This is an optimization exercise on Yosys and OpenROAD, whose aim is small area and a short achievable clock period, not a production implementation. RTL that was checked went through simulation tests only; none was proved equivalent to the original. Some runs may be left out. An edit can pass the tests and still lose a function that they never use. The RTL of runs 4, 5 and 9 was laid out without a check of its function. Power figures rest on the tool's default switching activity, not on a simulated workload. The flow treats the clock pin as an ideal source, which a real chip does not have.

**Run 1: clock wires, drivers and flops**

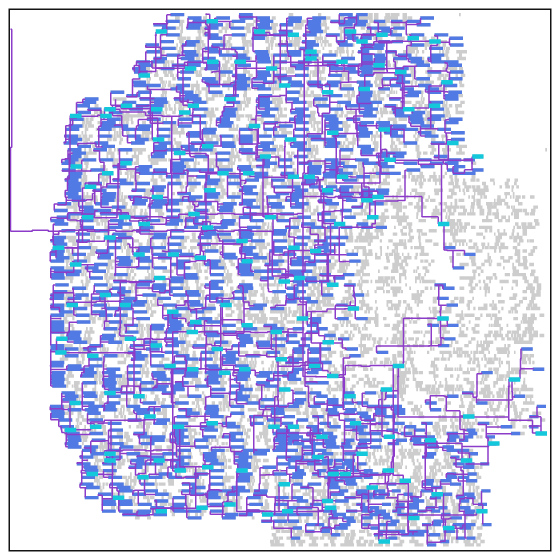
**Run 1: path with the least slack**

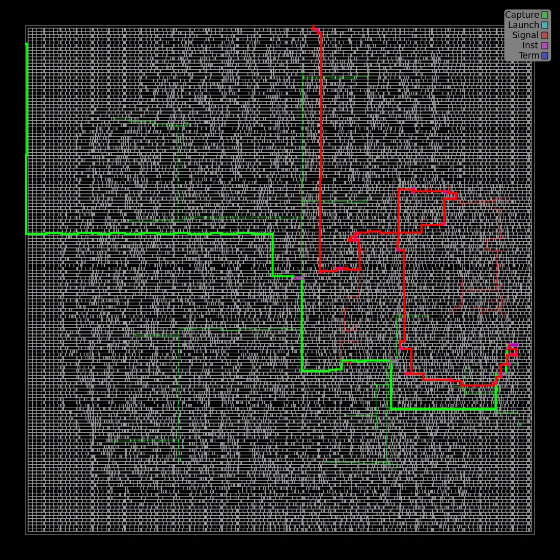
**Run 1: close-up of the layout**

The bar under the picture is 20 µm long. Region (192, 279) to (242, 329) µm. Cells in grey, sequential cells in the stronger grey; small squares are vias.
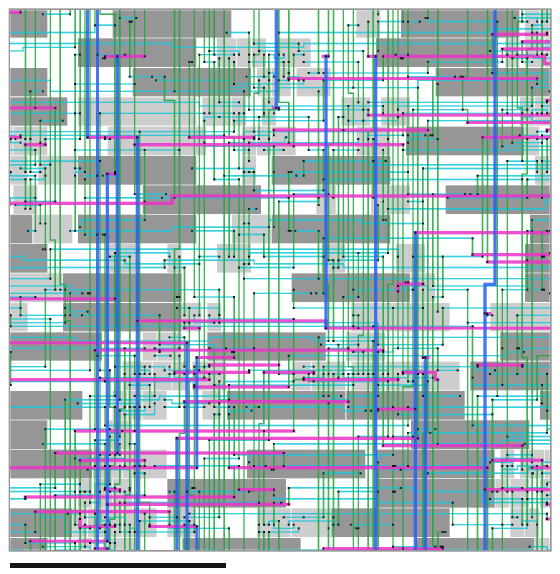
**Run 1: sequential cells coloured by instance or generate block**

Other sequential cells in the stronger grey, the rest of the logic in the fainter grey.
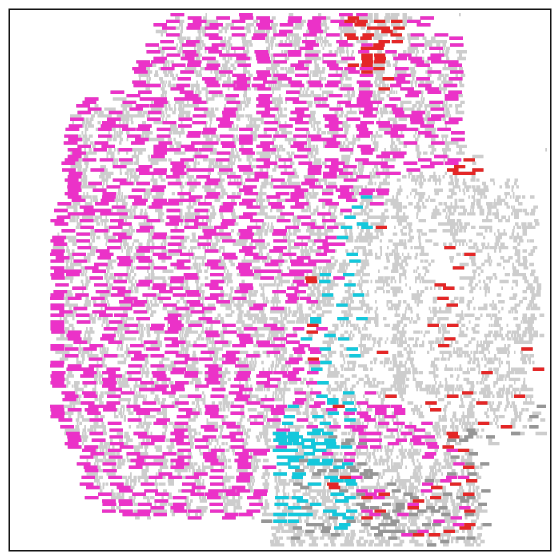
## flow/design.v

```verilog
module PC( 
          input logic clk,
          input logic reset,
          input logic[15:0] pc_new,
          input logic pc_write_zero,
          output logic[15:0] pc
          );
          always @(posedge clk) begin
                if(reset == 1'b1)
                     pc <= {32{1'b0}};
                else if(pc_write_zero == 1'b1)
                     pc <= pc;
                else
                    pc <= pc_new;      
         end
endmodule        
module pc_adder_1(
                  input logic[15:0] pc,
                  output logic[15:0] pc_plus4
                  );
                  assign pc_plus4 = pc + 16'b0000_0000_0000_0100;
endmodule
module pc_new_mux(
                  input logic[15:0] pc_plus4,
                  input logic[15:0] dest_pc,
                  input logic pc_src,
                  output logic[15:0] pc_new
                  );
                 assign pc_new = (pc_src)?dest_pc : pc_plus4;
endmodule
module instruction_memory(
                          input logic [15:0] pc,
                          input logic clk,
                          input logic[31:0] imem_rdata,
                          output logic[15:0] imem_addr,
                          output logic[31:0] instr
                          );
                          assign imem_addr = {pc[15:2], 2'b00};
                          always @(posedge clk) begin
                                 instr <= imem_rdata;
                          end
endmodule
module IF_top(
              input logic clk,
              input logic reset,
              input logic pc_src,
              input logic pc_write_zero, 
              input logic[15:0] dest_pc,
              output logic[31:0] instr,
              output logic[15:0] pc  ,
              output logic[15:0] pc_plus4,
              output logic[15:0] imem_addr,
              input logic[31:0] imem_rdata
              );
              wire[15:0] pc_new;
              instruction_memory IM(
                                    .clk(clk),
                                    .pc(pc),
                                    .imem_rdata(imem_rdata),
                                    .imem_addr(imem_addr),
                                    .instr(instr)
                                    );
              PC Pc(
                    .clk(clk),
                    .reset(reset),
                    .pc_new(pc_new),
                    .pc_write_zero(pc_write_zero),
                    .pc(pc)
                    );
             pc_adder_1 PC_adder_1(
                                   .pc(pc),
                                   .pc_plus4(pc_plus4)
                                   );
             pc_new_mux PC_new_mux(
                                   .pc_plus4(pc_plus4),
                                   .dest_pc(dest_pc),
                                   .pc_src(pc_src),
                                   .pc_new(pc_new)
                                   );
endmodule          
module instruction_fetch_pipeline(
                                  input logic clk,
                                  input logic reset,
                                  input logic pc_src,
                                  input logic IF_pipeline_write_zero,
                                  input logic pc_write_zero,
                                  input logic[15:0] dest_pc,
                                  output logic[31:0] instr_D,
                                  output logic[15:0] pc_D,
                                  output logic[15:0] pc_plus4D,
                                  output logic[15:0] imem_addr,
                                  input logic[31:0] imem_rdata
                                  );
                                  wire[15:0] pc_IF;
                                  wire[31:0] instr_IF;
                                  wire[15:0] pc_plus4_IF;
                                  logic[15:0] pc_IFp;
                                  logic[31:0] instr_IFp;
                                  logic[15:0] pc_plus4_IFp;
                                  IF_top IF_stage(
                                         .clk(clk),
                                         .reset(reset),
                                         .pc_src(pc_src),
                                         .pc_write_zero(pc_write_zero),
                                         .dest_pc(dest_pc),
                                         .instr(instr_IF),
                                         .pc(pc_IF),
                                         .pc_plus4(pc_plus4_IF),
                                         .imem_addr(imem_addr),
                                         .imem_rdata(imem_rdata)
                                         );
                                always @(posedge clk) begin
                                         if(reset == 1'b1 || IF_pipeline_write_zero == 1'b1) begin
                                                  pc_IFp <= 0;
                                                  instr_IFp <= 0; 
                                                  pc_plus4_IFp <= 0;
                                         end
                                         else begin
                                             pc_IFp <= pc_IF;
                                             instr_IFp <= instr_IF;
                                             pc_plus4_IFp <= pc_plus4_IF;
                                         end
                                 end
                                 assign instr_D =  instr_IFp ;
                                 assign pc_D = pc_IFp;
                                 assign pc_plus4D = pc_plus4_IFp;
endmodule
module instruction_decode(       
								 input logic[31:0] instr,
								 input logic[15:0] pc,
								 output logic[15:0] dest_pc,
								 output logic[4:0] rs1,
								 output logic[4:0] rs2,
								 output logic[4:0] rd,
								 input logic[15:0] jalr_ra,  
								 output logic[31:0] imm32_final,
								 output logic[2:0] funct3,
								 output logic[6:0] funct7,	
								 output logic[6:0] opcode
								 ); 
								 wire r_inst_check, i_inst_check, s_inst_check, b_inst_check, u_inst_check, j_inst_check, i_jalr_check;
								 wire rs1_valid,rs2_valid, imm_valid,funct3_valid,rd_valid,funct7_valid;
								 wire[11:0] i_imm;
								 wire[6:0] s_msb_imm;
								 wire[4:0] s_lsb_imm;
								 wire[19:0] u_imm;
								 wire[4:0]shamt;	
								 wire[12:0] b_imm;
								 wire[20:0] j_imm;
								 wire[31:0] i_imm_32;
								 wire[31:0] u_imm_32;
								 wire[31:0] s_imm_32;
								 wire[31:0] shamt_32;
								 wire[31:0] b_imm_32;
								 wire[31:0] j_imm_32;		
								 assign opcode = instr[6:0];
								 assign r_inst_check = opcode == 7'b0110011;
								 assign i_inst_check = (opcode & 7'b1101111) == 7'b0000011;  
								 assign s_inst_check = opcode == 7'b0100011;
								 assign b_inst_check = opcode == 7'b1100011;
								 assign u_inst_check = (opcode & 7'b1011111) == 7'b0010111;  
								 assign j_inst_check = opcode == 7'b1101111;
								 assign i_jalr_check = opcode ==7'b1100111;			
								 assign rs2_valid = r_inst_check || s_inst_check || b_inst_check;
								 assign imm_valid = ~r_inst_check;
								 assign funct3_valid = r_inst_check || i_inst_check || s_inst_check || b_inst_check;
								 assign rs1_valid =  r_inst_check || i_inst_check || s_inst_check || b_inst_check;
								 assign funct7_valid = r_inst_check;	
								 assign rd_valid = ~(s_inst_check||b_inst_check);
								 assign funct7 = (funct7_valid)?instr[31:25]:7'b0000000;
								 assign funct3 = (funct3_valid)?instr[14:12]:3'b000;							
								 assign rs1 =(rs1_valid)?instr[19:15]:5'b00000;
								 assign rs2 =(rs2_valid)?instr[24:20]:5'b00000;
								 assign rd = (rd_valid)?instr[11:7]:5'b00000;
								 assign i_imm = instr[31:20];
								 assign i_imm_32 = {{20{i_imm[11]}},i_imm};
								 assign shamt = instr[24:20];
								 assign shamt_32 = {{27{1'b0}},shamt};
								 assign s_msb_imm = instr[31:25];
								 assign s_lsb_imm = instr[11:7]; 
								 assign s_imm_32 = {{20{s_msb_imm[6]}},{s_msb_imm,s_lsb_imm}};
								 assign u_imm = instr[31:12];
								 assign u_imm_32 = {u_imm,{12{1'b0}}};
								 assign b_imm = {instr[31],instr[19:12],instr[20],instr[30:21],1'b0};
								 assign b_imm_32 = {{19{b_imm[12]}},b_imm};
								 assign j_imm = {instr[31],instr[19:12],instr[20],instr[30:21],1'b0};
								 assign j_imm_32 = {{11{j_imm[20]}},j_imm};
								 assign imm32_final = (i_inst_check && (funct3 == 3'b001||funct3==3'b101))?shamt_32:
								                             (i_inst_check)?i_imm_32:														 
															 (s_inst_check)?s_imm_32:
															 (u_inst_check)?u_imm_32:
															 (b_inst_check)?b_imm_32:
															 (j_inst_check)?j_imm_32:
															 (i_jalr_check)?i_imm_32:
															 0;
							assign dest_pc = (b_inst_check)?(pc + b_imm_32[15:0]):
							                 (j_inst_check)?(pc+j_imm_32[15:0]):
							                 (i_jalr_check)?jalr_ra:
							                 0;
endmodule
module control_unit(      
                          input logic[6:0] opcode,
						  input logic[6:0] funct7,
						  input logic[2:0] funct3, 
						  input stall,
					   	  output logic reg_we,
						  output logic mem_we,
						  output logic mem_re,
						  output logic branch,
						  output logic mem_to_reg,
						  output logic alu_src,
						  output logic[6:0] ALU_control,
						  output logic[2:0] mem_read_type,
						  output logic[1:0] mem_store_type
						  );
						  always @(*) begin
                              reg_we = 1'b0;
							  mem_we = 1'b0;
							  mem_re = 1'b0;
							  branch = 1'b0;
						      mem_to_reg = 1'b0;
							  alu_src = 1'b0;  
							  mem_read_type = 3'b000;
							  mem_store_type = 2'b00;
							  ALU_control     = 7'b0000000; 
						      if(stall) begin 
						      end
						      else begin
						  		casez(opcode)
								7'b0110011: begin 
					                reg_we = 1;
						 			mem_we = 0;
									mem_re = 0;
									branch = 0;
									mem_to_reg = 0;
									alu_src = 0;
									mem_store_type = 2'b00;
									mem_read_type = 3'b000;
									if(funct3 == 3'b000) begin
										if(funct7 == 7'b0000000) begin
											ALU_control = 7'b0000000;  
											end
										else begin
											ALU_control = 7'b0001000;  
											end
									end
									else if(funct3 == 3'b010) begin
										ALU_control = 7'b0000010;  
									end
									else if(funct3 == 3'b100) begin
										ALU_control = 7'b0000100;  
									end
									else if(funct3 == 3'b111) begin
										ALU_control = 7'b0000111;  
									end
									else if(funct3 == 3'b001) begin
										ALU_control = 7'b0000001; 
									end
									else if(funct3 == 3'b011) begin
										ALU_control = 7'b0000010; 
									end
									else if(funct3 == 3'b110) begin
										ALU_control = 7'b0000110; 
									end
									else if(funct3 == 3'b101) begin
										if(funct7 == 7'b0000000) begin
											ALU_control = 7'b000101;  
										end
										else begin
										ALU_control = 7'b001101; 
										end
									end
								end
								7'b0010011:begin 
									reg_we = 1;
									mem_we = 0;
									mem_re = 0;
									branch = 0;
									mem_to_reg = 0;
									alu_src = 1;
									mem_store_type = 2'b00;
									mem_read_type = 3'b000;
								if(funct3==3'b000) begin
									ALU_control = 7'b0000000; 
								end
								else if(funct3==3'b110) begin
									ALU_control = 7'b0000110; 
								end
								else if (funct3 == 3'b111) begin 
									ALU_control = 7'b0000111;  
								end
								else if (funct3 == 3'b100) begin 
									ALU_control = 7'b0000100;  
								end
								else if (funct3 == 3'b011) begin
									ALU_control = 7'b0000011;  
								end
								 else if (funct3 == 3'b010) begin
									ALU_control = 7'b0000011;  
								end
								else if (funct3 == 3'b001) begin
									ALU_control = 7'b0000001;  
								end
								else if (funct3 == 3'b101) begin 
									if (funct7 == 7'b0000000) begin 
										ALU_control = 7'b0000101;  
									end 
									else begin 
										ALU_control = 7'b0001101;  
									end
								end
								end
								7'b0000011: begin  
									reg_we = 1;
									mem_we = 0;
									mem_re = 1;
									branch = 0;
									mem_to_reg = 1;
									alu_src = 1; 
									ALU_control = 7'b0000000;
									mem_store_type = 2'b00;
									if(funct3 == 3'b000) begin
										mem_read_type = 3'b001; 
									end
									else if(funct3 == 3'b001) begin
										mem_read_type = 3'b010; 
									end
									else if(funct3 == 3'b010) begin
										mem_read_type = 3'b011; 
									end
									else if(funct3 == 3'b100) begin
										mem_read_type = 3'b100;  
									end
									else if(funct3 == 3'b101) begin
										mem_read_type = 3'b101;  
									end
									end
								  7'b0100011: begin  
									reg_we = 0;
									mem_we = 1;
									mem_re = 0;
									branch = 0;
									mem_to_reg = 1'b0;
									alu_src = 1; 
									ALU_control = 7'b0000000;
									mem_read_type = 3'b000;
									if(funct3 == 3'b000) begin
										mem_store_type = 2'b01;  
									end
									if(funct3 == 3'b001) begin
										mem_store_type = 2'b10;  
									end
									if(funct3 == 3'b010) begin
										mem_store_type = 2'b11;  
								   end		 																								
			                      end	
			                      7'b1100011:begin  
			                        reg_we = 0;
									mem_we = 0;
									mem_re = 0;
									branch = 1;
									mem_to_reg = 1'b0;
									alu_src = 1;
									mem_read_type = 3'b000;
									mem_store_type = 2'b00;
									if(funct3 == 3'b000) begin
									   ALU_control = 7'b0010000; 
									end
									else if(funct3 == 3'b001) begin
									   ALU_control = 7'b0010001; 
									end
									else if(funct3 == 3'b100) begin
									   ALU_control = 7'b0000010; 
									end
									else if(funct3 == 3'b101) begin
									   ALU_control = 7'b0010101; 
									end
									else if(funct3 == 3'b110) begin
									   ALU_control = 7'b0010110; 
									end
									else if(funct3 == 3'b111) begin
									   ALU_control = 7'b0010111;  
									end
								end
								7'b1101111: begin  
								    reg_we = 1;
									mem_we = 0;
									mem_re = 0;
									branch = 1;
									mem_to_reg = 0;
									alu_src = 1;   
									mem_read_type = 3'b000;
									mem_store_type = 2'b00;
									ALU_control = 7'b0011111;
								end
								7'b1100111: begin  
								    reg_we = 1;
									mem_we = 0;
									mem_re = 0;
									branch = 1;
									mem_to_reg = 0;
									alu_src = 1;
									mem_read_type = 3'b000;
									mem_store_type = 2'b00;
									 ALU_control = 7'b0111111;
								end
								7'b0?10111 :begin 
								  reg_we = 1;
								  mem_we = 0;
								  mem_re = 0;
								  branch = 0;
								  mem_to_reg = 0;
								  alu_src = 1;  
								  mem_read_type = 3'b000;
								  mem_store_type = 2'b00;
								  ALU_control = 7'b000000;
								end
								default: begin 
								reg_we = 1;
								  mem_we = 0;
								  mem_re = 0;
								  branch = 0;
								  mem_to_reg = 0;
								  alu_src = 1;  
								  mem_read_type = 3'b000;
								  mem_store_type = 2'b00;
								  ALU_control = 7'b000000;
								  end 
						  endcase
						  end
						  end
endmodule
module hazard_detection_unit(
                             input logic reset,
                             input logic mem_re_E,
                             input logic[4:0] rs1_D,
                             input logic[4:0] rs2_D,
                             input logic[4:0] rd_E,
                             output logic IF_pipeline_write_zero,
                             output logic stall ,
                             output logic pc_write_zero
                             );
                             assign stall = (reset == 1'b1)?1'b0:
                                            ((mem_re_E == 1) && ((rs1_D == rd_E) || (rs2_D == rd_E)))?1'b1:
                                            0;
                             assign IF_pipeline_write_zero = (reset == 1'b1)?1'b0:
                                                         ((mem_re_E == 1) && ((rs1_D == rd_E) || (rs2_D == rd_E)))?1'b1:
                                                         0;
                              assign pc_write_zero = (reset == 1'b1)?1'b0:
                                                     ((mem_re_E == 1) && ((rs1_D == rd_E) || (rs2_D == rd_E)))?1'b1:
                                                     0;
 endmodule
module ID_top(
              input logic[31:0] instr,
			  input logic[15:0] pc,
			  input logic[15:0] jalr_ra,
			  input logic reset,
              input logic mem_re_E,
              input logic[4:0] rs1_D,
              input logic[4:0] rs2_D,
              input logic[4:0] rd_E,
			  output logic[15:0] dest_pc,
			  output logic[4:0] rs1,
			  output logic[4:0] rs2,
			  output logic[4:0] rd,
			  output logic[31:0] imm32_final,
			  output logic reg_we,
			  output logic mem_we,
			  output logic mem_re,
			  output logic branch,
			  output logic mem_to_reg,
			  output logic alu_src,
			  output logic[6:0] ALU_control,
			  output logic[2:0] mem_read_type,
			  output logic[1:0] mem_store_type,
			  output logic IF_pipeline_write_zero,      
              output logic pc_write_zero
			  );
			  wire[2:0] funct3;
			  wire[6:0] funct7;
			  wire[6:0] opcode;
			  wire stall;
			  instruction_decode instrdec(
			                              .instr(instr),
                                          .pc(pc),
                                          .jalr_ra(jalr_ra),
                                          .dest_pc(dest_pc),
                                          .rs1(rs1),
                                          .rs2(rs2),
                                          .rd(rd),
                                          .imm32_final(imm32_final),
                                          .opcode(opcode),
                                          .funct7(funct7),
                                          .funct3(funct3)
			                              );
			   control_unit con(
                        .opcode(opcode),
                        .funct7(funct7),
                        .funct3(funct3),
                        .reg_we(reg_we),
                        .mem_we(mem_we),
                        .mem_re(mem_re),
                        .branch(branch),
                        .mem_to_reg(mem_to_reg),
                        .alu_src(alu_src),
                        .ALU_control(ALU_control),
                        .mem_read_type(mem_read_type),
                        .mem_store_type(mem_store_type),
                        .stall(stall)
                        );         
               hazard_detection_unit Hazard_Unit_detector(
                                                         .reset(reset),
                                                         .mem_re_E(mem_re_E),
                                                         .rs1_D(rs1_D),
                                                         .rs2_D(rs2_D),
                                                         .rd_E(rd_E),
                                                         .IF_pipeline_write_zero(IF_pipeline_write_zero),
                                                         .stall(stall),
                                                         .pc_write_zero(pc_write_zero) 
                                                         );               
endmodule		  
module reg_file(
                input clk,
                input reset,
                input reg_we,
                input logic[4:0] rd,
                input logic[4:0] rs1,
                input logic[4:0] rs2,
                input logic[31:0] wd,
                output logic[31:0] read_reg1,
                output logic[31:0] read_reg2
                );
                logic [31:0] registers[31:0];
                always @(posedge clk) begin
                    if(reset) begin
                        registers[0] <= 0;
                    end
                    else begin
                        if(reg_we && (rd!=5'b00000)) begin
                            registers[rd] <= wd;
                        end
                     end
                 end
                 assign read_reg1 = registers[rs1];
                 assign read_reg2 = registers[rs2];
endmodule
module decode_pipeline(
                        input logic clk,
                        input logic reset,
                        input logic reg_we_W, 
                        input logic[4:0] rd_W, 
                        input logic[31:0] instr_D,
                        input logic[15:0] pc_D, 
                        input logic[15:0] pc_plus4D, 
                        input logic[31:0] final_result, 
                        input logic[15:0] jalr_ra,
                        output logic reg_we_E,
                        output logic mem_we_E,
                        output logic mem_re_E,
                        output logic branch_E,
                        output logic mem_to_reg_E,
                        output logic alu_src_E,
                        output logic[6:0] ALU_control_E,
                        output logic[2:0] mem_read_type_E,
                        output logic[1:0] mem_store_type_E,
                        output logic[4:0] rs1_E,
                        output logic[4:0] rs2_E,
                        output logic[4:0] rd_E,
                        output logic[31:0] imm32_final_E,
                        output logic[15:0] pc_E,
                        output logic[15:0] pc_plus4E,
                        output logic[31:0] read_reg1_E,
                        output logic[31:0] read_reg2_E,
                        output logic[15:0] dest_pc_E,
                        output logic IF_pipeline_write_zero,
                        output logic pc_write_zero                       
                        );
                        wire[4:0] rs1, rs2;
                        wire reg_we_D, mem_we_D, mem_re_D, branch_D, mem_to_reg_D, alu_src_D;
                        wire [6:0] ALU_control_D;
                        wire[2:0] mem_read_type_D;
                        wire[1:0] mem_store_type_D;
                        wire[4:0] rs1_D, rs2_D, rd_D;
                        wire[31:0] imm32_final_D;
                        wire[31:0] read_reg1_D, read_reg2_D;
                        wire[15:0] dest_pc_D;
                        logic reg_we_Dp, mem_we_Dp, mem_re_Dp, branch_Dp, mem_to_reg_Dp, alu_src_Dp;
                        logic [6:0] ALU_control_Dp;
                        logic[2:0] mem_read_type_Dp;
                        logic[1:0] mem_store_type_Dp;
                        logic[4:0] rs1_Dp, rs2_Dp, rd_Dp;
                        logic[31:0] imm32_final_Dp;
                        logic[15:0] pc_Dp;
                        logic[15:0] pc_plus4Dp;
                        logic[31:0] read_reg1_Dp, read_reg2_Dp;
                        logic[15:0] dest_pc_Dp;
                        ID_top id(
                                  .instr(instr_D),
                                  .pc(pc_D),
                                  .jalr_ra(jalr_ra),
                                  .rs1_D(rs1_D),
                                  .rs2_D(rs2_D),
                                  .rd_E(rd_E),
                                  .rs1(rs1_D),
                                  .rs2(rs2_D),
                                  .rd(rd_D),
                                  .imm32_final(imm32_final_D),
                                  .reg_we(reg_we_D),
                                  .mem_we(mem_we_D),
                                  .mem_re(mem_re_D),
                                  .mem_re_E(mem_re_E),
                                  .branch(branch_D),
                                  .mem_to_reg(mem_to_reg_D),
                                  .alu_src(alu_src_D),
                                  .ALU_control(ALU_control_D),
                                  .mem_read_type(mem_read_type_D),
                                  .mem_store_type(mem_store_type_D),
                                  .dest_pc(dest_pc_D),
                                  .pc_write_zero(pc_write_zero),
                                  .IF_pipeline_write_zero(IF_pipeline_write_zero),
                                  .reset(reset)
                                  );
                        reg_file register_file(
                                               .clk(clk),
                                               .reset(reset),
                                               .reg_we(reg_we_W),
                                               .rd(rd_W),
                                               .rs1(rs1_D),
                                               .rs2(rs2_D),
                                               .wd(final_result),
                                               .read_reg1(read_reg1_D),
                                               .read_reg2(read_reg2_D)
                                               );
                         always @(posedge clk or posedge reset) begin
                                if(reset == 1'b1) begin
                                        reg_we_Dp <= 0;
                                        mem_we_Dp <= 0;
                                        mem_re_Dp <= 0;
                                        branch_Dp <=  0;
                                        mem_to_reg_Dp <= 0;
                                        alu_src_Dp <= 0;
                                        ALU_control_Dp <= 0;     
                                        mem_read_type_Dp <= 0;
                                        mem_store_type_Dp <= 0;
                                        rs1_Dp <= 0;
                                        rs2_Dp <= 0;
                                        rd_Dp <= 0;
                                        imm32_final_Dp <= 0;
                                        pc_Dp <= 0;
                                        pc_plus4Dp <= 0;
                                        read_reg1_Dp <= 0;
                                        read_reg2_Dp <= 0;
                                        dest_pc_Dp <=0;
                                  end
                                  else begin
                                        reg_we_Dp <= reg_we_D;
                                        mem_we_Dp <= mem_we_D;
                                        mem_re_Dp <= mem_re_D;
                                        branch_Dp <= branch_D;
                                        mem_to_reg_Dp <=  mem_to_reg_D;
                                        alu_src_Dp <=  alu_src_D;
                                        ALU_control_Dp <= ALU_control_D;     
                                        mem_read_type_Dp <= mem_read_type_D;
                                        mem_store_type_Dp <= mem_store_type_D;
                                        rs1_Dp <= rs1_D;
                                        rs2_Dp <= rs2_D;
                                        rd_Dp <= rd_D;
                                        imm32_final_Dp <= imm32_final_D;
                                        pc_Dp <=  pc_D;
                                        pc_plus4Dp <= pc_plus4D;
                                        read_reg1_Dp <= read_reg1_D;
                                        read_reg2_Dp <= read_reg2_D;
                                        dest_pc_Dp <= dest_pc_D;
                                  end
                         end
                         assign reg_we_E = reg_we_Dp;
                         assign mem_we_E = mem_we_Dp;
                         assign mem_re_E = mem_re_Dp;
                         assign branch_E = branch_Dp;
                         assign mem_to_reg_E = mem_to_reg_Dp;
                         assign alu_src_E = alu_src_Dp;
                         assign ALU_control_E =  ALU_control_Dp;
                         assign mem_read_type_E = mem_read_type_Dp;
                         assign mem_store_type_E =  mem_store_type_Dp;
                         assign rs1_E = rs1_Dp;
                         assign rs2_E = rs2_Dp;
                         assign rd_E = rd_Dp;
                         assign imm32_final_E = imm32_final_Dp;
                         assign pc_E =  pc_Dp;
                         assign pc_plus4E =  pc_plus4Dp;
                         assign read_reg1_E = read_reg1_Dp;
                         assign read_reg2_E = read_reg2_Dp;
                         assign dest_pc_E = dest_pc_Dp;
endmodule                        
module forward_unit(
                    input logic reset,
                    input logic reg_we_M,
                    input logic reg_we_W,
                    input logic[4:0] rd_M,   
                    input logic[4:0] rd_W,
                    input logic[4:0] rs1_E,
                    input logic[4:0] rs2_E,
                    output logic[1:0] forward_A,
                    output logic[1:0] forward_B
                    );
                    assign forward_A = (reset == 1'b0)?2'b00:
                                       ((reg_we_M == 1'b1) && (rd_M != 5'b00000) && (rd_M == rs1_E))?2'b10:
                                       ((reg_we_W == 1'b1) && (rd_W != 5'b00000) && (rd_W == rs1_E) && ~(reg_we_M == 1'b1) && (rd_M != 5'b00000) && (rd_M == rs1_E))?2'b01:
                                       0;
                    assign forward_B = (reset == 1'b0)?2'b00:
                                       ((reg_we_M == 1'b1) && (rd_M != 5'b00000) && (rd_M == rs2_E))?2'b10:
                                       ((reg_we_W == 1'b1) && (rd_W != 5'b00000) && (rd_W == rs2_E) && ~(reg_we_M == 1'b1) && (rd_M != 5'b00000) && (rd_M == rs2_E))?2'b01:
                                       0;
endmodule
module mux1(
            input logic[31:0] read_reg1,
            input logic[31:0] EX_MEM_rd,
            input logic[31:0] MEM_WB_rd,
            input logic[1:0] forward_A,
            output logic[31:0] opr1
            );
            assign opr1 = (forward_A == 2'b00)?read_reg1:
                          (forward_A == 2'b10)?EX_MEM_rd:
                          (forward_A == 2'b01)?MEM_WB_rd:
                          0;
endmodule
module mux2(
            input logic[31:0] read_reg2,
            input logic[31:0] EX_MEM_rd,
            input logic[31:0] MEM_WB_rd,
            input logic[1:0] forward_B,
            output logic[31:0] mux2_result
            );
            assign mux2_result = (forward_B == 2'b00)?read_reg2:
                                 (forward_B == 2'b10)?EX_MEM_rd:
                                 (forward_B == 2'b01)?MEM_WB_rd:
                                 0;
endmodule
module mux3(
            input logic[31:0] imm32_final,
            input logic[31:0] mux2_result,   
            input logic alu_src,
            output logic[31:0] opr2
            );
            assign opr2 = (alu_src == 1'b0)?mux2_result:
                          (alu_src == 1'b1)?imm32_final:
                          0;
endmodule
module ALU(
           input logic[31:0] opr1,
           input logic[31:0] opr2,
           input logic[6:0] ALU_control,
           output logic branch_flag,
           output[31:0] ALU_out
           );
           wire signed[31:0] s_op_1, s_op_2;
           wire SLT, SGTE;
           assign s_op_1 = $signed(opr1);
           assign s_op_2 = $signed(opr2);
           assign SLT = s_op_1 < s_op_2;
           assign SGTE = s_op_1 >= s_op_2;
           assign ALU_out = (ALU_control == 7'b0000000)?(opr1 + opr2):
                            (ALU_control == 7'b0001000)?(opr1 - opr2):
                            (ALU_control == 7'b0000010)?(SLT):
                            (ALU_control == 7'b0010110 || ALU_control == 7'b0000011)?(opr1 < opr2):
                            (ALU_control == 7'b0010101)?(SGTE):
                            (ALU_control == 7'b0010111)?(opr1 >= opr2):
                            (ALU_control == 7'b0000110)?(opr1 | opr2):
                            (ALU_control == 7'b0000100)?(opr1 ^ opr2):
                            (ALU_control == 7'b0000111)?(opr1 & opr2):
                            (ALU_control == 7'b0000001)?(opr1 << opr2):
                            (ALU_control == 7'b0000101)?(opr1 >> opr2):
                            (ALU_control == 7'b0001101)?(opr1 >>> opr2):
                            (ALU_control == 7'b0011111 || ALU_control == 7'b0111111)?(opr1):
                            1'b0;
             assign branch_flag = (ALU_control == 7'b0010000)?(opr1 == opr2):
                           (ALU_control == 7'b0010001)?(opr1 != opr2):
                           (ALU_control == 7'b0000010)?(SLT):
                           (ALU_control == 7'b0010101)?(SGTE):
                           (ALU_control == 7'b0010110)?(opr1 < opr2):
                           (ALU_control == 7'b0010111)?(opr1 >= opr2):
                           1'b0;
endmodule              
module ALU_top(
               input reset,
               input logic[31:0] read_reg1,
               input logic[31:0] read_reg2,
               input logic[31:0] EX_MEM_rd,
               input logic[31:0] MEM_WB_rd,
               input logic alu_src,
               input logic[6:0] ALU_control,
               input logic reg_we_M,
               input logic reg_we_W,
               input logic[4:0] rd_M,
               input logic[4:0] rd_W,
               input logic[4:0] rs1_E,
               input logic[4:0] rs2_E,
               input logic[31:0] imm32_final,
               output logic[31:0] ALU_out,
               output logic branch_flag
               );
               wire[31:0] opr1, opr2, mux2_result;
               wire[1:0] forward_A, forward_B;
               ALU ab(
                      .opr1(opr1),
                      .opr2(opr2),
                      .ALU_control(ALU_control),
                      .branch_flag(branch_flag),
                      .ALU_out(ALU_out)
                      );
                mux1 m1(
                        .read_reg1(read_reg1),
                        .EX_MEM_rd(EX_MEM_rd),
                        .MEM_WB_rd(MEM_WB_rd),
                        .forward_A(forward_A),
                        .opr1(opr1)
                        );
                mux2 m2(
                        .read_reg2(read_reg2),
                        .EX_MEM_rd(EX_MEM_rd),
                        .MEM_WB_rd(MEM_WB_rd),
                        .forward_B(forward_B),
                        .mux2_result(mux2_result)
                        );
                mux3 m3(
                        .imm32_final(imm32_final),
                        .mux2_result(mux2_result),
                        .alu_src(alu_src),
                        .opr2(opr2)
                        );
                forward_unit forwardUnit(
                                        .reg_we_M(reg_we_M),
                                        .reg_we_W(reg_we_W),
                                        .rd_M(rd_M),
                                        .rd_W(rd_W),
                                        .rs1_E(rs1_E),
                                        .rs2_E(rs2_E),
                                        .forward_A(forward_A),
                                        .forward_B(forward_B),
                                        .reset(reset)
                                        );
endmodule
module execution_pipeline(
                        input clk,
                        input reset,
                        input logic reg_we_E,
                        input logic reg_we_W,
                        input logic mem_we_E,
                        input logic mem_re_E,
                        input logic branch_E,
                        input logic mem_to_reg_E,
                        input logic alu_src_E,
                        input logic[4:0] rd_W,
                        input logic[6:0] ALU_control_E,
                        input logic[2:0] mem_read_type_E,
                        input logic[1:0] mem_store_type_E,
                        input logic[4:0] rs1_E,
                        input logic[4:0] rs2_E,
                        input logic[4:0] rd_E,
                        input logic[31:0] imm32_final_E,
                        input logic[15:0] pc_E,
                        input logic[15:0] pc_plus4E,
                        input logic[31:0] read_reg1_E,
                        input logic[31:0] read_reg2_E,
                        input logic[15:0] dest_pc_E,
                        input logic[31:0] ALU_out_W,
                        output logic branch_flag_M,
                        output logic branch_M,
                        output logic reg_we_M,
                        output logic mem_we_M,
                        output logic mem_re_M,
                        output logic mem_to_reg_M,
                        output logic[4:0] rd_M,
                        output logic[15:0] pc_plus4M,
                        output logic[31:0] ALU_out_M,
                        output logic[15:0] dest_pc_M,
                        output logic[2:0] mem_read_type_M,
                        output logic[1:0] mem_store_type_M,
                        output logic[31:0] reg2_din_M
                        );
                        wire[31:0] ALU_out_E;
                        wire branch_flag_E;
                        logic[31:0] ALU_out_Ep;
                        logic branch_flag_Ep;
                        logic branch_Ep;
                        logic reg_we_Ep;
                        logic mem_we_Ep;
                        logic mem_re_Ep;
                        logic mem_to_reg_Ep;
                        logic[4:0] rd_Ep;
                        logic[15:0] pc_plus4Ep;
                        logic[15:0] dest_pc_Ep;
                        logic[2:0] mem_read_type_Ep;
                        logic[1:0] mem_store_type_Ep;
                        logic[31:0] reg2_din_Ep;
                        ALU_top alu_top(
                                        .reset(reset),
                                        .read_reg1(read_reg1_E),
                                        .read_reg2(read_reg2_E),
                                        .EX_MEM_rd(ALU_out_M),
                                        .MEM_WB_rd(ALU_out_W),
                                        .alu_src(alu_src_E),
                                        .ALU_control(ALU_control_E),
                                        .reg_we_M(reg_we_M),
                                        .reg_we_W(reg_we_W),
                                        .rd_M(rd_M),
                                        .rd_W(rd_W),
                                        .rs1_E(rs1_E),
                                        .rs2_E(rs2_E),
                                        .imm32_final(imm32_final_E),
                                        .ALU_out(ALU_out_E),
                                        .branch_flag(branch_flag_E)
                                        );
                                        always @(posedge clk or posedge reset) begin
                                                if(reset == 1'b1) begin
                                                         branch_flag_Ep <= 0;
                                                         branch_Ep <= 0;
                                                         reg_we_Ep <= 0;
                                                         mem_we_Ep <= 0;
                                                         mem_re_Ep <= 0;
                                                         mem_to_reg_Ep <= 0;
                                                         rd_Ep <= 0;
                                                         pc_plus4Ep <= 0;
                                                         ALU_out_Ep <= 0;
                                                         dest_pc_Ep <= 0;
                                                         mem_read_type_Ep <= 0;
                                                         mem_store_type_Ep <= 0;
                                                         reg2_din_Ep <= 0;
                                                 end   
                                                 else begin
                                                         ALU_out_Ep <= ALU_out_E;
                                                         branch_flag_Ep <= branch_flag_E;
                                                         branch_Ep <= branch_E;
                                                         reg_we_Ep <= reg_we_E;
                                                         mem_we_Ep <=  mem_we_E;
                                                         mem_re_Ep <= mem_re_E;
                                                         mem_to_reg_Ep <= mem_to_reg_E;
                                                         rd_Ep <= rd_E;
                                                         pc_plus4Ep <= pc_plus4E;
                                                         ALU_out_Ep <= ALU_out_E;
                                                         dest_pc_Ep <= dest_pc_E; 
                                                         mem_read_type_Ep <=  mem_read_type_E;
                                                         mem_store_type_Ep <= mem_store_type_E;
                                                         reg2_din_Ep <=  read_reg2_E;     
                                                end
                                        end
                                       assign branch_flag_M = branch_flag_Ep;
                                       assign  branch_M = branch_Ep;
                                       assign  reg_we_M = reg_we_Ep;
                                       assign  mem_we_M = mem_we_Ep;
                                       assign  mem_re_M = mem_re_Ep;
                                       assign  mem_to_reg_M = mem_to_reg_Ep;
                                       assign  rd_M = rd_Ep;
                                       assign  pc_plus4M = pc_plus4Ep;
                                       assign  ALU_out_M = ALU_out_Ep;
                                       assign  dest_pc_M = dest_pc_Ep;
                                       assign mem_read_type_M = mem_read_type_Ep;
                                       assign mem_store_type_M = mem_store_type_Ep;
                                       assign reg2_din_M =  reg2_din_Ep;
endmodule
module and_gate(
                input logic branch,
                input logic branch_flag,
                output logic pc_src
                );
                assign pc_src = branch & branch_flag;
endmodule
module data_memory(
                   input logic clk,
                   input logic mem_re,
                   input logic mem_we,
                   input logic[1:0] mem_store_type,
                   input logic[2:0] mem_read_type,
                   input logic[31:0] d_in,
                   input logic[15:0] addr,
                   output logic dmem_re,
                   output logic[15:0] dmem_addr,
                   output logic[31:0] dmem_wdata,
                   output logic[3:0] dmem_wstrb,
                   input logic[31:0] dmem_rdata,
                   output logic[31:0] d_out
                   );
                   assign dmem_addr = addr;
                   assign dmem_wdata = d_in;
                   assign dmem_re = mem_re & ~mem_we;
                   assign dmem_wstrb = (!mem_we) ? 4'b0000 :
                                       (mem_store_type == 2'b01) ? 4'b0001 :  
                                       (mem_store_type == 2'b10) ? 4'b0011 :  
                                       (mem_store_type == 2'b11) ? 4'b1111 :  
                                       4'b0000;
                   always @ (posedge clk) begin
                             if(!mem_we && mem_re) begin
                                if(mem_read_type == 3'b001) begin 
                                    d_out <= {{24{dmem_rdata[7]}}, dmem_rdata[7:0]};
                                end
                                else if(mem_read_type == 3'b010) begin  
                                    d_out <= {{16{dmem_rdata[15]}}, dmem_rdata[15:0]};
                                end
                                else if(mem_read_type == 3'b011) begin  
                                    d_out <= dmem_rdata;
                                end  
                                else if(mem_read_type == 3'b100) begin  
                                    d_out <= {24'b0, dmem_rdata[7:0]};
                                end
                                else if(mem_read_type == 3'b101) begin  
                                    d_out <= {16'b0, dmem_rdata[15:0]};
                                end
                                else begin
                                    d_out <= 32'b0;
                                end
                             end   
                       end         
endmodule
module IM_top(
               input logic clk,
               input logic mem_re,
               input logic mem_we,
               input logic[1:0] mem_store_type,
               input logic[2:0] mem_read_type,
               input logic[31:0] d_in,
               input logic[15:0] addr,
               input logic branch,
               input logic branch_flag,
               output logic pc_src,
               output logic[31:0] d_out,
               output logic dmem_re,
               output logic[15:0] dmem_addr,
               output logic[31:0] dmem_wdata,
               output logic[3:0] dmem_wstrb,
               input logic[31:0] dmem_rdata
               );
               data_memory DM(
                              .clk(clk),
                              .mem_re(mem_re),
                              .mem_we(mem_we),
                              .mem_store_type(mem_store_type),
                              .mem_read_type(mem_read_type),
                              .d_in(d_in),
                              .addr(addr),
                              .dmem_re(dmem_re),
                              .dmem_addr(dmem_addr),
                              .dmem_wdata(dmem_wdata),
                              .dmem_wstrb(dmem_wstrb),
                              .dmem_rdata(dmem_rdata),
                              .d_out(d_out)
                              );
              and_gate andGate(
                               .branch(branch),
                               .branch_flag(branch_flag),
                               .pc_src(pc_src)
                               );
endmodule
module memory_access_pipeline(
                              input logic branch_flag_M,
                              input logic reset,
                              input logic clk,
                              input logic branch_M,
                              input logic reg_we_M,
                              input logic mem_we_M,
                              input logic mem_re_M,
                              input logic mem_to_reg_M,
                              input logic[4:0] rd_M,
                              input logic[15:0] pc_plus4M,
                              input logic[31:0] ALU_out_M,
                              input logic[15:0] dest_pc_M,
                              input logic[2:0] mem_read_type_M,
                              input logic[1:0] mem_store_type_M,
                              input logic[31:0] reg2_din_M,
                              output logic mem_to_reg_W,
                              output logic reg_we_W,
                              output logic[4:0] rd_W,
                              output logic[31:0] ALU_out_W,
                              output logic[31:0] d_out_W,
                              output logic pc_src,
                              output logic dmem_re,
                              output logic[15:0] dmem_addr,
                              output logic[31:0] dmem_wdata,
                              output logic[3:0] dmem_wstrb,
                              input logic[31:0] dmem_rdata
                              );
                            wire[31:0] d_out_M;
                            logic mem_to_reg_Mp;
                            logic reg_we_Mp;
                            logic[4:0] rd_Mp;
                            logic[31:0] ALU_out_Mp;
                            logic[31:0] d_out_Mp;
                            IM_top imt(
                                       .clk(clk),
                                       .mem_re(mem_re_M),
                                       .mem_we(mem_we_M),
                                       .mem_store_type(mem_store_type_M),
                                       .mem_read_type(mem_read_type_M),
                                       .d_in(reg2_din_M),
                                       .addr(ALU_out_M[15:0]),
                                       .dmem_re(dmem_re),
                                       .dmem_addr(dmem_addr),
                                       .dmem_wdata(dmem_wdata),
                                       .dmem_wstrb(dmem_wstrb),
                                       .dmem_rdata(dmem_rdata),
                                       .branch(branch_M),
                                       .branch_flag(branch_flag_M),
                                       .pc_src(pc_src),
                                       .d_out(d_out_M)
                                       );
                            always @(posedge clk or posedge reset) begin
                                    if(reset == 1'b1) begin
                                           mem_to_reg_Mp <= 0;
                                           reg_we_Mp <= 0;
                                           rd_Mp <= 0;
                                           ALU_out_Mp <= 0;
                                           d_out_Mp <= 0;
                                    end
                                    else begin
                                           mem_to_reg_Mp <= mem_to_reg_M;
                                           reg_we_Mp <= reg_we_M;
                                           rd_Mp <= rd_M;
                                           ALU_out_Mp <= ALU_out_M;
                                           d_out_Mp <= d_out_M;
                                    end            
                            end
                            assign mem_to_reg_W = mem_to_reg_Mp;
                            assign reg_we_W = reg_we_Mp;
                            assign rd_W = rd_Mp;
                            assign ALU_out_W = ALU_out_Mp;
                            assign d_out_W = d_out_Mp;
endmodule
module mux_result(
                  input logic mem_to_reg,
                  input logic[31:0] d_out,
                  input logic[31:0] ALU_out,
                  output logic[31:0] final_result
                  );
                  assign final_result = (mem_to_reg)?d_out : ALU_out;
endmodule
module WB_top(
              input logic mem_to_reg_W,
              input logic reg_we_W,
              input logic[4:0] rd_W,
              input logic[31:0] ALU_out_W,
              input logic[31:0] d_out_W,
              output logic[31:0] final_result
              );
              mux_result mux_final(
                                   .mem_to_reg(mem_to_reg_W),
                                   .ALU_out(ALU_out_W),
                                   .d_out(d_out_W),
                                   .final_result(final_result)
                                   );
endmodule                                   
module top_5stage(
           input logic clk,
           input logic reset,
           output logic[15:0] imem_addr,
           input logic[31:0] imem_rdata,
           output logic dmem_re,
           output logic[15:0] dmem_addr,
           output logic[31:0] dmem_wdata,
           output logic[3:0] dmem_wstrb,
           input logic[31:0] dmem_rdata,
           output logic rf_we,
           output logic[4:0] rf_waddr,
           output logic[31:0] rf_wdata
           );
           wire[31:0] instr_D;
           wire reg_we_E, reg_we_M, reg_we_W;
           wire[4:0] rd_E, rd_M, rd_W;
           wire alu_src_E;
           wire mem_to_reg_E, mem_to_reg_M, mem_to_reg_W;
           wire[6:0] ALU_control_E;
           wire[2:0] mem_read_type_E, mem_read_type_M;
           wire[1:0] mem_store_type_E, mem_store_type_M;
           wire mem_re_E, mem_re_M;
           wire mem_we_E, mem_we_M;
           wire[4:0] rs1_E, rs2_E;
           wire[31:0] imm32_final_E;
           wire[15:0] pc_E,pc_D;
           wire[15:0] pc_plus4E, pc_plus4M;
           wire branch_flag_M;
           wire branch_E, branch_M;
           wire[31:0] read_reg1_E;
           wire[31:0] read_reg2_E;
           wire[15:0] dest_pc_E;
           wire[31:0] ALU_out_M;
           wire[15:0] dest_pc_M;
           wire[31:0] reg2_din_M;
           wire[31:0] ALU_out_W;
           wire[31:0] d_out_W;
           wire[31:0] final_result;
           wire pc_src;
wire IF_pipeline_write_zero;
wire pc_write_zero;
           wire [15:0] pc_plus4D; 
           instruction_fetch_pipeline IF_stage(
                                               .clk(clk),
                                               .reset(reset),
                                               .pc_src(pc_src),
                                               .IF_pipeline_write_zero(IF_pipeline_write_zero),
                                               .pc_write_zero(pc_write_zero),
                                               .dest_pc(dest_pc_M),
                                               .instr_D(instr_D),
                                               .pc_D(pc_D),
                                               .pc_plus4D(pc_plus4D),
                                               .imem_addr(imem_addr),
                                               .imem_rdata(imem_rdata)
                                               );
           decode_pipeline ID_stage(
                                    .clk(clk),
                                    .reset(reset),
                                    .reg_we_W(reg_we_W),
                                    .rd_W(rd_W),
                                    .instr_D(instr_D),
                                    .pc_D(pc_D),
                                    .pc_plus4D(pc_plus4D),
                                    .jalr_ra(16'b0),
                                    .final_result(final_result),
                                    .reg_we_E(reg_we_E),
                                    .mem_we_E(mem_we_E),
                                    .mem_re_E(mem_re_E),
                                    .branch_E(branch_E),
                                    .mem_to_reg_E(mem_to_reg_E),
                                    .alu_src_E(alu_src_E),
                                    .ALU_control_E(ALU_control_E),
                                    .mem_read_type_E(mem_read_type_E),
                                    .mem_store_type_E(mem_store_type_E),
                                    .rs1_E(rs1_E),
                                    .rs2_E(rs2_E),
                                    .rd_E(rd_E),
                                    .imm32_final_E(imm32_final_E),
                                    .pc_E(pc_E),
                                    .pc_plus4E(pc_plus4E),
                                    .read_reg1_E(read_reg1_E),
                                    .read_reg2_E(read_reg2_E),
                                    .dest_pc_E(dest_pc_E),
                                    .IF_pipeline_write_zero(IF_pipeline_write_zero),
                                    .pc_write_zero(pc_write_zero)
                                    );
           execution_pipeline IE_stage(
                                       .clk(clk),
                                       .reset(reset),
                                       .reg_we_E(reg_we_E),
                                       .mem_we_E(mem_we_E),
                                       .mem_re_E(mem_re_E),
                                       .branch_E(branch_E),
                                       .mem_to_reg_E(mem_to_reg_E),
                                       .alu_src_E(alu_src_E),
                                       .ALU_control_E(ALU_control_E),
                                       .mem_read_type_E(mem_read_type_E),
                                       .mem_store_type_E(mem_store_type_E),
                                       .rs1_E(rs1_E),
                                       .rs2_E(rs2_E),
                                       .rd_E(rd_E),
                                       .imm32_final_E(imm32_final_E),
                                       .pc_E(pc_E),
                                       .pc_plus4E(pc_plus4E),
                                       .read_reg1_E(read_reg1_E),
                                       .read_reg2_E(read_reg2_E),
                                       .dest_pc_E(dest_pc_E),
                                       .branch_flag_M(branch_flag_M),
                                       .branch_M(branch_M),
                                       .reg_we_M(reg_we_M),
                                       .reg_we_W(reg_we_W),
                                       .mem_we_M(mem_we_M),
                                       .mem_re_M(mem_re_M),
                                       .mem_to_reg_M(mem_to_reg_M),
                                       .rd_M(rd_M),
                                       .rd_W(rd_W),
                                       .pc_plus4M(pc_plus4M),
                                       .ALU_out_M(ALU_out_M),
                                       .ALU_out_W(ALU_out_W),
                                       .dest_pc_M(dest_pc_M),
                                       .mem_read_type_M(mem_read_type_M),
                                       .mem_store_type_M(mem_store_type_M),
                                       .reg2_din_M(reg2_din_M)
                                       );
           memory_access_pipeline MA_stage(
                                           .reset(reset),
                                           .clk(clk),
                                           .branch_M(branch_M),
                                           .branch_flag_M(branch_flag_M),
                                           .reg_we_M(reg_we_M),
                                           .mem_we_M(mem_we_M),
                                           .mem_re_M(mem_re_M),
                                           .mem_to_reg_M(mem_to_reg_M),
                                           .rd_M(rd_M),
                                           .pc_plus4M(pc_plus4M),
                                           .ALU_out_M(ALU_out_M),
                                           .dest_pc_M(dest_pc_M),
                                           .mem_read_type_M(mem_read_type_M),
                                           .mem_store_type_M(mem_store_type_M),
                                           .reg2_din_M(reg2_din_M),
                                           .mem_to_reg_W(mem_to_reg_W),
                                           .reg_we_W(reg_we_W),
                                           .rd_W(rd_W),
                                           .ALU_out_W(ALU_out_W),
                                           .d_out_W(d_out_W),
                                           .pc_src(pc_src),
                                           .dmem_re(dmem_re),
                                           .dmem_addr(dmem_addr),
                                           .dmem_wdata(dmem_wdata),
                                           .dmem_wstrb(dmem_wstrb),
                                           .dmem_rdata(dmem_rdata)
                                           );
           WB_top WB_stage(
                           .reg_we_W(reg_we_W),
                           .mem_to_reg_W(mem_to_reg_W),
                           .rd_W(rd_W),
                           .ALU_out_W(ALU_out_W),
                           .d_out_W(d_out_W),
                           .final_result(final_result)
                           );
           assign rf_we = reg_we_W && (rd_W != 5'b00000);
           assign rf_waddr = rd_W;
           assign rf_wdata = final_result;
endmodule                                                           
```

## flow/run.sh

```bash
#!/bin/bash
# synth_recipe.tcl (not shown) runs the flow's synth.tcl, then flattens the netlist and writes it again
# the make line also repeats each setting of config.mk as NAME=value (left out here)
make -C /OpenROAD-flow-scripts/flow DESIGN_CONFIG=/design/flow/config.mk WORK_HOME=/design/flow/orfs CLKGATE_MAP_FILE= SYNTH_SCRIPT=/design/flow/synth_recipe.tcl finish
```

## flow/config.mk

```make
export PLATFORM = sky130hd
export DESIGN_NAME = top_5stage
export DESIGN_NICKNAME = top_5stage
export VERILOG_FILES = /design/flow/design.v
export SDC_FILE = /design/flow/constraint.sdc
export NUM_CORES = 4
export LEC_CHECK = 0
export CAP_MARGIN = 20
export CORE_MARGIN = 2
export CORE_UTILIZATION = 40
export SLEW_MARGIN = 20
```

## flow/constraint.sdc

```tcl
create_clock -name core_clock -period 9.0 [get_ports {clk}]
set_input_delay 1.8000 -clock core_clock [delete_from_list [all_inputs] [get_ports {clk}]]
set_output_delay 1.8000 -clock core_clock [all_outputs]
set_load 0.01 [all_outputs]
```

==> impl_metrics.csv, run 1 <==
group,metric,value,unit
grt,gr-usage-met2,0.480,
pwr,power.switching,4.36,mW
detailed_routing,wl_met3,28.2,mm
detailed_routing,met2_wirelength,137,mm
timing,setup_viol,0,
die,core,185000,µm²
critical_path,max_stage_delay,0.50,ns
timing,tightest_slew,1.23,ns
clocking,clock-root-buffer,"clkbuf_16",
detailed_routing,ant_nets,0,
critical_path,cp-endpoint,"IE_stage.ALU_out_Ep[31]",
die,die_area,189000,µm²
timing,period_needed,7.07,ns
final_layout,clkbuf_count,206,
run_status,status,"finished clean",
pwr,comb_power_share,0.113,
critical_path,critPathLaunchType,"primary input",
clocking,clock_insertion_delay_worst_skew,0.84,ns
synthesis,netlist_top_cells_count,"1276 x nand2_1, 1056 x edfxtp_1, 509 x clkbuf_1, 398 x mux2i_1, 365 x a21oi_1",
final_layout,multi_input_area_share,0.363,
timing,rsz0062_at_grt,"false",
placement,io_buffers,170,
die,tap_cells,2480,
synthesis,synth_compound_area_frac,0.178,
timing,relSlewSlack,0.156,
final_layout,seqCellArea,41300,µm²
pwr,power-top-group,"registers",
grt,grt_pass1_vias,58000,
final_layout,signal_buffers,329,
pwr,power_density,194,nW/µm²
critical_path,cp_num_buf_inv,5,
detailed_routing,drt-wirelength-per-cell,31.8,µm
detailed_routing,drt-initial-drc-count,8097,
critical_path,crit_start,"reset",
pwr,power.share.clock,0.410,
critical_path,cp.depth,22,
synthesis,synth_xor_area_frac,0.00602,
die,ios,173,
critical_path,cp_top_family,"compound AO/OA/AOI/OAI gates",
critical_path,critPathMaxFanout,50,
synthesis,yosys.area_share.simple,0.138,
final_layout,design_area,83500,µm²
synthesis,synth_top_family_by_area,"compound AO/OA/AOI/OAI gates",
pwr,p_seq_frac,0.477,
grt,grt_pass1_wl,426,mm
critical_path,worstPathRequired,9.73,ns
clocking,h-tree-depth,4,
synthesis,syn-mean-instance-area,10.6,µm²
clocking,ctsResizeCount,0,
synthesis,synth-edff-count,1056,
placement,dp_hpwl,190,mm
synthesis,synth-main-ff-cell,"edfxtp_1",
placement,dp.cells,9170,
grt,grt_use_met3,0.0599,
synthesis,yosys.area_share.adder,0.0199,
synthesis,synth-warning-count,9,
critical_path,r2r_slack,1.96,ns
pwr,max-vdd-ir-drop,236,µV
grt,grt_use_met1,0.388,
final_layout,comb.multi_input.count,4780,
clocking,cts_tree,"built",
final_layout,fillers,16900,
detailed_routing,drc,0,
## Picture notes: 'clock wires, drivers and flops'
- flip-flops: blue (count 1457)
- clock wires: purple (length 18600 µm)
- cells driving clock nets: cyan (count 159)
- routed clock nets: 160

## Picture notes: 'path with the least slack'
final worst setup slack: 1.93 ns
Setup TNS: 0 ns
fin cells: 9473
Final Util: 0.452

## Picture notes: 'close-up of the layout'
- met3: magenta
- met2: green
- met1: cyan
- met4: blue
- cells with their middle in the window: 117
- sequential cells in the window: 30
- most frequent: nand2_1 (35), edfxtp_1 (30)
- netlist names of flops here include: `ID_stage.register_file.registers` (30)

## Picture notes: 'sequential cells coloured by instance or generate block'
- `MA_stage`: cyan (flops 103)
- `ID_stage`: magenta (flops 1166)
- `IE_stage`: red (flops 94; where a vertical strip on the right)
- not coloured: 94

run 1: sequential cells by signal, indices dropped and copies added, names as in the netlist, 5 cells and up:
| signal | cells |
|---|---|
| ID_stage.register_file.registers | 1024 |
| ID_stage.ALU_control_Dp | 6 |
| IF_stage.instr_IFp | 32 |
| ID_stage.read_reg2_Dp | 32 |
| ID_stage.rd_Dp | 5 |
| IE_stage.rd_Ep | 5 |
| ID_stage.read_reg1_Dp | 32 |
| IF_stage.pc_IFp | 15 |
| MA_stage.ALU_out_Mp | 32 |
| IF_stage.IF_stage.IM.instr | 32 |
| IF_stage.IF_stage.Pc.pc | 15 |
| IE_stage.dest_pc_Ep | 15 |
| MA_stage.rd_Mp | 5 |
| ID_stage.rs2_Dp | 5 |
| ID_stage.dest_pc_Dp | 15 |
| MA_stage.imt.DM.d_out | 32 |
| ID_stage.imm32_final_Dp | 32 |
| IE_stage.reg2_din_Ep | 32 |
| IE_stage.ALU_out_Ep | 32 |
| MA_stage.d_out_Mp | 32 |
| ID_stage.rs1_Dp | 5 |
==> run 2: a larger rewrite; changed files in full <==
==> flow/design.v <==
module top_5stage(
    input  logic        clk,
    input  logic        reset,
    output logic [15:0] imem_addr,
    input  logic [31:0] imem_rdata,
    output logic        dmem_re,
    output logic [15:0] dmem_addr,
    output logic [31:0] dmem_wdata,
    output logic [3:0]  dmem_wstrb,
    input  logic [31:0] dmem_rdata,
    output logic        rf_we,
    output logic [4:0]  rf_waddr,
    output logic [31:0] rf_wdata
);
    logic [15:1] pc;
    logic [31:0] instr;             
    logic [31:0] iD;                
    logic        vD;                
    logic [15:1] pD;                
    logic [31:0] A_E, B_E, C_E;     
    logic [4:0]  rd_E;
    logic [2:0]  f3_E;
    logic        opk_E, sub_E, sgn_E, xsel_E;
    logic        we_E, ld_E, br_E, sta_E, sthw_E, stw_E;    
    logic [31:0] X_M;               
    logic [15:0] Y_M;               
    logic [4:0]  rd_M;
    logic [2:0]  f3_M;
    logic        we_M, ld_M, pcsrc_M, sta_M, sthw_M, stw_M;  
    logic [31:0] LD;                
    logic [31:0] fin_W;
    logic [4:0]  rd_W;
    logic        we_W;              
    logic [31:1][31:0] rf;          
    assign imem_addr = {pc[15:2], 2'b00};
    always_ff @(posedge clk)
        instr <= imem_rdata;
    wire [6:0] op = iD[6:0];
    wire [2:0] f3 = iD[14:12];
    wire isR  = op == 7'b0110011;
    wire isIA = op == 7'b0010011;
    wire isL  = op == 7'b0000011;
    wire isS  = op == 7'b0100011;
    wire isB  = op == 7'b1100011;
    wire isU  = (op & 7'b1011111) == 7'b0010111;
    wire isI  = isIA | isL;
    wire rs1v = isR | isI | isS | isB;
    wire rs2v = isR | isS | isB;
    wire [4:0] rs1f = iD[19:15];
    wire [4:0] rs2f = iD[24:20];
    wire [4:0] rdf  = iD[11:7];
    wire stall = ld_E & (((rs1v ? rs1f : 5'd0) == rd_E) | ((rs2v ? rs2f : 5'd0) == rd_E));
    logic [31:0] rv1, rv2;
    always_comb begin
        rv1 = 32'd0;
        rv2 = 32'd0;
        for (int i = 1; i < 32; i++) begin
            rv1 = rv1 | ({32{rs1f == i[4:0]}} & rf[i]);
            rv2 = rv2 | ({32{rs2f == i[4:0]}} & rf[i]);
        end
    end
    wire shamt_sel = isI & (f3[1:0] == 2'b01);
    wire [31:0] imm_i = shamt_sel ? {27'd0, iD[24:20]} : {{20{iD[31]}}, iD[31:20]};
    wire [31:0] imm_s = {{20{iD[31]}}, iD[31:25], iD[11:7]};
    wire [31:0] imm_u = {iD[31:12], 12'd0};
    wire [31:0] imm_b = {{20{iD[12]}}, iD[20], iD[30:21], 1'b0};
    wire [31:0] imm = isI ? imm_i : isS ? imm_s : isU ? imm_u : isB ? imm_b : 32'd0;
    wire sllD = (isR | isIA) & (f3 == 3'b001);
    logic [31:0] rv1_rev;
    always_comb for (int i = 0; i < 32; i++) rv1_rev[i] = rv1[31-i];
    wire [15:1] dest = pD + imm_b[15:1];
    wire g = vD & ~stall;
    always_ff @(posedge clk) begin
        iD <= instr;
        pD <= pc;
        vD <= ~reset & ~stall;
        A_E <= rs1v ? (sllD ? rv1_rev : rv1) : 32'd0;
        B_E <= isR ? rv2 : imm;
        C_E <= isB ? {16'd0, dest, 1'b0} : rv2;
        rd_E <= rdf;
        f3_E <= f3;
        opk_E <= isR | isIA;
        sub_E <= (isR & (f3 == 3'b000) & (iD[31:25] != 7'd0)) | ((isR | isIA) & (f3[2:1] == 2'b01)) | isB;
        sgn_E <= isR | (isB & ~f3[1]);
        xsel_E <= isS | isB;
    end
    always_ff @(posedge clk or posedge reset) begin
        if (reset) begin
            we_E <= 1'b0; ld_E <= 1'b0; br_E <= 1'b0;
            sta_E <= 1'b0; sthw_E <= 1'b0; stw_E <= 1'b0;
        end else begin
            we_E   <= g & ~isS & ~isB & (rdf != 5'd0);
            ld_E   <= g & isL;
            br_E   <= g & isB & (f3[2:1] != 2'b01);
            sta_E  <= g & isS & ((f3 == 3'b000) | (f3 == 3'b001) | (f3 == 3'b010));
            sthw_E <= g & isS & ((f3 == 3'b001) | (f3 == 3'b010));
            stw_E  <= g & isS & (f3 == 3'b010);
        end
    end
    wire [31:0] Bx = sub_E ? ~B_E : B_E;
    wire [32:0] sum33 = {1'b0, A_E} + {1'b0, Bx} + {32'd0, sub_E};
    wire [31:0] sum = sum33[31:0];
    wire cout = sum33[32];
    wire ltu = ~cout;
    wire lts = (A_E[31] ^ B_E[31]) ? A_E[31] : ~cout;
    wire lt  = sgn_E ? lts : ltu;
    wire eq  = A_E == B_E;
    wire flag = f3_E[2] ? (lt ^ f3_E[0]) : (eq ^ f3_E[0]);
    wire big = |B_E[31:5];
    wire [31:0] sr = big ? 32'd0 : (A_E >> B_E[4:0]);
    logic [31:0] sr_rev;
    always_comb for (int i = 0; i < 32; i++) sr_rev[i] = sr[31-i];
    logic [31:0] res;
    always_comb begin
        if (!opk_E) res = sum;
        else case (f3_E)
            3'b000: res = sum;
            3'b001: res = sr_rev;
            3'b010, 3'b011: res = {31'd0, lt};
            3'b100: res = A_E ^ B_E;
            3'b101: res = sr;
            3'b110: res = A_E | B_E;
            default: res = A_E & B_E;
        endcase
    end
    always_ff @(posedge clk) begin
        X_M <= xsel_E ? C_E : res;
        Y_M <= sum[15:0];
        rd_M <= rd_E;
        f3_M <= f3_E;
    end
    always_ff @(posedge clk or posedge reset) begin
        if (reset) begin
            we_M <= 1'b0; ld_M <= 1'b0; pcsrc_M <= 1'b0;
            sta_M <= 1'b0; sthw_M <= 1'b0; stw_M <= 1'b0;
        end else begin
            we_M <= we_E; ld_M <= ld_E; pcsrc_M <= br_E & flag;
            sta_M <= sta_E; sthw_M <= sthw_E; stw_M <= stw_E;
        end
    end
    assign dmem_re    = ld_M;
    assign dmem_addr  = Y_M;
    assign dmem_wdata = X_M;
    assign dmem_wstrb = {stw_M, stw_M, sthw_M, sta_M};
    logic [31:0] ldv;
    always_comb begin
        case (f3_M)
            3'b000: ldv = {{24{dmem_rdata[7]}}, dmem_rdata[7:0]};
            3'b001: ldv = {{16{dmem_rdata[15]}}, dmem_rdata[15:0]};
            3'b010: ldv = dmem_rdata;
            3'b100: ldv = {24'd0, dmem_rdata[7:0]};
            3'b101: ldv = {16'd0, dmem_rdata[15:0]};
            default: ldv = 32'd0;
        endcase
    end
    always_ff @(posedge clk) begin
        if (ld_M) LD <= ldv;
        fin_W <= ld_M ? LD : X_M;
        rd_W <= rd_M;
    end
    always_ff @(posedge clk or posedge reset) begin
        if (reset) we_W <= 1'b0;
        else we_W <= we_M;
    end
    always_ff @(posedge clk) begin
        if (reset) pc <= 15'd0;
        else if (!stall) pc <= pcsrc_M ? X_M[15:1] : pc + 15'd2;
    end
    assign rf_we    = we_W;
    assign rf_waddr = rd_W;
    assign rf_wdata = fin_W;
    always_ff @(posedge clk)
        for (int i = 1; i < 32; i++)
            if (we_W && rd_W == i[4:0]) rf[i] <= fin_W;
endmodule
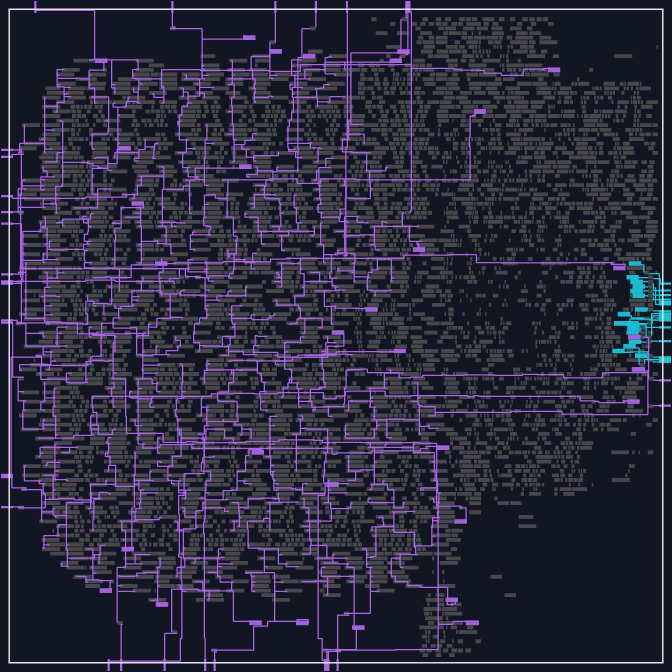
**Above:** run 2 (port wiring).
- `rf_wdata`: purple (direction output; end cells 32; buffers 47; wire 13300 µm)
- `dmem_addr`: cyan (direction output; end cells 16; buffers 16; wire 253 µm)
input/output buffers: 170
Top Ports: 173

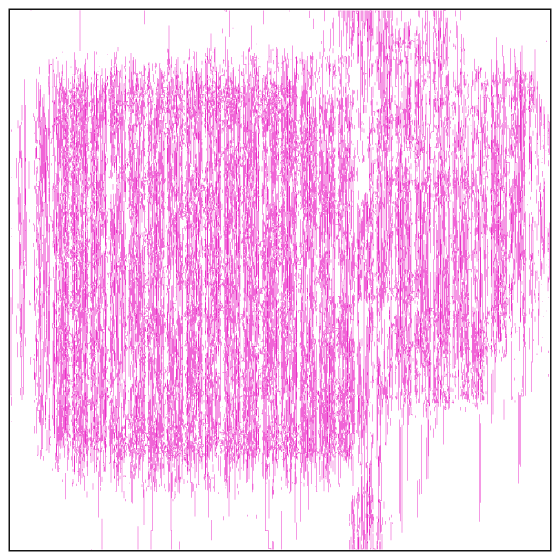
**Above:** run 2 (M2 wires).
- wire length on this layer: 113 mm
- main direction: vertical
- nets with wire on the layer: 4032

==> impl_metrics.csv, run 2 <==
group,metric,value,unit
final_layout,clkbuf_count,187,
final_layout,multi_input_area_share,0.297,
final_layout,final_common_cell,"edfxtp_1",
synthesis,synth.most_common_cell,"edfxtp_1",
critical_path,cp_top_family,"flip-flops",
synthesis,synth-main-ff-cell,"edfxtp_1",
final_layout,stdcell_count,6635,
clocking,ctsResizeCount,0,
final_layout,fin_util,0.468,
grt,grt_use_met3,0.165,
timing,relSlewSlack,0.169,
clocking,h-tree-depth,4,
timing,fin_setup_tns,0,ns
critical_path,cpMaxStageDelayCell,"dfxtp_1",
critical_path,critPathLaunchType,"flop",
synthesis,synth_compound_area_frac,0.186,
pwr,power-top-group,"registers",
pwr,power.switching,3.34,mW
run,cap_violations,0,
critical_path,max_stage_delay,1.03,ns
clocking,cts_sinks,1333,
detailed_routing,ant_nets,0,
die,tap_cells,1903,
detailed_routing,drc,0,
synthesis,yosys.area_share.adder,0.0244,
synthesis,synth_top_family_by_area,"compound AO/OA/AOI/OAI gates",
synthesis,synth_top_area_frac,0.530,
synthesis,synth_xor_area_frac,0.0113,
final_layout,drive_gt1_frac,0.119,
final_layout,signal_buffers,312,
timing,rsz0062_at_grt,"false",
timing,tightest_slew,1.24,ns
clocking,clock-root-buffer,"clkbuf_16",
run_status,status,"finished clean",
final_layout,comb.multi_input.count,2731,
die,start_util,0.403,
synthesis,netlist_top_cells_count,"1024 x edfxtp_1, 555 x a22oi_1, 296 x dfxtp_1, 275 x nor2_1, 242 x clkbuf_1",
placement,dp_hpwl,150,mm
critical_path,critPathMaxFanout,32,
clocking,cts_tree,"built",
final_layout,largest_register,"rf",
synthesis,synthMuxAreaShare,0.0241,
pwr,comb_power_share,0.065,
grt,grt_pass1_wl,372,mm
die,core,144000,µm²
placement,dp.cells,6370,
die,die_area,148000,µm²
detailed_routing,drt-initial-drc-count,11200,
critical_path,r2r_slack,4.71,ns
grt,grt_use_met1,0.453,
synthesis,yosys.area_share.simple,0.0872,
synthesis,syn-mean-instance-area,12.9,µm²
clocking,clock_insertion_delay_worst_skew,0.80,ns
timing,setup_viol,0,
final_layout,seqCellArea,37000,µm²
pwr,power_density,206,nW/µm²
critical_path,cp_num_buf_inv,1,
timing,timing.final.ws_setup,4.51,ns
pwr,power.share.clock,0.440,
grt,grt_pass1_vias,45100,
final_layout,largest_reg_flops,992,
critical_path,worstPathRequired,7.20,ns
timing,period_needed,4.49,ns
detailed_routing,drt-wirelength-per-cell,42.1,µm
synthesis,synth-edff-count,1024,
pwr,max-vdd-ir-drop,203,µV
==> run 2: cell types whose count changed after synthesis, moves of 267 or more <==
cell / before / now
dfrtp_1: 307 / 13
clkbuf_1: 509 / 242
mux2i_1: 398 / 33
a22oi_1: 41 / 555
nand2_1: 1276 / 212
o221ai_1: 306 / 26
==> run 2: cells by family (layout without fill, tap and decap cells) <==
family,Yosys count,count (layout)
mux,101,101
xor+xnor,75,75
other cells,1,9
buf+inv,419,661
compound gates,1406,1406
flops,1333,1333
simple gates,1035,1035
fa+ha+maj,112,112
==> run 2: stage by stage <==
| step | instance area, µm² | total power [mW] |
|---|---|---|
| after floorplan | 58000 | 7.31 |
| after global placement | 62500 | 7.81 |
| after detailed placement | 62500 | 7.82 |
| after CTS | 67400 | 13.8 |
| after global routing | 67400 | 14.1 |
| final | 67400 | 13.9 |
==> run 2: path summary, 6_finish.rpt <==
kind                                 from            to  depth (start not counted)
worst min register to register   instr[7]         iD[7]                          0
worst max register to register     B_E[0]       pcsrc_M                         12
worst max-delay path            fin_W[19]  rf_wdata[19]                          1
worst min-delay path             instr[7]         iD[7]                          0
min in group asynchronous           reset       pcsrc_M                          2
max in group asynchronous           reset          ld_M                          2
==> run 2 -> run 3 <==
--- a/flow/config.mk
+++ b/flow/config.mk
@@ -5,7 +5,9 @@
 export SDC_FILE = /design/flow/constraint.sdc
 export NUM_CORES = 4
 export LEC_CHECK = 0
+export ABC_CLOCK_PERIOD_IN_PS = 3000
 export CAP_MARGIN = 20
 export CORE_MARGIN = 2
 export CORE_UTILIZATION = 40
+export SETUP_SLACK_MARGIN = 5
 export SLEW_MARGIN = 20
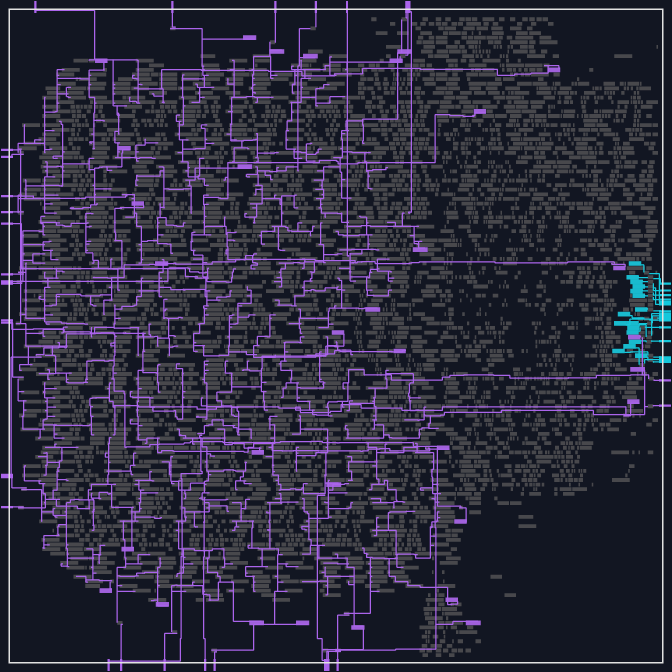
**Above:** run 3 (port wiring).
- `rf_wdata`: purple (direction output; end cells 32; buffers 47; wire 13200 µm)
- `dmem_addr`: cyan (direction output; end cells 16; buffers 16; wire 253 µm)

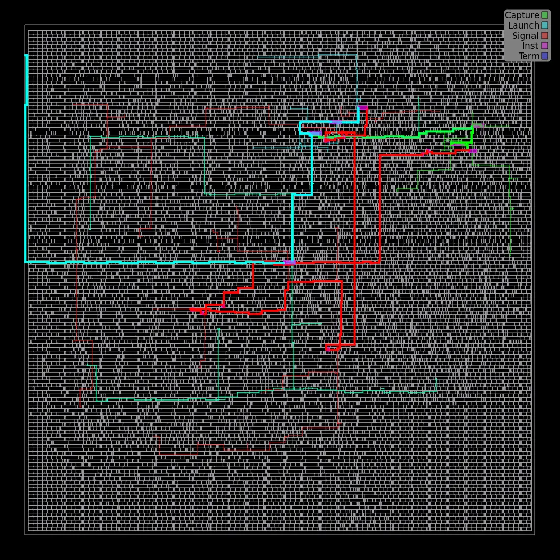
**Above:** run 3 (path with the least slack).
Final Util: 0.470
minimum clock period: 4.08 ns
final worst setup slack: 4.92 ns
fin cells: 6645

==> impl_metrics.csv, run 3 <==
group,metric,value,unit
final_layout,fillers,12500,
clocking,clk_pin_slew,0.06,ns
critical_path,critPathLaunchType,"flop",
clocking,cts_tree,"built",
synthesis,synth-edff-count,1024,
synthesis,syn_inst,4482,
pwr,power_leakage,23.1,nW
critical_path,reg2reg_to,"C_E[3]",
clocking,ctsResizeCount,26,
placement,io_buffers,170,
clocking,numCtsBuffers,141,
synthesis,synth_top_area_frac,0.530,
die,die_h,385,µm
placement,placed_area,62500,µm²
timing,fin_setup_tns,0,ns
synthesis,synth_compound_area_frac,0.186,
critical_path,worstPathRequired,9.69,ns
die,die_x,385,µm
run_status,status,"finished clean",
hold_path,hold_end,"iD[3]",
synthesis,netlist_area,58000,µm²
placement,gp_congestion,1.01,
die,core,144000,µm²
synthesis,synth_xor_area_frac,0.0113,
synthesis,syn-mean-instance-area,12.9,µm²
timing,relSlewSlack,0.175,
synthesis,synth-main-ff-cell,"edfxtp_1",
timing,hold_viol,0,
synthesis,synth_top_family_by_area,"compound AO/OA/AOI/OAI gates",
hold_path,worstHoldPathCells,0,
synthesis,yosys.area_share.adder,0.0244,
grt,grt_usage,0.367,
clocking,cts_sinks,1333,
pwr,max-vdd-ir-drop,208,µV
final_layout,layout.nets,4793,
synthesis,yosys.area_share.simple,0.0872,
detailed_routing,drt-wirelength-per-cell,42.2,µm
pwr,power_density,205,nW/µm²
synthesis,synthMuxAreaShare,0.0241,
critical_path,crit_start,"iD[24]",
critical_path,crit_path_end_kind,"flop",
clocking,h-tree-depth,4,
critical_path,r2r_slack,4.92,ns
placement,dp.cells,6370,
final_layout,final_common_cell,"edfxtp_1",
clocking,clock-root-buffer,"clkbuf_16",
pwr,power.share.clock,0.440,
critical_path,worst_r2r_path_depth,8,
pwr,p_sw_frac,0.241,
final_layout,largest_reg_flops,992,
hold_path,min-delay-path-class,"flop to flop",
clocking,clock_insertion_delay_worst_skew,0.80,ns
pwr,power.switching,3.33,mW
timing,setup_viol,0,
die,num_rows,139,
timing,rsz0062_at_grt,"true",
pwr,p_total,13.8,mW
placement,dp_hpwl,150,mm
critical_path,crit_arrival,4.77,ns
synthesis,ys_types,86,
grt,grt_pass1_wl,373,mm
timing,skew,0.0396,ns
final_layout,multi_input_area,20000,µm²
final_layout,seqCellArea,37100,µm²
final_layout,largest_register,"rf",
grt,grt_pass1_vias,45100,
final_layout,drive_gt1_frac,0.123,
detailed_routing,drc,0,
critical_path,worstReg2RegStart,"iD[24]",
die,ios,173,
grt,gr-usage-met2,0.518,
synthesis,synth_top_area_cell,"edfxtp_1",
synthesis,synth.most_common_cell,"edfxtp_1",
grt,grt_use_met1,0.453,
placement,dp_slack,4.76,ns
hold_path,hold_start,"instr[3]",
detailed_routing,first_pass_iters,10,
pwr,p_int,10.5,mW
detailed_routing,drt-initial-drc-count,11300,
timing,tightest_slew,1.23,ns
run,cap_violations,0,
clocking,hold_buffers,0,
final_layout,design_area,67500,µm²
grt,antenna_found_initial,14,
critical_path,critPathMaxFanout,17,
grt,grt_use_met3,0.167,
pwr,comb_power_share,0.065,
die,start_util,0.403,
synthesis,netlist_top_cells_count,"1024 x edfxtp_1, 555 x a22oi_1, 296 x dfxtp_1, 275 x nor2_1, 242 x clkbuf_1",
detailed_routing,ant_nets,0,
die,die_area,148000,µm²
critical_path,cp-endpoint,"C_E[3]",
-- run 3: power groups by stage --
stage / sequential (mW) / clock [mW] / combinational, mW
2_1_floorplan: 6.94 / 0 / 0.371
3_3_place_gp: 6.98 / 0 / 0.832
3_5_place_dp: 6.98 / 0 / 0.835
4_1_cts: 6.85 / 6.10 / 0.838
5_1_grt: 6.86 / 6.35 / 0.907
6_report: 6.85 / 6.10 / 0.898
-- run 3: critical path, stage by stage, from the launching register on --
cell,delay (ns)
dfxtp_1,0.68
nand3b_1,0.45
nor2_4,1.07
buf_4,0.63
a22oi_1,0.18
nand4_1,0.18
or3_1,0.43
nor2_1,0.09
a21oi_1,0.22
-- run 3: area by class of cell --
type,instances,share of cell area
sequential,1333,0.549
multi-input combinational,2731,0.297
clock buffer,187,0.0591
timing repair buffer,317,0.0424
tap,1903,0.0353
clock inverter,71,0.0122
inverter,91,0.00506
antenna,12,0.000445
-- run 3: per-layer routing --
metal  share of wire  wire length (µm)  up-vias
met5         0.00050               140        -
met4           0.082             23000       12
met3            0.17             48200     1478
met2            0.41            114000     5199
met1            0.34             95400    23800
li1                -                 -    18300
==> run 3 -> run 4 <==
--- a/flow/design.v
+++ b/flow/design.v
@@ -1,3 +1,9 @@
+module rf_aoi3(
+    input  logic a1, b1, a2, b2, a3, b3,
+    output logic y
+);
+    assign y = ~((a1 & b1) | (a2 & b2) | (a3 & b3));
+endmodule
 module top_5stage(
     input  logic        clk,
     input  logic        reset,
@@ -50,14 +56,25 @@
     wire [4:0] rs2f = iD[24:20];
     wire [4:0] rdf  = iD[11:7];
     wire stall = ld_E & (((rs1v ? rs1f : 5'd0) == rd_E) | ((rs2v ? rs2f : 5'd0) == rd_E));
+    logic [31:0] s1, s2;
+    always_comb
+        for (int i = 0; i < 32; i++) begin
+            s1[i] = rs1f == i[4:0];
+            s2[i] = rs2f == i[4:0];
+        end
     logic [31:0] rv1, rv2;
-    always_comb begin
-        rv1 = 32'd0;
-        rv2 = 32'd0;
-        for (int i = 1; i < 32; i++) begin
-            rv1 = rv1 | ({32{rs1f == i[4:0]}} & rf[i]);
-            rv2 = rv2 | ({32{rs2f == i[4:0]}} & rf[i]);
+    logic [31:0][10:0] t1, t2;
+    for (genvar b = 0; b < 32; b++) begin : g_rd
+        for (genvar k = 0; k < 10; k++) begin : g_t
+            rf_aoi3 u1(.a1(s1[3*k+1]), .b1(rf[3*k+1][b]), .a2(s1[3*k+2]), .b2(rf[3*k+2][b]),
+                       .a3(s1[3*k+3]), .b3(rf[3*k+3][b]), .y(t1[b][k]));
+            rf_aoi3 u2(.a1(s2[3*k+1]), .b1(rf[3*k+1][b]), .a2(s2[3*k+2]), .b2(rf[3*k+2][b]),
+                       .a3(s2[3*k+3]), .b3(rf[3*k+3][b]), .y(t2[b][k]));
         end
+        assign t1[b][10] = ~(s1[31] & rf[31][b]);
+        assign t2[b][10] = ~(s2[31] & rf[31][b]);
+        assign rv1[b] = ~&t1[b];
+        assign rv2[b] = ~&t2[b];
     end
     wire shamt_sel = isI & (f3[1:0] == 2'b01);
     wire [31:0] imm_i = shamt_sel ? {27'd0, iD[24:20]} : {{20{iD[31]}}, iD[31:20]};
==> flow/flow/run.sh (new file) <==
#!/bin/bash
# Standard layout with a tighter setup repair target and plain buffers on the ports.
set -uo pipefail
bash standard.sh "SETUP_SLACK_MARGIN=5.8" "BUFFER_PORTS_ARGS=-buffer_cell sky130_fd_sc_hd__buf_4" finish > make_finish.log 2>&1
==> flow/standard.sh (new file) <==
#!/bin/bash
# synth_recipe.tcl (not shown) runs the flow's synth.tcl, then flattens the netlist and writes it again
# the make line also repeats each setting of config.mk as NAME=value (left out here)
make -C /OpenROAD-flow-scripts/flow DESIGN_CONFIG=/design/flow/config.mk WORK_HOME=/design/flow/orfs CLKGATE_MAP_FILE= SYNTH_SCRIPT=/design/flow/synth_recipe.tcl "${@:-finish}"
--- a/flow/config.mk
+++ b/flow/config.mk
@@ -9,5 +9,6 @@
 export CAP_MARGIN = 20
 export CORE_MARGIN = 2
 export CORE_UTILIZATION = 40
-export SETUP_SLACK_MARGIN = 5
 export SLEW_MARGIN = 20
+export SYNTH_HIERARCHICAL = 1
+export SYNTH_MINIMUM_KEEP_SIZE = 0
removed: flow/run.sh
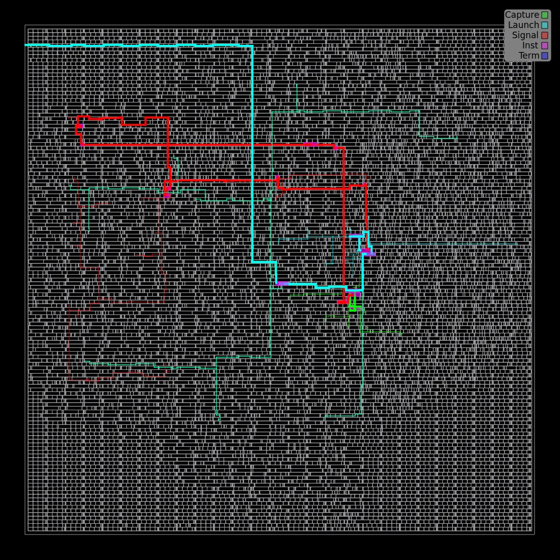
**Above:** run 4 (path with the least slack).
final worst setup slack: 5.66 ns
minimum clock period: 3.34 ns
Final Util: 0.491
fin cells: 6410

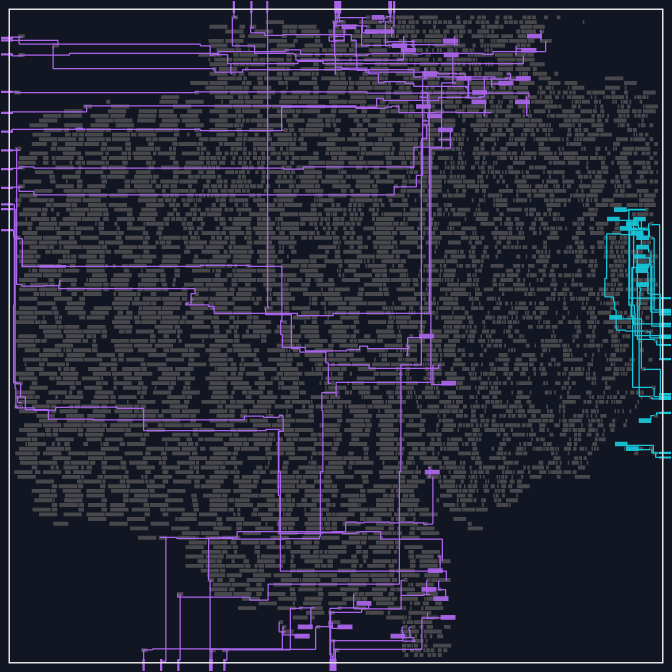
**Above:** run 4 (port wiring).
- `dmem_addr`: cyan (direction output; end cells 16; buffers 16; wire 1050 µm)
- `rf_wdata`: purple (direction output; end cells 32; buffers 61; wire 7490 µm)

==> impl_metrics.csv, run 4 <==
group,metric,value,unit
run_status,status,"finished clean",
timing,skew,0.0398,ns
pwr,comb_power,1.07,mW
die,start_util,0.402,
detailed_routing,drt-wirelength-per-cell,36.5,µm
final_layout,design_area,68400,µm²
grt,grt_pass1_wl,319,mm
critical_path,cpMaxStageDelayCell,"nand4_1",
placement,io_buffers,170,
grt,grt_pass1_vias,41500,
final_layout,final_common_cell,"edfxtp_1",
clocking,clock_insertion_delay_worst_skew,0.79,ns
grt,gr-usage-met2,0.480,
pwr,power.switching,3.27,mW
placement,dp_slack,5.12,ns
hold_path,worstHoldPathCells,0,
timing,fmax,300,MHz
timing,setup_viol,0,
placement,dp.cells,5990,
critical_path,cp.depth,11,
die,die_x,378,µm
final_layout,seqCellArea,37200,µm²
clocking,ctsResizeCount,301,
final_layout,drive_gt1_frac,0.226,
final_layout,multi_input_area,18900,µm²
pwr,p_seq_frac,0.499,
synthesis,netlist_top_cells_count,"1024 x edfxtp_1, 640 x a222oi_1, 296 x dfxtp_1, 267 x nor2_1, 256 x nand2_1",
detailed_routing,first_pass_iters,15,
detailed_routing,drc,0,
synthesis,synth_top_area_cell,"edfxtp_1",
clocking,numCtsBuffers,142,
critical_path,worstReg2RegStart,"iD[19]",
pwr,p_sw_frac,0.239,
die,die_h,378,µm
grt,antenna_found_initial,17,
timing,rsz0062_at_grt,"true",
clocking,hold_buffers,0,
timing,holdWs,0.320,ns
critical_path,crit_path_cell_trace,"nor2_1, nand2_2, nor2_4, buf_4, a222oi_1, nand4_1, a2111oi_4, buf_4, nor2_1, a21oi_1, nor2_1",
critical_path,crit_path_end_kind,"flop",
clocking,clock-root-buffer,"clkbuf_16",
final_layout,fillers,12000,
detailed_routing,finalWirelength,234,mm
pwr,comb_power_share,0.078,
placement,gp_congestion,0.983,
detailed_routing,met2_wirelength,103,mm
pwr,p_total,13.7,mW
placement,dp_hpwl,138,mm
detailed_routing,ant_nets,0,
synthesis,synth-edff-count,1024,
grt,grt_use_met1,0.411,
die,ios,173,
detailed_routing,drt-initial-drc-count,9435,
critical_path,cp_common_cell,"nor2_1",
critical_path,cp_top_family,"simple AND/OR/NAND/NOR gates",
timing,fin_setup_tns,0,ns
synthesis,synth_top_area_frac,0.549,
clocking,postCtsSetupRepairBufs,92,
grt,grt_usage,0.317,
die,num_rows,137,
critical_path,critPathLaunchType,"flop",
timing,relSlewSlack,0.370,
hold_path,hold_start,"instr[19]",
grt,grt_start_max_net_pins,64,
detailed_routing,wl_met1,83.7,mm
critical_path,crit_arrival,3.97,ns
synthesis,ys_ff_latch,1333,
pwr,pwr.group.clock,5.77,mW
critical_path,reg2reg_to,"A_E[1]",
critical_path,crit_start,"iD[19]",
final_layout,layout.nets,4596,
pwr,power_density,200,nW/µm²
critical_path,cp_num_buf_inv,2,
final_layout,largest_reg_flops,992,
grt,grt_use_met3,0.112,
timing,hold_viol,0,
pwr,power_leakage,24.1,nW
clocking,cts_sinks,1333,
final_layout,largest_register,"rf",
synthesis,netlist_area,56000,µm²
placement,placed_area,60700,µm²
synthesis,synth-main-ff-cell,"edfxtp_1",
clocking,h-tree-depth,4,
critical_path,r2r_slack,5.66,ns
pwr,power.share.clock,0.422,
pwr,p_int,10.4,mW
hold_path,hold_end,"iD[19]",
synthesis,ys_types,88,
pwr,power-top-group,"registers",
detailed_routing,wl_met3,35.5,mm
synthesis,synth.most_common_cell,"edfxtp_1",
hold_path,min-delay-path-class,"flop to flop",
synthesis,syn_inst,3943,
detailed_routing,top_layer,"met5",
critical_path,worstPathRequired,9.63,ns
critical_path,worst_r2r_path_depth,11,
critical_path,cp-endpoint,"A_E[1]",
run,cap_violations,0,
timing,slew_violations,0,
pwr,max-vdd-ir-drop,177,µV
clocking,clk_pin_slew,0.06,ns
pwr,seq-power,6.83,mW
synthesis,syn-mean-instance-area,14.2,µm²
critical_path,critPathMaxFanout,32,
die,core,139000,µm²
clocking,cts_tree,"built",
die,die_area,143000,µm²
timing,tightest_slew,0.945,ns
critical_path,max_stage_delay,0.55,ns
-- run 4: changes by cell type in the layout (fill, tap and decap cells not counted), moves of 42 or more --
cell and change:
nand4_1 +71, a22oi_1 -522, dfxtp_1 -75, a22o_1 -169
or4_1 -50, a221oi_1 -181, nand3_1 -193, buf_4 +234
nor2_2 +42, clkdlybuf4s50_1 -165, a222oi_1 +576, o21ai_0 -42
-- run 4: area by class of cell --
cell class / instances / share of cell area
clock inverter: 63 / 0.00903
tap: 1876 / 0.0343
antenna: 4 / 0.000146
inverter: 93 / 0.00521
timing repair buffer: 483 / 0.0743
sequential: 1333 / 0.544
multi-input combinational: 2365 / 0.276
clock buffer: 193 / 0.0570
-- run 4: cell families after synthesis --
family,Yosys count,synth area share
multiplexers,110,0.0254
AND/OR/NAND/NOR,878,0.0752
buffers and inverters,248,0.0187
adder cells (fa/ha/maj),112,0.0253
flip-flops,1333,0.660
AO/OA/AOI/OAI,1188,0.184
XOR/XNOR,73,0.0114
other,1,0.0000669
-- run 4: per-module statistics from Yosys (local to each module, per instance) --
module / cells / cell area, µm² / copies in the design / flip-flops and latches
rf_aoi3: 1 / 10.0 / 640 / 0
top_5stage: 3303 / 49600 / 1 / 1333
==> run 4 -> run 5 <==
--- a/flow/design.v
+++ b/flow/design.v
@@ -33,6 +33,7 @@
     logic [4:0]  rd_M;
     logic [2:0]  f3_M;
     logic        we_M, ld_M, pcsrc_M, sta_M, sthw_M, stw_M;  
+    logic        ldi_M;             
     logic [31:0] LD;                
     logic [31:0] fin_W;
     logic [4:0]  rd_W;
@@ -56,11 +57,11 @@
     wire [4:0] rs2f = iD[24:20];
     wire [4:0] rdf  = iD[11:7];
     wire stall = ld_E & (((rs1v ? rs1f : 5'd0) == rd_E) | ((rs2v ? rs2f : 5'd0) == rd_E));
-    logic [31:0] s1, s2;
-    always_comb
-        for (int i = 0; i < 32; i++) begin
-            s1[i] = rs1f == i[4:0];
-            s2[i] = rs2f == i[4:0];
+    logic [31:1] s1, s2;
+    always_ff @(posedge clk)
+        for (int i = 1; i < 32; i++) begin
+            s1[i] <= instr[19:15] == i[4:0];
+            s2[i] <= instr[24:20] == i[4:0];
         end
     logic [31:0] rv1, rv2;
     logic [31:0][10:0] t1, t2;
@@ -87,17 +88,18 @@
     always_comb for (int i = 0; i < 32; i++) rv1_rev[i] = rv1[31-i];
     wire [15:1] dest = pD + imm_b[15:1];
     wire g = vD & ~stall;
+    wire subD = (isR & (f3 == 3'b000) & (iD[31:25] != 7'd0)) | ((isR | isIA) & (f3[2:1] == 2'b01)) | isB;
     always_ff @(posedge clk) begin
         iD <= instr;
         pD <= pc;
         vD <= ~reset & ~stall;
         A_E <= rs1v ? (sllD ? rv1_rev : rv1) : 32'd0;
-        B_E <= isR ? rv2 : imm;
+        B_E <= (isR ? rv2 : imm) ^ {32{subD}};
         C_E <= isB ? {16'd0, dest, 1'b0} : rv2;
         rd_E <= rdf;
         f3_E <= f3;
         opk_E <= isR | isIA;
-        sub_E <= (isR & (f3 == 3'b000) & (iD[31:25] != 7'd0)) | ((isR | isIA) & (f3[2:1] == 2'b01)) | isB;
+        sub_E <= subD;
         sgn_E <= isR | (isB & ~f3[1]);
         xsel_E <= isS | isB;
     end
@@ -114,32 +116,41 @@
             stw_E  <= g & isS & (f3 == 3'b010);
         end
     end
-    wire [31:0] Bx = sub_E ? ~B_E : B_E;
-    wire [32:0] sum33 = {1'b0, A_E} + {1'b0, Bx} + {32'd0, sub_E};
-    wire [31:0] sum = sum33[31:0];
-    wire cout = sum33[32];
+    wire [31:0] p = A_E ^ B_E;
+    wire [31:0] gg = A_E & B_E;
+    logic [31:0] G, P;
+    always_comb begin
+        G = gg;
+        P = p;
+        G[0] = gg[0] | (p[0] & sub_E);
+        for (int l = 0; l < 5; l++)
+            for (int i = 0; i < 32; i++)
+                if ((i >> l) & 1) begin
+                    G[i] = G[i] | (P[i] & G[((i >> l) << l) - 1]);
+                    P[i] = P[i] & P[((i >> l) << l) - 1];
+                end
+    end
+    wire [31:0] cin = {G[30:0], sub_E};
+    wire [31:0] sum = p ^ cin;
+    wire cout = G[31];
     wire ltu = ~cout;
-    wire lts = (A_E[31] ^ B_E[31]) ? A_E[31] : ~cout;
+    wire lts = p[31] ? ~cout : A_E[31];
     wire lt  = sgn_E ? lts : ltu;
-    wire eq  = A_E == B_E;
+    wire eq  = &p;
     wire flag = f3_E[2] ? (lt ^ f3_E[0]) : (eq ^ f3_E[0]);
     wire big = |B_E[31:5];
     wire [31:0] sr = big ? 32'd0 : (A_E >> B_E[4:0]);
     logic [31:0] sr_rev;
     always_comb for (int i = 0; i < 32; i++) sr_rev[i] = sr[31-i];
-    logic [31:0] res;
-    always_comb begin
-        if (!opk_E) res = sum;
-        else case (f3_E)
-            3'b000: res = sum;
-            3'b001: res = sr_rev;
-            3'b010, 3'b011: res = {31'd0, lt};
-            3'b100: res = A_E ^ B_E;
-            3'b101: res = sr;
-            3'b110: res = A_E | B_E;
-            default: res = A_E & B_E;
-        endcase
-    end
+    wire is_add = ~opk_E | (f3_E == 3'b000);
+    wire en_p = is_add | (f3_E == 3'b100) | (f3_E == 3'b110);
+    wire en_c = is_add;
+    wire en_g = opk_E & f3_E[2] & f3_E[1];
+    wire en_sr = opk_E & (f3_E == 3'b101);
+    wire en_sl = opk_E & (f3_E == 3'b001);
+    wire en_lt = opk_E & (f3_E[2:1] == 2'b01);
+    wire [31:0] res = ((p & {32{en_p}}) ^ (cin & {32{en_c}})) | (gg & {32{en_g}})
+                    | (sr & {32{en_sr}}) | (sr_rev & {32{en_sl}}) | {31'd0, lt & en_lt};
     always_ff @(posedge clk) begin
         X_M <= xsel_E ? C_E : res;
         Y_M <= sum[15:0];
@@ -171,8 +182,9 @@
         endcase
     end
     always_ff @(posedge clk) begin
-        if (ld_M) LD <= ldv;
-        fin_W <= ld_M ? LD : X_M;
+        ldi_M <= ld_E;
+        if (ldi_M & ~reset) LD <= ldv;
+        fin_W <= ldi_M ? LD : X_M;
         rd_W <= rd_M;
     end
     always_ff @(posedge clk or posedge reset) begin
==> flow/flow/run.sh (replaced) <==
#!/bin/bash
# Standard layout with a tighter setup repair target, plain buffers on the ports and a clock
# tree without dummy loads.
set -uo pipefail
bash standard.sh "SETUP_SLACK_MARGIN=5.9" \
  "BUFFER_PORTS_ARGS=-buffer_cell sky130_fd_sc_hd__buf_2" \
  "CTS_ARGS=-sink_clustering_enable -repair_clock_nets -dont_use_dummy_load -sink_clustering_size 30 -sink_clustering_max_diameter 100" \
  finish > make_finish.log 2>&1
--- a/flow/config.mk
+++ b/flow/config.mk
@@ -8,7 +8,7 @@
 export ABC_CLOCK_PERIOD_IN_PS = 3000
 export CAP_MARGIN = 20
 export CORE_MARGIN = 2
-export CORE_UTILIZATION = 40
+export CORE_UTILIZATION = 55
 export SLEW_MARGIN = 20
 export SYNTH_HIERARCHICAL = 1
 export SYNTH_MINIMUM_KEEP_SIZE = 0
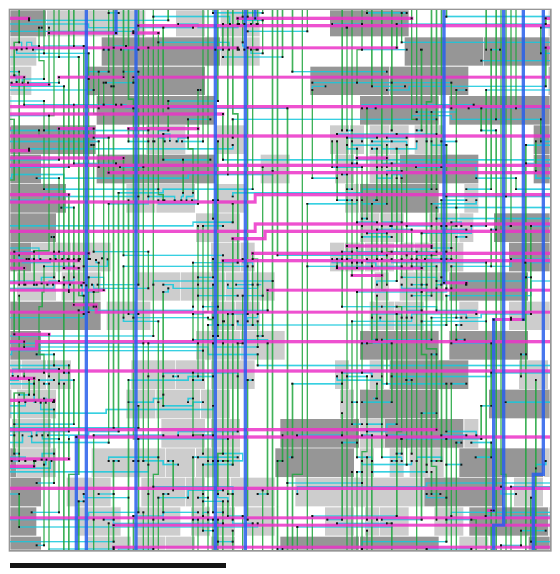
**Above:** run 5 (close-up of the layout).
The bar under the picture is 20 µm long. Region (136, 200) to (186, 250) µm. Cells in grey, sequential cells in the stronger grey; small squares are vias.
- met2: green
- met3: magenta
- met4: blue
- met1: cyan
- cells with their middle in the window: 129
- netlist names of flops here include: `s2` (15), `rf` (7), `instr` (4)
- sequential cells in the window: 29
- most frequent: dfxtp_1 (21), nor2_1 (18), buf_4 (18)

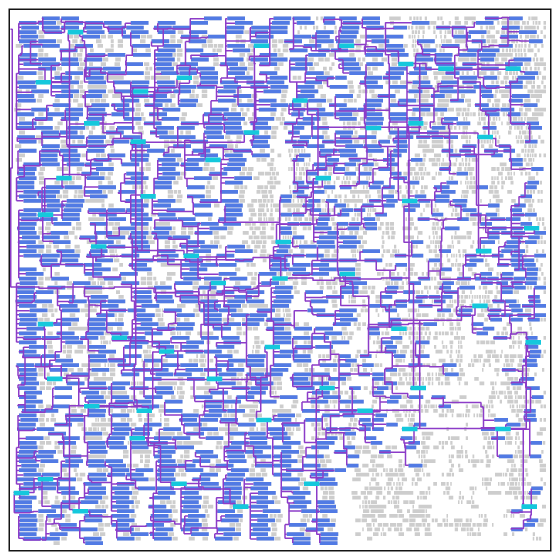
**Above:** run 5 (clock wires, drivers and flops).
- cells driving clock nets: cyan (count 55)
- clock wires: purple (length 13400 µm)
- flip-flops: blue (count 1396)
- flops lie: all over the die
- routed clock nets: 56

==> impl_metrics.csv, run 5 <==
group,metric,value,unit
die,ios,173,
critical_path,crit_arrival,3.92,ns
die,start_util,0.555,
detailed_routing,first_pass_iters,13,
detailed_routing,wl_met3,36.4,mm
critical_path,cp-endpoint,"B_E[7]",
run_status,status,"finished clean",
synthesis,synthMuxAreaShare,0.0232,
pwr,power-top-group,"registers",
synthesis,ys_ff_latch,1396,
detailed_routing,drt-wirelength-per-cell,42.4,µm
clocking,cts_sinks,1396,
synthesis,synth_xor_area_frac,0.0123,
pwr,p_int,8.50,mW
final_layout,drive_gt1_frac,0.186,
hold_path,hold_end,"rd_W[2]",
clocking,hold_buffers,0,
pwr,p_sw_frac,0.244,
timing,timing.final.ws_setup,5.69,ns
timing,relSlewSlack,0.175,
critical_path,reg2reg_to,"B_E[7]",
critical_path,worstPathRequired,9.61,ns
timing,period_needed,3.31,ns
synthesis,syn_inst,3766,
detailed_routing,drc,0,
die,die_x,322,µm
clocking,clock_insertion_delay_worst_skew,0.75,ns
final_layout,layout.nets,4278,
pwr,comb_power,1.11,mW
grt,grt_usage,0.437,
pwr,power_density,178,nW/µm²
critical_path,r2r_slack,5.69,ns
clocking,clock-root-buffer,"clkbuf_16",
synthesis,syn-mean-instance-area,14.8,µm²
critical_path,crit_start,"s2[28]",
pwr,power_leakage,21.7,nW
critical_path,worstReg2RegStart,"s2[28]",
hold_path,min-delay-path-class,"flop to flop",
critical_path,crit_path_end_kind,"flop",
placement,dp_slack,4.75,ns
timing,rsz0062_at_grt,"true",
final_layout,fillers,7411,
critical_path,critPathMaxFanout,25,
timing,fin_setup_tns,0,ns
clocking,h-tree-depth,2,
synthesis,synth-edff-count,1024,
pwr,seq-power,7.15,mW
synthesis,synth.most_common_cell,"edfxtp_1",
synthesis,synth_top_area_frac,0.553,
timing,fin_crit_sh,0.367,
placement,placed_area,59100,µm²
pwr,comb_power_share,0.099,
detailed_routing,drt-initial-drc-count,9660,
hold_path,worstHoldPathCells,0,
timing,slew_violations,0,
timing,skew,0.126,ns
placement,gp_congestion,1.02,
pwr,power.switching,2.74,mW
detailed_routing,finalWirelength,232,mm
pwr,p_seq_frac,0.635,
pwr,pwr.group.clock,2.99,mW
clocking,cts_tree,"built",
synthesis,ys_types,94,
placement,dp.cells,5271,
grt,grt_start_max_net_pins,65,
critical_path,worst_r2r_path_depth,8,
detailed_routing,wl_met1,72.3,mm
critical_path,critPathLaunchType,"flop",
timing,hold_viol,0,
placement,dp_hpwl,133,mm
detailed_routing,via_per_inst,7.86,
synthesis,synth_top_family_by_area,"compound AO/OA/AOI/OAI gates",
final_layout,fin_util,0.632,
final_layout,stdcell_count,5465,
synthesis,synth-main-ff-cell,"edfxtp_1",
clocking,clk_pin_slew,0.12,ns
synthesis,synth_compound_area_frac,0.180,
final_layout,final_common_cell,"edfxtp_1",
pwr,p_total,11.2,mW
pwr,power.share.clock,0.265,
timing,tightest_slew,1.21,ns
synthesis,netlist_area,55600,µm²
detailed_routing,met2_wirelength,99.0,mm
clocking,numCtsBuffers,55,
final_layout,largest_reg_flops,992,
die,num_rows,116,
die,die_area,104000,µm²
grt,grt_pass1_vias,40200,
synthesis,netlist_top_cells_count,"1024 x edfxtp_1, 640 x a222oi_1, 359 x dfxtp_1, 225 x nand2_1, 201 x nor2_1",
die,core,100000,µm²
timing,setup_viol,0,
run,cap_violations,0,
hold_path,hold_start,"rd_M[2]",
final_layout,design_area,63300,µm²
placement,io_buffers,170,
final_layout,largest_register,"rf",
detailed_routing,top_layer,"met5",
pwr,max-vdd-ir-drop,181,µV
synthesis,yosys.area_share.simple,0.0690,
final_layout,multi_input_area,17100,µm²
grt,antenna_found_initial,13,
final_layout,seqCellArea,38600,µm²
timing,fmax,303,MHz
grt,grt_pass1_wl,313,mm
die,die_h,322,µm
synthesis,yosys.area_share.adder,0.0127,
run 5: cell types whose count changed in the layout (fill, tap and decap cells not counted), sizes merged, moves of 42 or more:
cell,previous run,this run
a2111o,43,0
a2111oi,21,66
clkbuf,194,55
clkinv,43,1
dfxtp,296,359
ha,110,47
inv,98,35
nor2,271,203
run 5: routing by layer:
metal,track usage,up-vias
li1,-,17100
met1,0.510,20900
met2,0.647,4086
met3,0.158,878
met4,0.361,8
met5,0.00331,-
run 5: area by class of cell:
cell class,count,share of cell area
sequential,1396,0.609
clock buffer,55,0.0217
antenna,10,0.000395
multi-input combinational,2203,0.271
inverter,35,0.00249
timing repair buffer,467,0.0697
tap,1298,0.0256
timing repair inverter,1,0.000178
run 5: critical path, cell delays in order (launching register included):
cell	delay (ns)
dfxtp_1	0.43
buf_4	0.32
a222oi_1	0.43
nand4_1	0.62
a2111oi_1	0.74
buf_4	0.27
nor2_1	0.07
a21oi_1	0.15
xnor2_1	0.15
run 5: what timing repair did:
action,4_1_cts,5_1_grt
pin swaps,4,18
buffers inserted,81,17
gates cloned,28,2
endpoints found under the setup margin,145,75
resized for setup,300,42
==> run 5 -> run 6 <==
--- a/flow/design.v
+++ b/flow/design.v
@@ -33,7 +33,6 @@
     logic [4:0]  rd_M;
     logic [2:0]  f3_M;
     logic        we_M, ld_M, pcsrc_M, sta_M, sthw_M, stw_M;  
-    logic        ldi_M;             
     logic [31:0] LD;                
     logic [31:0] fin_W;
     logic [4:0]  rd_W;
@@ -182,9 +181,8 @@
         endcase
     end
     always_ff @(posedge clk) begin
-        ldi_M <= ld_E;
-        if (ldi_M & ~reset) LD <= ldv;
-        fin_W <= ldi_M ? LD : X_M;
+        if (ld_M) LD <= ldv;
+        fin_W <= ld_M ? LD : X_M;
         rd_W <= rd_M;
     end
     always_ff @(posedge clk or posedge reset) begin
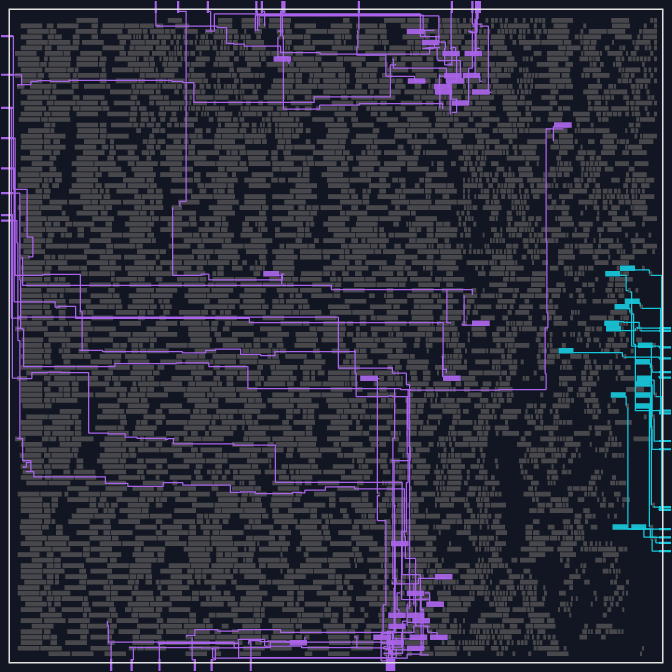
**Above:** run 6 (port wiring).
- `dmem_addr`: cyan (direction output; end cells 16; buffers 16; wire 748 µm)
- `rf_wdata`: purple (direction output; end cells 32; buffers 52; wire 6120 µm)

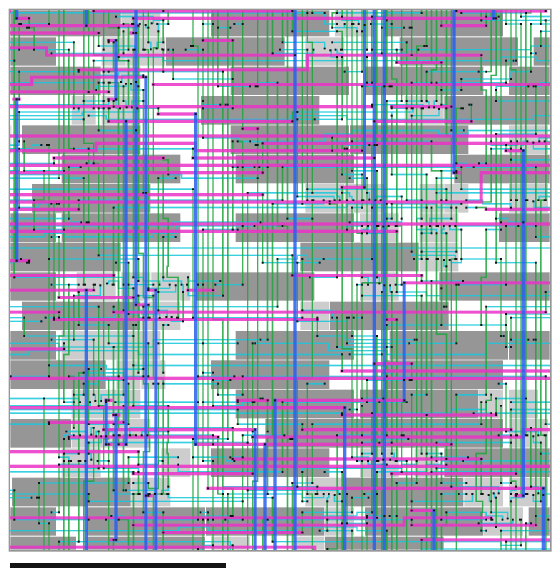
**Above:** run 6 (close-up of the layout).
The bar under the picture is 20 µm long. Region (136, 200) to (186, 250) µm. Cells in grey, sequential cells in the stronger grey; small squares are vias.
- met4: blue
- met3: magenta
- met1: cyan
- met2: green
- sequential cells in the window: 42
- netlist names of flops here include: `rf` (42)
- most frequent: edfxtp_1 (42), a222oi_1 (29), nand4_1 (8)
- cells with their middle in the window: 86

==> impl_metrics.csv, run 6 <==
group,metric,value,unit
detailed_routing,drt-wirelength-per-cell,41.1,µm
pwr,p_total,11.2,mW
hold_path,worstHoldPathCells,0,
critical_path,r2r_slack,5.82,ns
pwr,power-top-group,"registers",
timing,timing.final.ws_setup,5.81,ns
pwr,comb_power_share,0.094,
critical_path,worstPathRequired,7.20,ns
critical_path,cp_num_buf_inv,1,
pwr,power.share.clock,0.268,
detailed_routing,wl_met3,35.0,mm
clocking,hold_buffers,0,
clocking,cts_tree,"built",
die,core,100000,µm²
detailed_routing,drt-initial-drc-count,10700,
detailed_routing,finalWirelength,224,mm
run_status,status,"finished clean",
critical_path,cp.depth,1,
die,die_x,322,µm
synthesis,synth.most_common_cell,"edfxtp_1",
grt,gr-usage-met2,0.657,
grt,grt_usage,0.421,
pwr,comb_power,1.06,mW
timing,relSlewSlack,0.175,
clocking,clk_pin_slew,0.12,ns
grt,grt_pass1_wl,306,mm
synthesis,ys_ff_latch,1395,
placement,dp.cells,5277,
detailed_routing,via_per_inst,7.91,
pwr,p_seq_frac,0.637,
timing,holdWs,0.329,ns
detailed_routing,top_layer,"met5",
grt,antenna_found_initial,11,
die,start_util,0.555,
timing,fmax,313,MHz
final_layout,drive_gt1_frac,0.189,
critical_path,worst_r2r_path_depth,6,
detailed_routing,first_pass_iters,11,
placement,dp_slack,5.33,ns
pwr,max-vdd-ir-drop,159,µV
clocking,ctsResizeCount,249,
die,die_area,104000,µm²
clocking,postCtsSetupRepairBufs,72,
critical_path,crit_start,"ld_M",
pwr,seq-power,7.14,mW
critical_path,crit_path_end_kind,"primary output",
critical_path,cp_top_family,"flip-flops",
hold_path,hold_start,"instr[7]",
final_layout,fillers,7414,
critical_path,critPathMaxFanout,2,
timing,fin_crit_sh,0.355,
timing,rsz0062_at_grt,"true",
pwr,power_density,178,nW/µm²
critical_path,crit_path_cell_trace,"buf_6",
final_layout,final_common_cell,"edfxtp_1",
grt,grt_pass1_vias,41000,
final_layout,largest_reg_flops,992,
synthesis,synth-main-ff-cell,"edfxtp_1",
synthesis,syn-mean-instance-area,14.8,µm²
grt,grt_use_met3,0.152,
clocking,cts_sinks,1395,
detailed_routing,drc,0,
timing,slew_violations,0,
timing,tightest_slew,1.24,ns
final_layout,design_area,62800,µm²
placement,io_buffers,170,
clocking,numCtsBuffers,55,
final_layout,fin_util,0.627,
critical_path,cpMaxStageDelayCell,"dfrtp_2",
synthesis,netlist_top_cells_count,"1024 x edfxtp_1, 640 x a222oi_1, 358 x dfxtp_1, 248 x nor2_1, 231 x nand2_1",
timing,setup_viol,0,
placement,dp_hpwl,134,mm
die,num_rows,116,
pwr,p_int,8.50,mW
pwr,pwr.group.clock,3.01,mW
timing,period_needed,3.19,ns
critical_path,critPathLaunchType,"flop",
critical_path,reg2reg_to,"A_E[2]",
grt,busiest_layer,"met2",
die,ios,173,
final_layout,layout.nets,4261,
critical_path,cp-endpoint,"dmem_re",
clocking,h-tree-depth,2,
clocking,clock_insertion_delay_worst_skew,0.74,ns
die,die_h,322,µm
run,cap_violations,0,
timing,skew,0.0897,ns
timing,fin_setup_tns,0,ns
critical_path,max_stage_delay,0.53,ns
pwr,p_sw_frac,0.241,
critical_path,crit_arrival,1.39,ns
grt,grt_start_max_net_pins,44,
detailed_routing,wl_met1,72.7,mm
[run 6: cell types whose count changed after synthesis, sizes merged, moves of 14 or more]
cell and change:
o21a -14, mux2 +24, nand3 +14, o21ai -30, nor2 +46, a211oi -28
xnor2 +18, xor2 -16, nor2b -30
[run 6: cell families after synthesis]
logic type	count (synthesis)	share of synthesized area
multiplexers	140	0.0308
AND/OR/NAND/NOR	806	0.0680
AO/OA/AOI/OAI	1118	0.174
flip-flops	1395	0.688
XOR/XNOR	80	0.0126
other	1	0.0000674
adder cells (fa/ha/maj)	53	0.0127
buffers and inverters	173	0.0143
[run 6: cell type report]
| type | count | area [µm²] | share of cell area |
|---|---|---|---|
| Timing Repair Buffer | 453 | 4000 | 0.0636 |
| Tap cell | 1298 | 1620 | 0.0259 |
| Clock buffer | 55 | 1380 | 0.0219 |
| Multi-Input combinational cell | 2200 | 17200 | 0.273 |
| Antenna cell | 3 | 7.51 | 0.000120 |
| Sequential cell | 1395 | 38500 | 0.613 |
| Inverter | 37 | 151 | 0.00241 |
[run 6: Yosys stat by module, one instance, submodules excluded]
module	flip-flops and latches	copies in the design	cell area (µm²)
rf_aoi3	0	640	10.0
top_5stage	1395	1	49200
==> run 6 -> run 7 <==
==> flow/flow/run.sh (replaced) <==
#!/bin/bash
# Standard layout with a tighter setup repair target, plain buffers on the ports and a clock
# tree without dummy loads.
set -uo pipefail
bash standard.sh "SETUP_SLACK_MARGIN=6.1" \
  "BUFFER_PORTS_ARGS=-buffer_cell sky130_fd_sc_hd__buf_2" \
  "CTS_ARGS=-sink_clustering_enable -repair_clock_nets -dont_use_dummy_load -sink_clustering_size 30 -sink_clustering_max_diameter 100" \
  finish > make_finish.log 2>&1
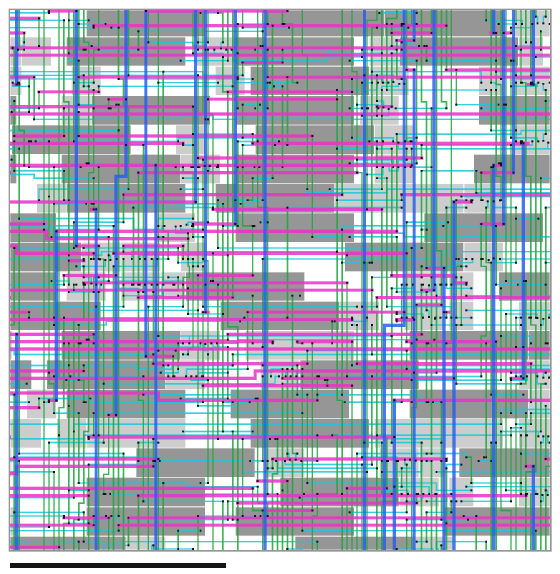
**Above:** run 7 (close-up of the layout).
The bar under the picture is 20 µm long. Region (136, 200) to (186, 250) µm. Cells in grey, sequential cells in the stronger grey; small squares are vias.
- met2: green
- met4: blue
- met3: magenta
- met1: cyan
- most frequent: edfxtp_1 (39), a222oi_1 (28), buf_4 (10)
- cells with their middle in the window: 90
- netlist names of flops here include: `rf` (39)
- sequential cells in the window: 39

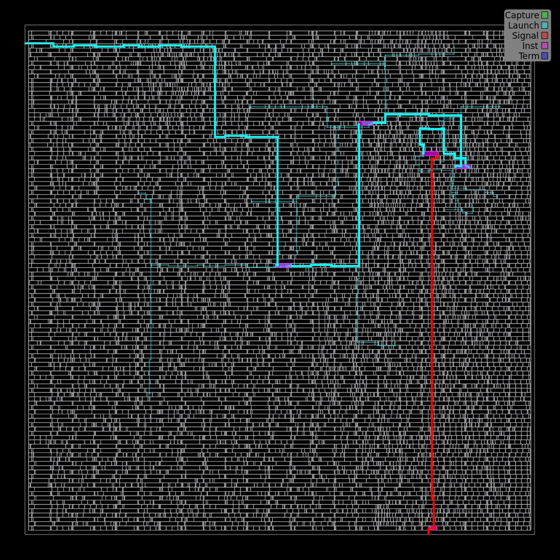
**Above:** run 7 (path with the least slack).
Final Util: 0.641
minimum clock period: 3.18 ns
final worst setup slack: 5.82 ns
fin cells: 5500

==> impl_metrics.csv, run 7 <==
group,metric,value,unit
final_layout,layout.nets,4317,
pwr,comb_power_share,0.098,
synthesis,netlist_area,55600,µm²
synthesis,synthMuxAreaShare,0.0308,
clocking,clock_insertion_delay_worst_skew,0.76,ns
grt,grt_pass1_vias,41700,
synthesis,yosys.area_share.adder,0.0127,
clocking,clk_pin_slew,0.12,ns
die,ios,173,
critical_path,worstReg2RegStart,"B_E[4]",
grt,busiest_layer,"met2",
hold_path,worstHoldPathCells,0,
pwr,comb_power,1.10,mW
critical_path,worstPathRequired,7.20,ns
die,die_area,104000,µm²
die,die_x,322,µm
pwr,pwr.group.clock,2.97,mW
final_layout,final_common_cell,"edfxtp_1",
placement,dp_slack,5.26,ns
synthesis,yosys.area_share.simple,0.0680,
critical_path,crit_path_cell_trace,"buf_6",
pwr,power_density,175,nW/µm²
detailed_routing,finalWirelength,228,mm
run,cap_violations,0,
timing,relSlewSlack,0.234,
synthesis,ys_async_sr_fraction,0.00932,
pwr,p_total,11.2,mW
pwr,p_int,8.51,mW
die,core,100000,µm²
pwr,power.share.clock,0.265,
clocking,cts_tree,"built",
final_layout,largest_reg_flops,992,
pwr,power.switching,2.69,mW
pwr,max-vdd-ir-drop,157,µV
clocking,numCtsBuffers,54,
synthesis,synth_compound_area_frac,0.174,
critical_path,crit_start,"ld_M",
critical_path,cp.depth,1,
detailed_routing,via_per_inst,7.91,
detailed_routing,top_layer,"met5",
timing,rsz0062_at_grt,"true",
grt,antenna_found_initial,12,
critical_path,cp_num_buf_inv,1,
critical_path,critPathLaunchType,"flop",
grt,gr-usage-met2,0.671,
detailed_routing,wl_met3,34.8,mm
detailed_routing,met2_wirelength,103,mm
timing,slew_violations,0,
timing,fin_crit_sh,0.354,
timing,fin_setup_tns,0,ns
grt,grt_start_max_net_pins,44,
detailed_routing,first_pass_iters,14,
die,num_rows,116,
pwr,seq-power,7.14,mW
run_status,status,"finished clean",
critical_path,crit_arrival,1.38,ns
timing,holdWs,0.315,ns
final_layout,design_area,64200,µm²
placement,dp.cells,5282,
synthesis,synth.most_common_cell,"edfxtp_1",
die,die_h,322,µm
synthesis,synth-main-ff-cell,"edfxtp_1",
timing,setup_viol,0,
grt,grt_usage,0.426,
timing,skew,0.102,ns
synthesis,synth_top_family_by_area,"compound AO/OA/AOI/OAI gates",
detailed_routing,drt-initial-drc-count,11000,
pwr,p_sw_frac,0.240,
critical_path,cp_top_family,"flip-flops",
clocking,cts_sinks,1395,
placement,io_buffers,170,
detailed_routing,drt-wirelength-per-cell,41.4,µm
synthesis,ys_ff_latch,1395,
synthesis,synth_xor_area_frac,0.0126,
pwr,p_seq_frac,0.637,
timing,fmax,314,MHz
critical_path,max_stage_delay,0.53,ns
pwr,power_leakage,21.9,nW
placement,dp_hpwl,134,mm
synthesis,netlist_top_cells_count,"1024 x edfxtp_1, 640 x a222oi_1, 358 x dfxtp_1, 248 x nor2_1, 231 x nand2_1",
synthesis,syn-mean-instance-area,14.8,µm²
clocking,h-tree-depth,2,
detailed_routing,drc,0,
timing,tightest_slew,1.15,ns
final_layout,drive_gt1_frac,0.215,
die,start_util,0.555,
critical_path,critPathMaxFanout,2,
grt,grt_use_met3,0.138,
synthesis,synth.area.top_cells,"edfxtp_1 55%, dfxtp_1 13%, a222oi_1 12%",
pwr,power-top-group,"registers",
hold_path,min-delay-path-class,"flop to flop",
critical_path,cpMaxStageDelayCell,"dfrtp_2",
grt,grt_pass1_wl,310,mm
hold_path,hold_start,"instr[28]",
critical_path,worst_r2r_path_depth,10,
detailed_routing,wl_met1,72.2,mm
critical_path,crit_path_end_kind,"primary output",
-- run 7: final timing paths --
| path | to | slack (ns) |
|---|---|---|
| max | dmem_re | 5.82 |
| min | iD[28] | 0.31 |
| max reg2reg | X_M[15] | 5.98 |
| min reg2reg | iD[28] | 0.31 |
| max in group asynchronous | we_W | 7.21 |
| min in group asynchronous | sta_M | 1.34 |
-- run 7: area by class of cell --
type                    instances  area [µm²]
fillers                      7237       36000
flip-flops and latches       1395       38600
multi-input cells            2200       17500
diodes                          6        15.0
clock buffers                  54        1350
inverters                      37         151
repair buffers                510        5010
well taps                    1298        1620
-- run 7: worst register-to-register path, delay by kind of cell (launching register included) --
kind	cells	cell delay, ns
compound gates	5	1.58
flops	1	0.51
fa+ha+maj	1	0.32
xor+xnor	1	0.18
buf+inv	1	0.16
simple gates	2	0.12
-- run 7: timing repair --
item	in CTS	in global routing
hold buffers	0	0
setup endpoints to repair	163	179
gates cloned	21	2
pin swaps	17	43
resized for setup	403	108
setup buffers	115	20
-- run 7: Yosys stat by module (local to each module, per instance) --
module,cells inside,flip-flops and latches
rf_aoi3,1,0
top_5stage,3126,1395
==> run 7 -> run 8 <==
==> flow/flow/run.sh (replaced) <==
#!/bin/bash
# Standard layout with a tighter setup repair target, plain buffers on the ports and a clock
# tree without dummy loads.
set -uo pipefail
bash standard.sh "SETUP_SLACK_MARGIN=5.9" \
  "BUFFER_PORTS_ARGS=-buffer_cell sky130_fd_sc_hd__buf_2" \
  "CTS_ARGS=-sink_clustering_enable -repair_clock_nets -dont_use_dummy_load -sink_clustering_size 30 -sink_clustering_max_diameter 100" \
  finish > make_finish.log 2>&1
--- a/flow/config.mk
+++ b/flow/config.mk
@@ -5,7 +5,7 @@
 export SDC_FILE = /design/flow/constraint.sdc
 export NUM_CORES = 4
 export LEC_CHECK = 0
-export ABC_CLOCK_PERIOD_IN_PS = 3000
+export ABC_CLOCK_PERIOD_IN_PS = 2000
 export CAP_MARGIN = 20
 export CORE_MARGIN = 2
 export CORE_UTILIZATION = 55
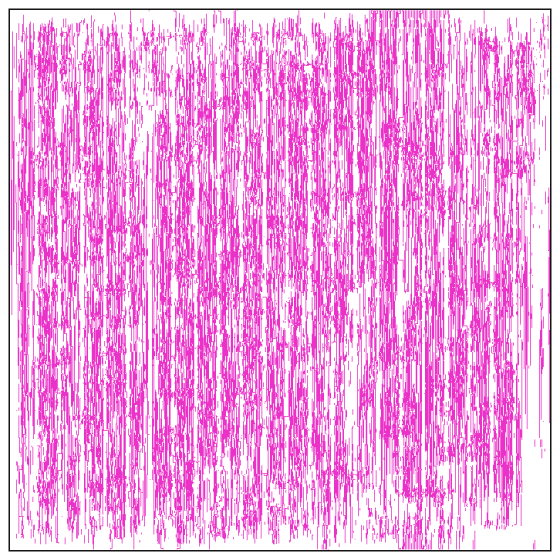
**Above:** run 8 (M2 wires).
- share of all routed wire: 45%
- nets with wire on the layer: 3835
- main direction: vertical
- longest straight run: 149 µm
- wire length on this layer: 100 mm
routed via count: 43000
GRT met2 Usage: 0.657
Post-Route WL: 224 mm

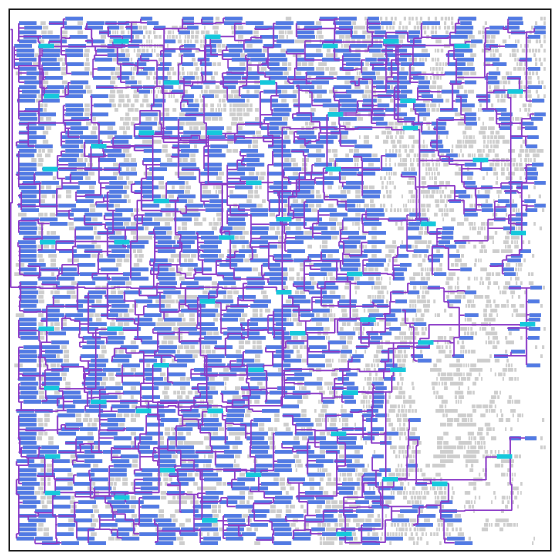
**Above:** run 8 (clock wires, drivers and flops).
- flip-flops: blue (count 1395)
- clock wires: purple (length 13700 µm)
- cells driving clock nets: cyan (count 55)
- routed clock nets: 56
skew final: 0.0897 ns
Clock Power: 3.01 mW

==> impl_metrics.csv, run 8 <==
group,metric,value,unit
synthesis,netlist_area,55600,µm²
critical_path,cp.depth,1,
pwr,power.share.clock,0.268,
final_layout,stdcell_count,5441,
grt,grt_pass1_vias,41000,
final_layout,layout.nets,4261,
timing,timing.final.ws_setup,5.81,ns
critical_path,worst_r2r_path_depth,6,
critical_path,cp_top_family,"flip-flops",
hold_path,hold_end,"iD[7]",
timing,relSlewSlack,0.175,
hold_path,hold_start,"instr[7]",
run_status,status,"finished clean",
critical_path,crit_arrival,1.39,ns
critical_path,crit_path_end_kind,"primary output",
clocking,cts_sinks,1395,
timing,holdWs,0.329,ns
critical_path,reg2reg_to,"A_E[2]",
pwr,power-top-group,"registers",
synthesis,syn-mean-instance-area,14.8,µm²
pwr,max-vdd-ir-drop,159,µV
grt,grt_pass1_wl,306,mm
placement,dp.cells,5277,
timing,period_needed,3.19,ns
pwr,comb_power_share,0.094,
detailed_routing,first_pass_iters,11,
die,die_area,104000,µm²
final_layout,multi_input_area,17200,µm²
synthesis,synth_xor_area_frac,0.0126,
clocking,clk_pin_slew,0.12,ns
grt,grt_usage,0.421,
critical_path,critPathMaxFanout,2,
hold_path,worstHoldPathCells,0,
die,num_rows,116,
pwr,p_sw_frac,0.241,
synthesis,synth.most_common_cell,"edfxtp_1",
detailed_routing,via_per_inst,7.91,
pwr,power_leakage,21.4,nW
pwr,p_int,8.50,mW
detailed_routing,drt-wirelength-per-cell,41.1,µm
run,cap_violations,0,
final_layout,design_area,62800,µm²
synthesis,ys_async_sr_fraction,0.00932,
final_layout,drive_gt1_frac,0.189,
die,ios,173,
pwr,p_total,11.2,mW
die,die_x,322,µm
pwr,power.switching,2.70,mW
final_layout,final_common_cell,"edfxtp_1",
synthesis,netlist_top_cells_count,"1024 x edfxtp_1, 640 x a222oi_1, 358 x dfxtp_1, 248 x nor2_1, 231 x nand2_1",
clocking,hold_buffers,0,
placement,dp_hpwl,134,mm
final_layout,seqCellArea,38500,µm²
pwr,power_density,178,nW/µm²
timing,setup_viol,0,
timing,fin_setup_tns,0,ns
timing,rsz0062_at_grt,"true",
synthesis,synth-main-ff-cell,"edfxtp_1",
grt,grt_start_max_net_pins,44,
critical_path,cp_num_buf_inv,1,
critical_path,cpMaxStageDelayCell,"dfrtp_2",
critical_path,r2r_slack,5.82,ns
run 8: timing repair:
action	4_1_cts	5_1_grt
setup endpoints to repair	112	67
cloned	21	1
hold endpoints to repair	0	0
setup buffers	72	12
resized for setup	249	38
pin swaps	4	12
run 8: per-module statistics from Yosys (local to each module, per instance):
module / times used / area [µm²] / cells inside / flops+latches
top_5stage: 1 / 49200 / 3126 / 1395
rf_aoi3: 640 / 10.0 / 1 / 0
run 8: layout make-up:
| class | count | area share |
|---|---|---|
| Multi-Input combinational cell | 2200 | 0.273 |
| Inverter | 37 | 0.00241 |
| Clock buffer | 55 | 0.0219 |
| Tap cell | 1298 | 0.0259 |
| Timing Repair Buffer | 453 | 0.0636 |
| Antenna cell | 3 | 0.000120 |
| Sequential cell | 1395 | 0.613 |
run 8: metal layers:
metal / up-vias / wire (µm) / share of wire / track usage
li1: 17100 / - / - / -
met3: 902 / 35000 / 0.16 / 0.152
met4: 12 / 15400 / 0.069 / 0.219
met2: 3996 / 100000 / 0.45 / 0.657
met5: - / 212 / 0.00095 / 0
met1: 21100 / 72700 / 0.33 / 0.516
==> run 8 -> run 9 <==
--- a/flow/design.v
+++ b/flow/design.v
@@ -33,6 +33,7 @@
     logic [4:0]  rd_M;
     logic [2:0]  f3_M;
     logic        we_M, ld_M, pcsrc_M, sta_M, sthw_M, stw_M;  
+    logic        ldi_M;             
     logic [31:0] LD;                
     logic [31:0] fin_W;
     logic [4:0]  rd_W;
@@ -181,8 +182,9 @@
         endcase
     end
     always_ff @(posedge clk) begin
-        if (ld_M) LD <= ldv;
-        fin_W <= ld_M ? LD : X_M;
+        ldi_M <= ld_E;
+        if (ldi_M & ~reset) LD <= ldv;
+        fin_W <= ldi_M ? LD : X_M;
         rd_W <= rd_M;
     end
     always_ff @(posedge clk or posedge reset) begin
==> flow/flow/run.sh (replaced) <==
#!/bin/bash
# Standard layout with a tighter setup repair target, plain buffers on the ports and a clock
# tree without dummy loads.
set -uo pipefail
bash standard.sh "SETUP_SLACK_MARGIN=5.9" \
  "BUFFER_PORTS_ARGS=-buffer_cell sky130_fd_sc_hd__buf_2" \
  "CTS_ARGS=-sink_clustering_enable -repair_clock_nets -dont_use_dummy_load -sink_clustering_size 30 -sink_clustering_max_diameter 90" \
  finish > make_finish.log 2>&1
--- a/flow/config.mk
+++ b/flow/config.mk
@@ -5,10 +5,10 @@
 export SDC_FILE = /design/flow/constraint.sdc
 export NUM_CORES = 4
 export LEC_CHECK = 0
-export ABC_CLOCK_PERIOD_IN_PS = 2000
+export ABC_CLOCK_PERIOD_IN_PS = 3000
 export CAP_MARGIN = 20
 export CORE_MARGIN = 2
-export CORE_UTILIZATION = 55
+export CORE_UTILIZATION = 60
 export SLEW_MARGIN = 20
 export SYNTH_HIERARCHICAL = 1
 export SYNTH_MINIMUM_KEEP_SIZE = 0
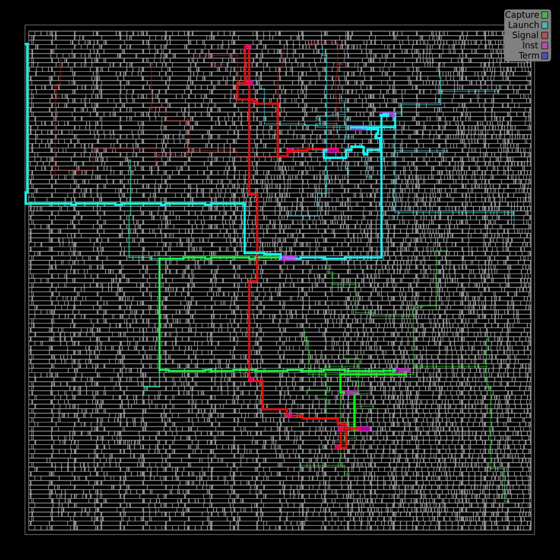
**Above:** run 9 (path with the least slack).
Final Util: 0.687
final worst setup slack: 5.77 ns

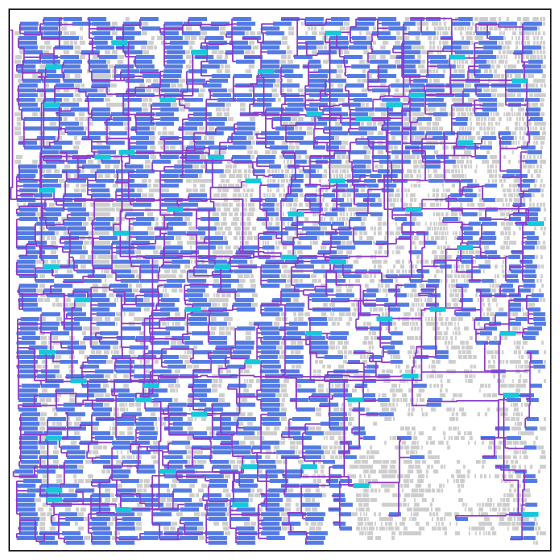
**Above:** run 9 (clock wires, drivers and flops).
- clock wires: purple (length 13200 µm)
- cells driving clock nets: cyan (count 55)
- flip-flops: blue (count 1396)
- flops lie: all over the die

==> impl_metrics.csv, run 9 <==
group,metric,value,unit
pwr,power_density,178,nW/µm²
synthesis,netlist_top_cells_count,"1024 x edfxtp_1, 640 x a222oi_1, 359 x dfxtp_1, 225 x nand2_1, 201 x nor2_1",
synthesis,synth-main-ff-cell,"edfxtp_1",
die,num_rows,111,
detailed_routing,via_per_inst,8.05,
final_layout,largest_reg_flops,992,
run,cap_violations,0,
die,ios,173,
hold_path,hold_start,"instr[27]",
grt,grt_usage,0.471,
final_layout,multi_input_area,17200,µm²
final_layout,fillers,6265,
final_layout,seqCellArea,38500,µm²
synthesis,synth.area.top_cells,"edfxtp_1 55%, dfxtp_1 13%, a222oi_1 12%",
detailed_routing,drt-initial-drc-count,11100,
critical_path,crit_path_end_kind,"flop",
final_layout,stdcell_count,5401,
final_layout,final_cell_mix,"1024 x edfxtp_1, 640 x a222oi_1, 272 x dfxtp_1",
critical_path,critPathMaxFanout,24,
pwr,max-vdd-ir-drop,168,µV
final_layout,layout.nets,4267,
placement,dp_slack,4.71,ns
synthesis,syn-mean-instance-area,14.8,µm²
synthesis,ys_async_sr_fraction,0.00931,
critical_path,cp.depth,7,
synthesis,synth-edff-count,1024,
synthesis,synth.most_common_cell,"edfxtp_1",
pwr,comb_power,1.09,mW
synthesis,netlist_area,55600,µm²
critical_path,cp_num_buf_inv,2,
pwr,power.share.clock,0.266,
clocking,ctsResizeCount,266,
final_layout,design_area,63000,µm²
die,die_x,308,µm
clocking,clock_insertion_delay_worst_skew,0.75,ns
grt,grt_pass1_wl,310,mm
run_status,status,"finished clean",
critical_path,crit_arrival,3.81,ns
final_layout,clk_share,0.0218,
timing,setup_viol,0,
placement,dp_hpwl,131,mm
detailed_routing,drt-wirelength-per-cell,42.1,µm
timing,tightest_slew,1.13,ns
grt,grt_start_max_net_pins,65,
grt,grt_pass1_vias,40800,
synthesis,synth-warning-count,7,
final_layout,buffer_area_frac,0.0666,
die,tap_cells,1243,
final_layout,final_common_cell,"edfxtp_1",
timing,relSlewSlack,0.248,
final_layout,largest_class,"sequential cells",
clocking,cts_sinks,1396,
final_layout,clkbuf_count,55,
pwr,p_total,11.2,mW
final_layout,seq_cells,1396,
pwr,pwr.group.clock,2.99,mW
hold_path,worstHoldPathCells,0,
final_layout,antenna_cells,12,
clocking,postCtsSetupRepairBufs,72,
final_layout,n_all_inverters,35,
timing,fin_setup_tns,0,ns
pwr,comb_power_share,0.097,
clocking,clk_pin_slew,0.11,ns
final_layout,multi_input_area_share,0.272,
final_layout,seq_share,0.612,
pwr,p_int,8.49,mW
timing,rsz0062_at_grt,"true",
pwr,power.switching,2.74,mW
critical_path,cp_top_family,"compound AO/OA/AOI/OAI gates",
pwr,power_leakage,21.6,nW
critical_path,reg2reg_to,"A_E[21]",
clocking,numCtsBuffers,55,
critical_path,critPathLaunchType,"flop",
detailed_routing,first_pass_iters,14,
synthesis,ys_types,94,
detailed_routing,finalWirelength,228,mm
detailed_routing,vias,43500,
die,die_area,95100,µm²
timing,skew,0.0646,ns
final_layout,signal_buffers,457,
critical_path,cpMaxStageDelayCell,"a2111oi_0",
critical_path,cp-endpoint,"A_E[21]",
pwr,p_sw_frac,0.244,
timing,period_needed,3.23,ns
pwr,power-top-group,"registers",
timing,holdWs,0.338,ns
final_layout,drive_gt1_frac,0.184,
critical_path,r2r_slack,5.77,ns
placement,dp.cells,5222,
critical_path,worstPathRequired,9.58,ns
final_layout,comb.multi_input.count,2203,
critical_path,worst_r2r_path_depth,7,
hold_path,hold_end,"iD[27]",
clocking,hold_buffers,0,
pwr,p_seq_frac,0.636,
## run 9: cell types whose count changed in the layout (fill, tap and decap cells not counted), sizes merged, moves of 11 or more
cell,before,now
o21ai,82,112
o21a,10,24
nor2b,24,54
a22oi,13,2
mux4,16,5
nor2,249,203
xor2,20,36
nand3,37,23
xnor2,60,42
a211oi,16,44
mux2,81,57
## run 9: routing by layer
| layer | track usage | share of wire |
|---|---|---|
| met5 | 0.00620 | 0.00058 |
| met4 | 0.378 | 0.10 |
| met3 | 0.170 | 0.16 |
| met2 | 0.695 | 0.43 |
| met1 | 0.557 | 0.31 |
## run 9: cells by family (layout without fill, tap and decap cells)
kind of cell | after synthesis | in the layout | synth area share
AND/OR/NAND/NOR | 783 | 784 | 0.0690
buffers and inverters | 169 | 547 | 0.0141
multiplexers | 111 | 111 | 0.0232
AO/OA/AOI/OAI | 1175 | 1175 | 0.180
XOR/XNOR | 78 | 78 | 0.0123
adder cells (fa/ha/maj) | 53 | 53 | 0.0127
flip-flops | 1396 | 1396 | 0.688
other | 1 | 14 | 0.0000675
## run 9: per-module statistics from Yosys (local to each module, per instance)
module,copies in the design,flops+latches
rf_aoi3,640,0
top_5stage,1,1396

port drivers added, routing unchanged:
The results above use ideal ports. As a check the final layouts listed here were re-extracted and re-timed, cells and wires unchanged. Step 1: set_driving_cell puts a clkbuf_16 on clk and a buf_2 on each other input, an assumption about the parent block. Step 2, shift: input delay + t, output delay - t, t = (earliest + latest rising clock arrival at the registers) / 2. This alone moves slack from input paths to output paths. Slacks: no drivers / after step 1 / after step 2; pairs: no drivers / after step 1.
run | t, ns | setup WS [ns] | worst setup path after step 2
run 1 | 0.901 | 1.932 / 1.958 / 1.089 | input to register
run 2 | 0.855 | 4.509 / 4.431 / 4.708 | register to register
run 3 | 0.861 | 4.920 / 4.920 / 4.920 | register to register
run 4 | 0.855 | 5.662 / 5.617 / 5.662 | register to register
run 5 | 0.768 | 5.695 / 5.695 / 5.695 | register to register
run 6 | 0.771 | 5.808 / 5.731 / 5.638 | input to register
run 7 | 0.770 | 5.816 / 5.736 / 5.461 | input to register
run 8 | 0.771 | 5.808 / 5.731 / 5.638 | input to register
run 9 | 0.786 | 5.770 / 5.727 / 5.770 | register to register
After both steps setup and hold are still met in every run listed. For run 1, which loses most, drivers alone change the setup slack by +0.026 ns; drivers and shift together by -0.843 ns.
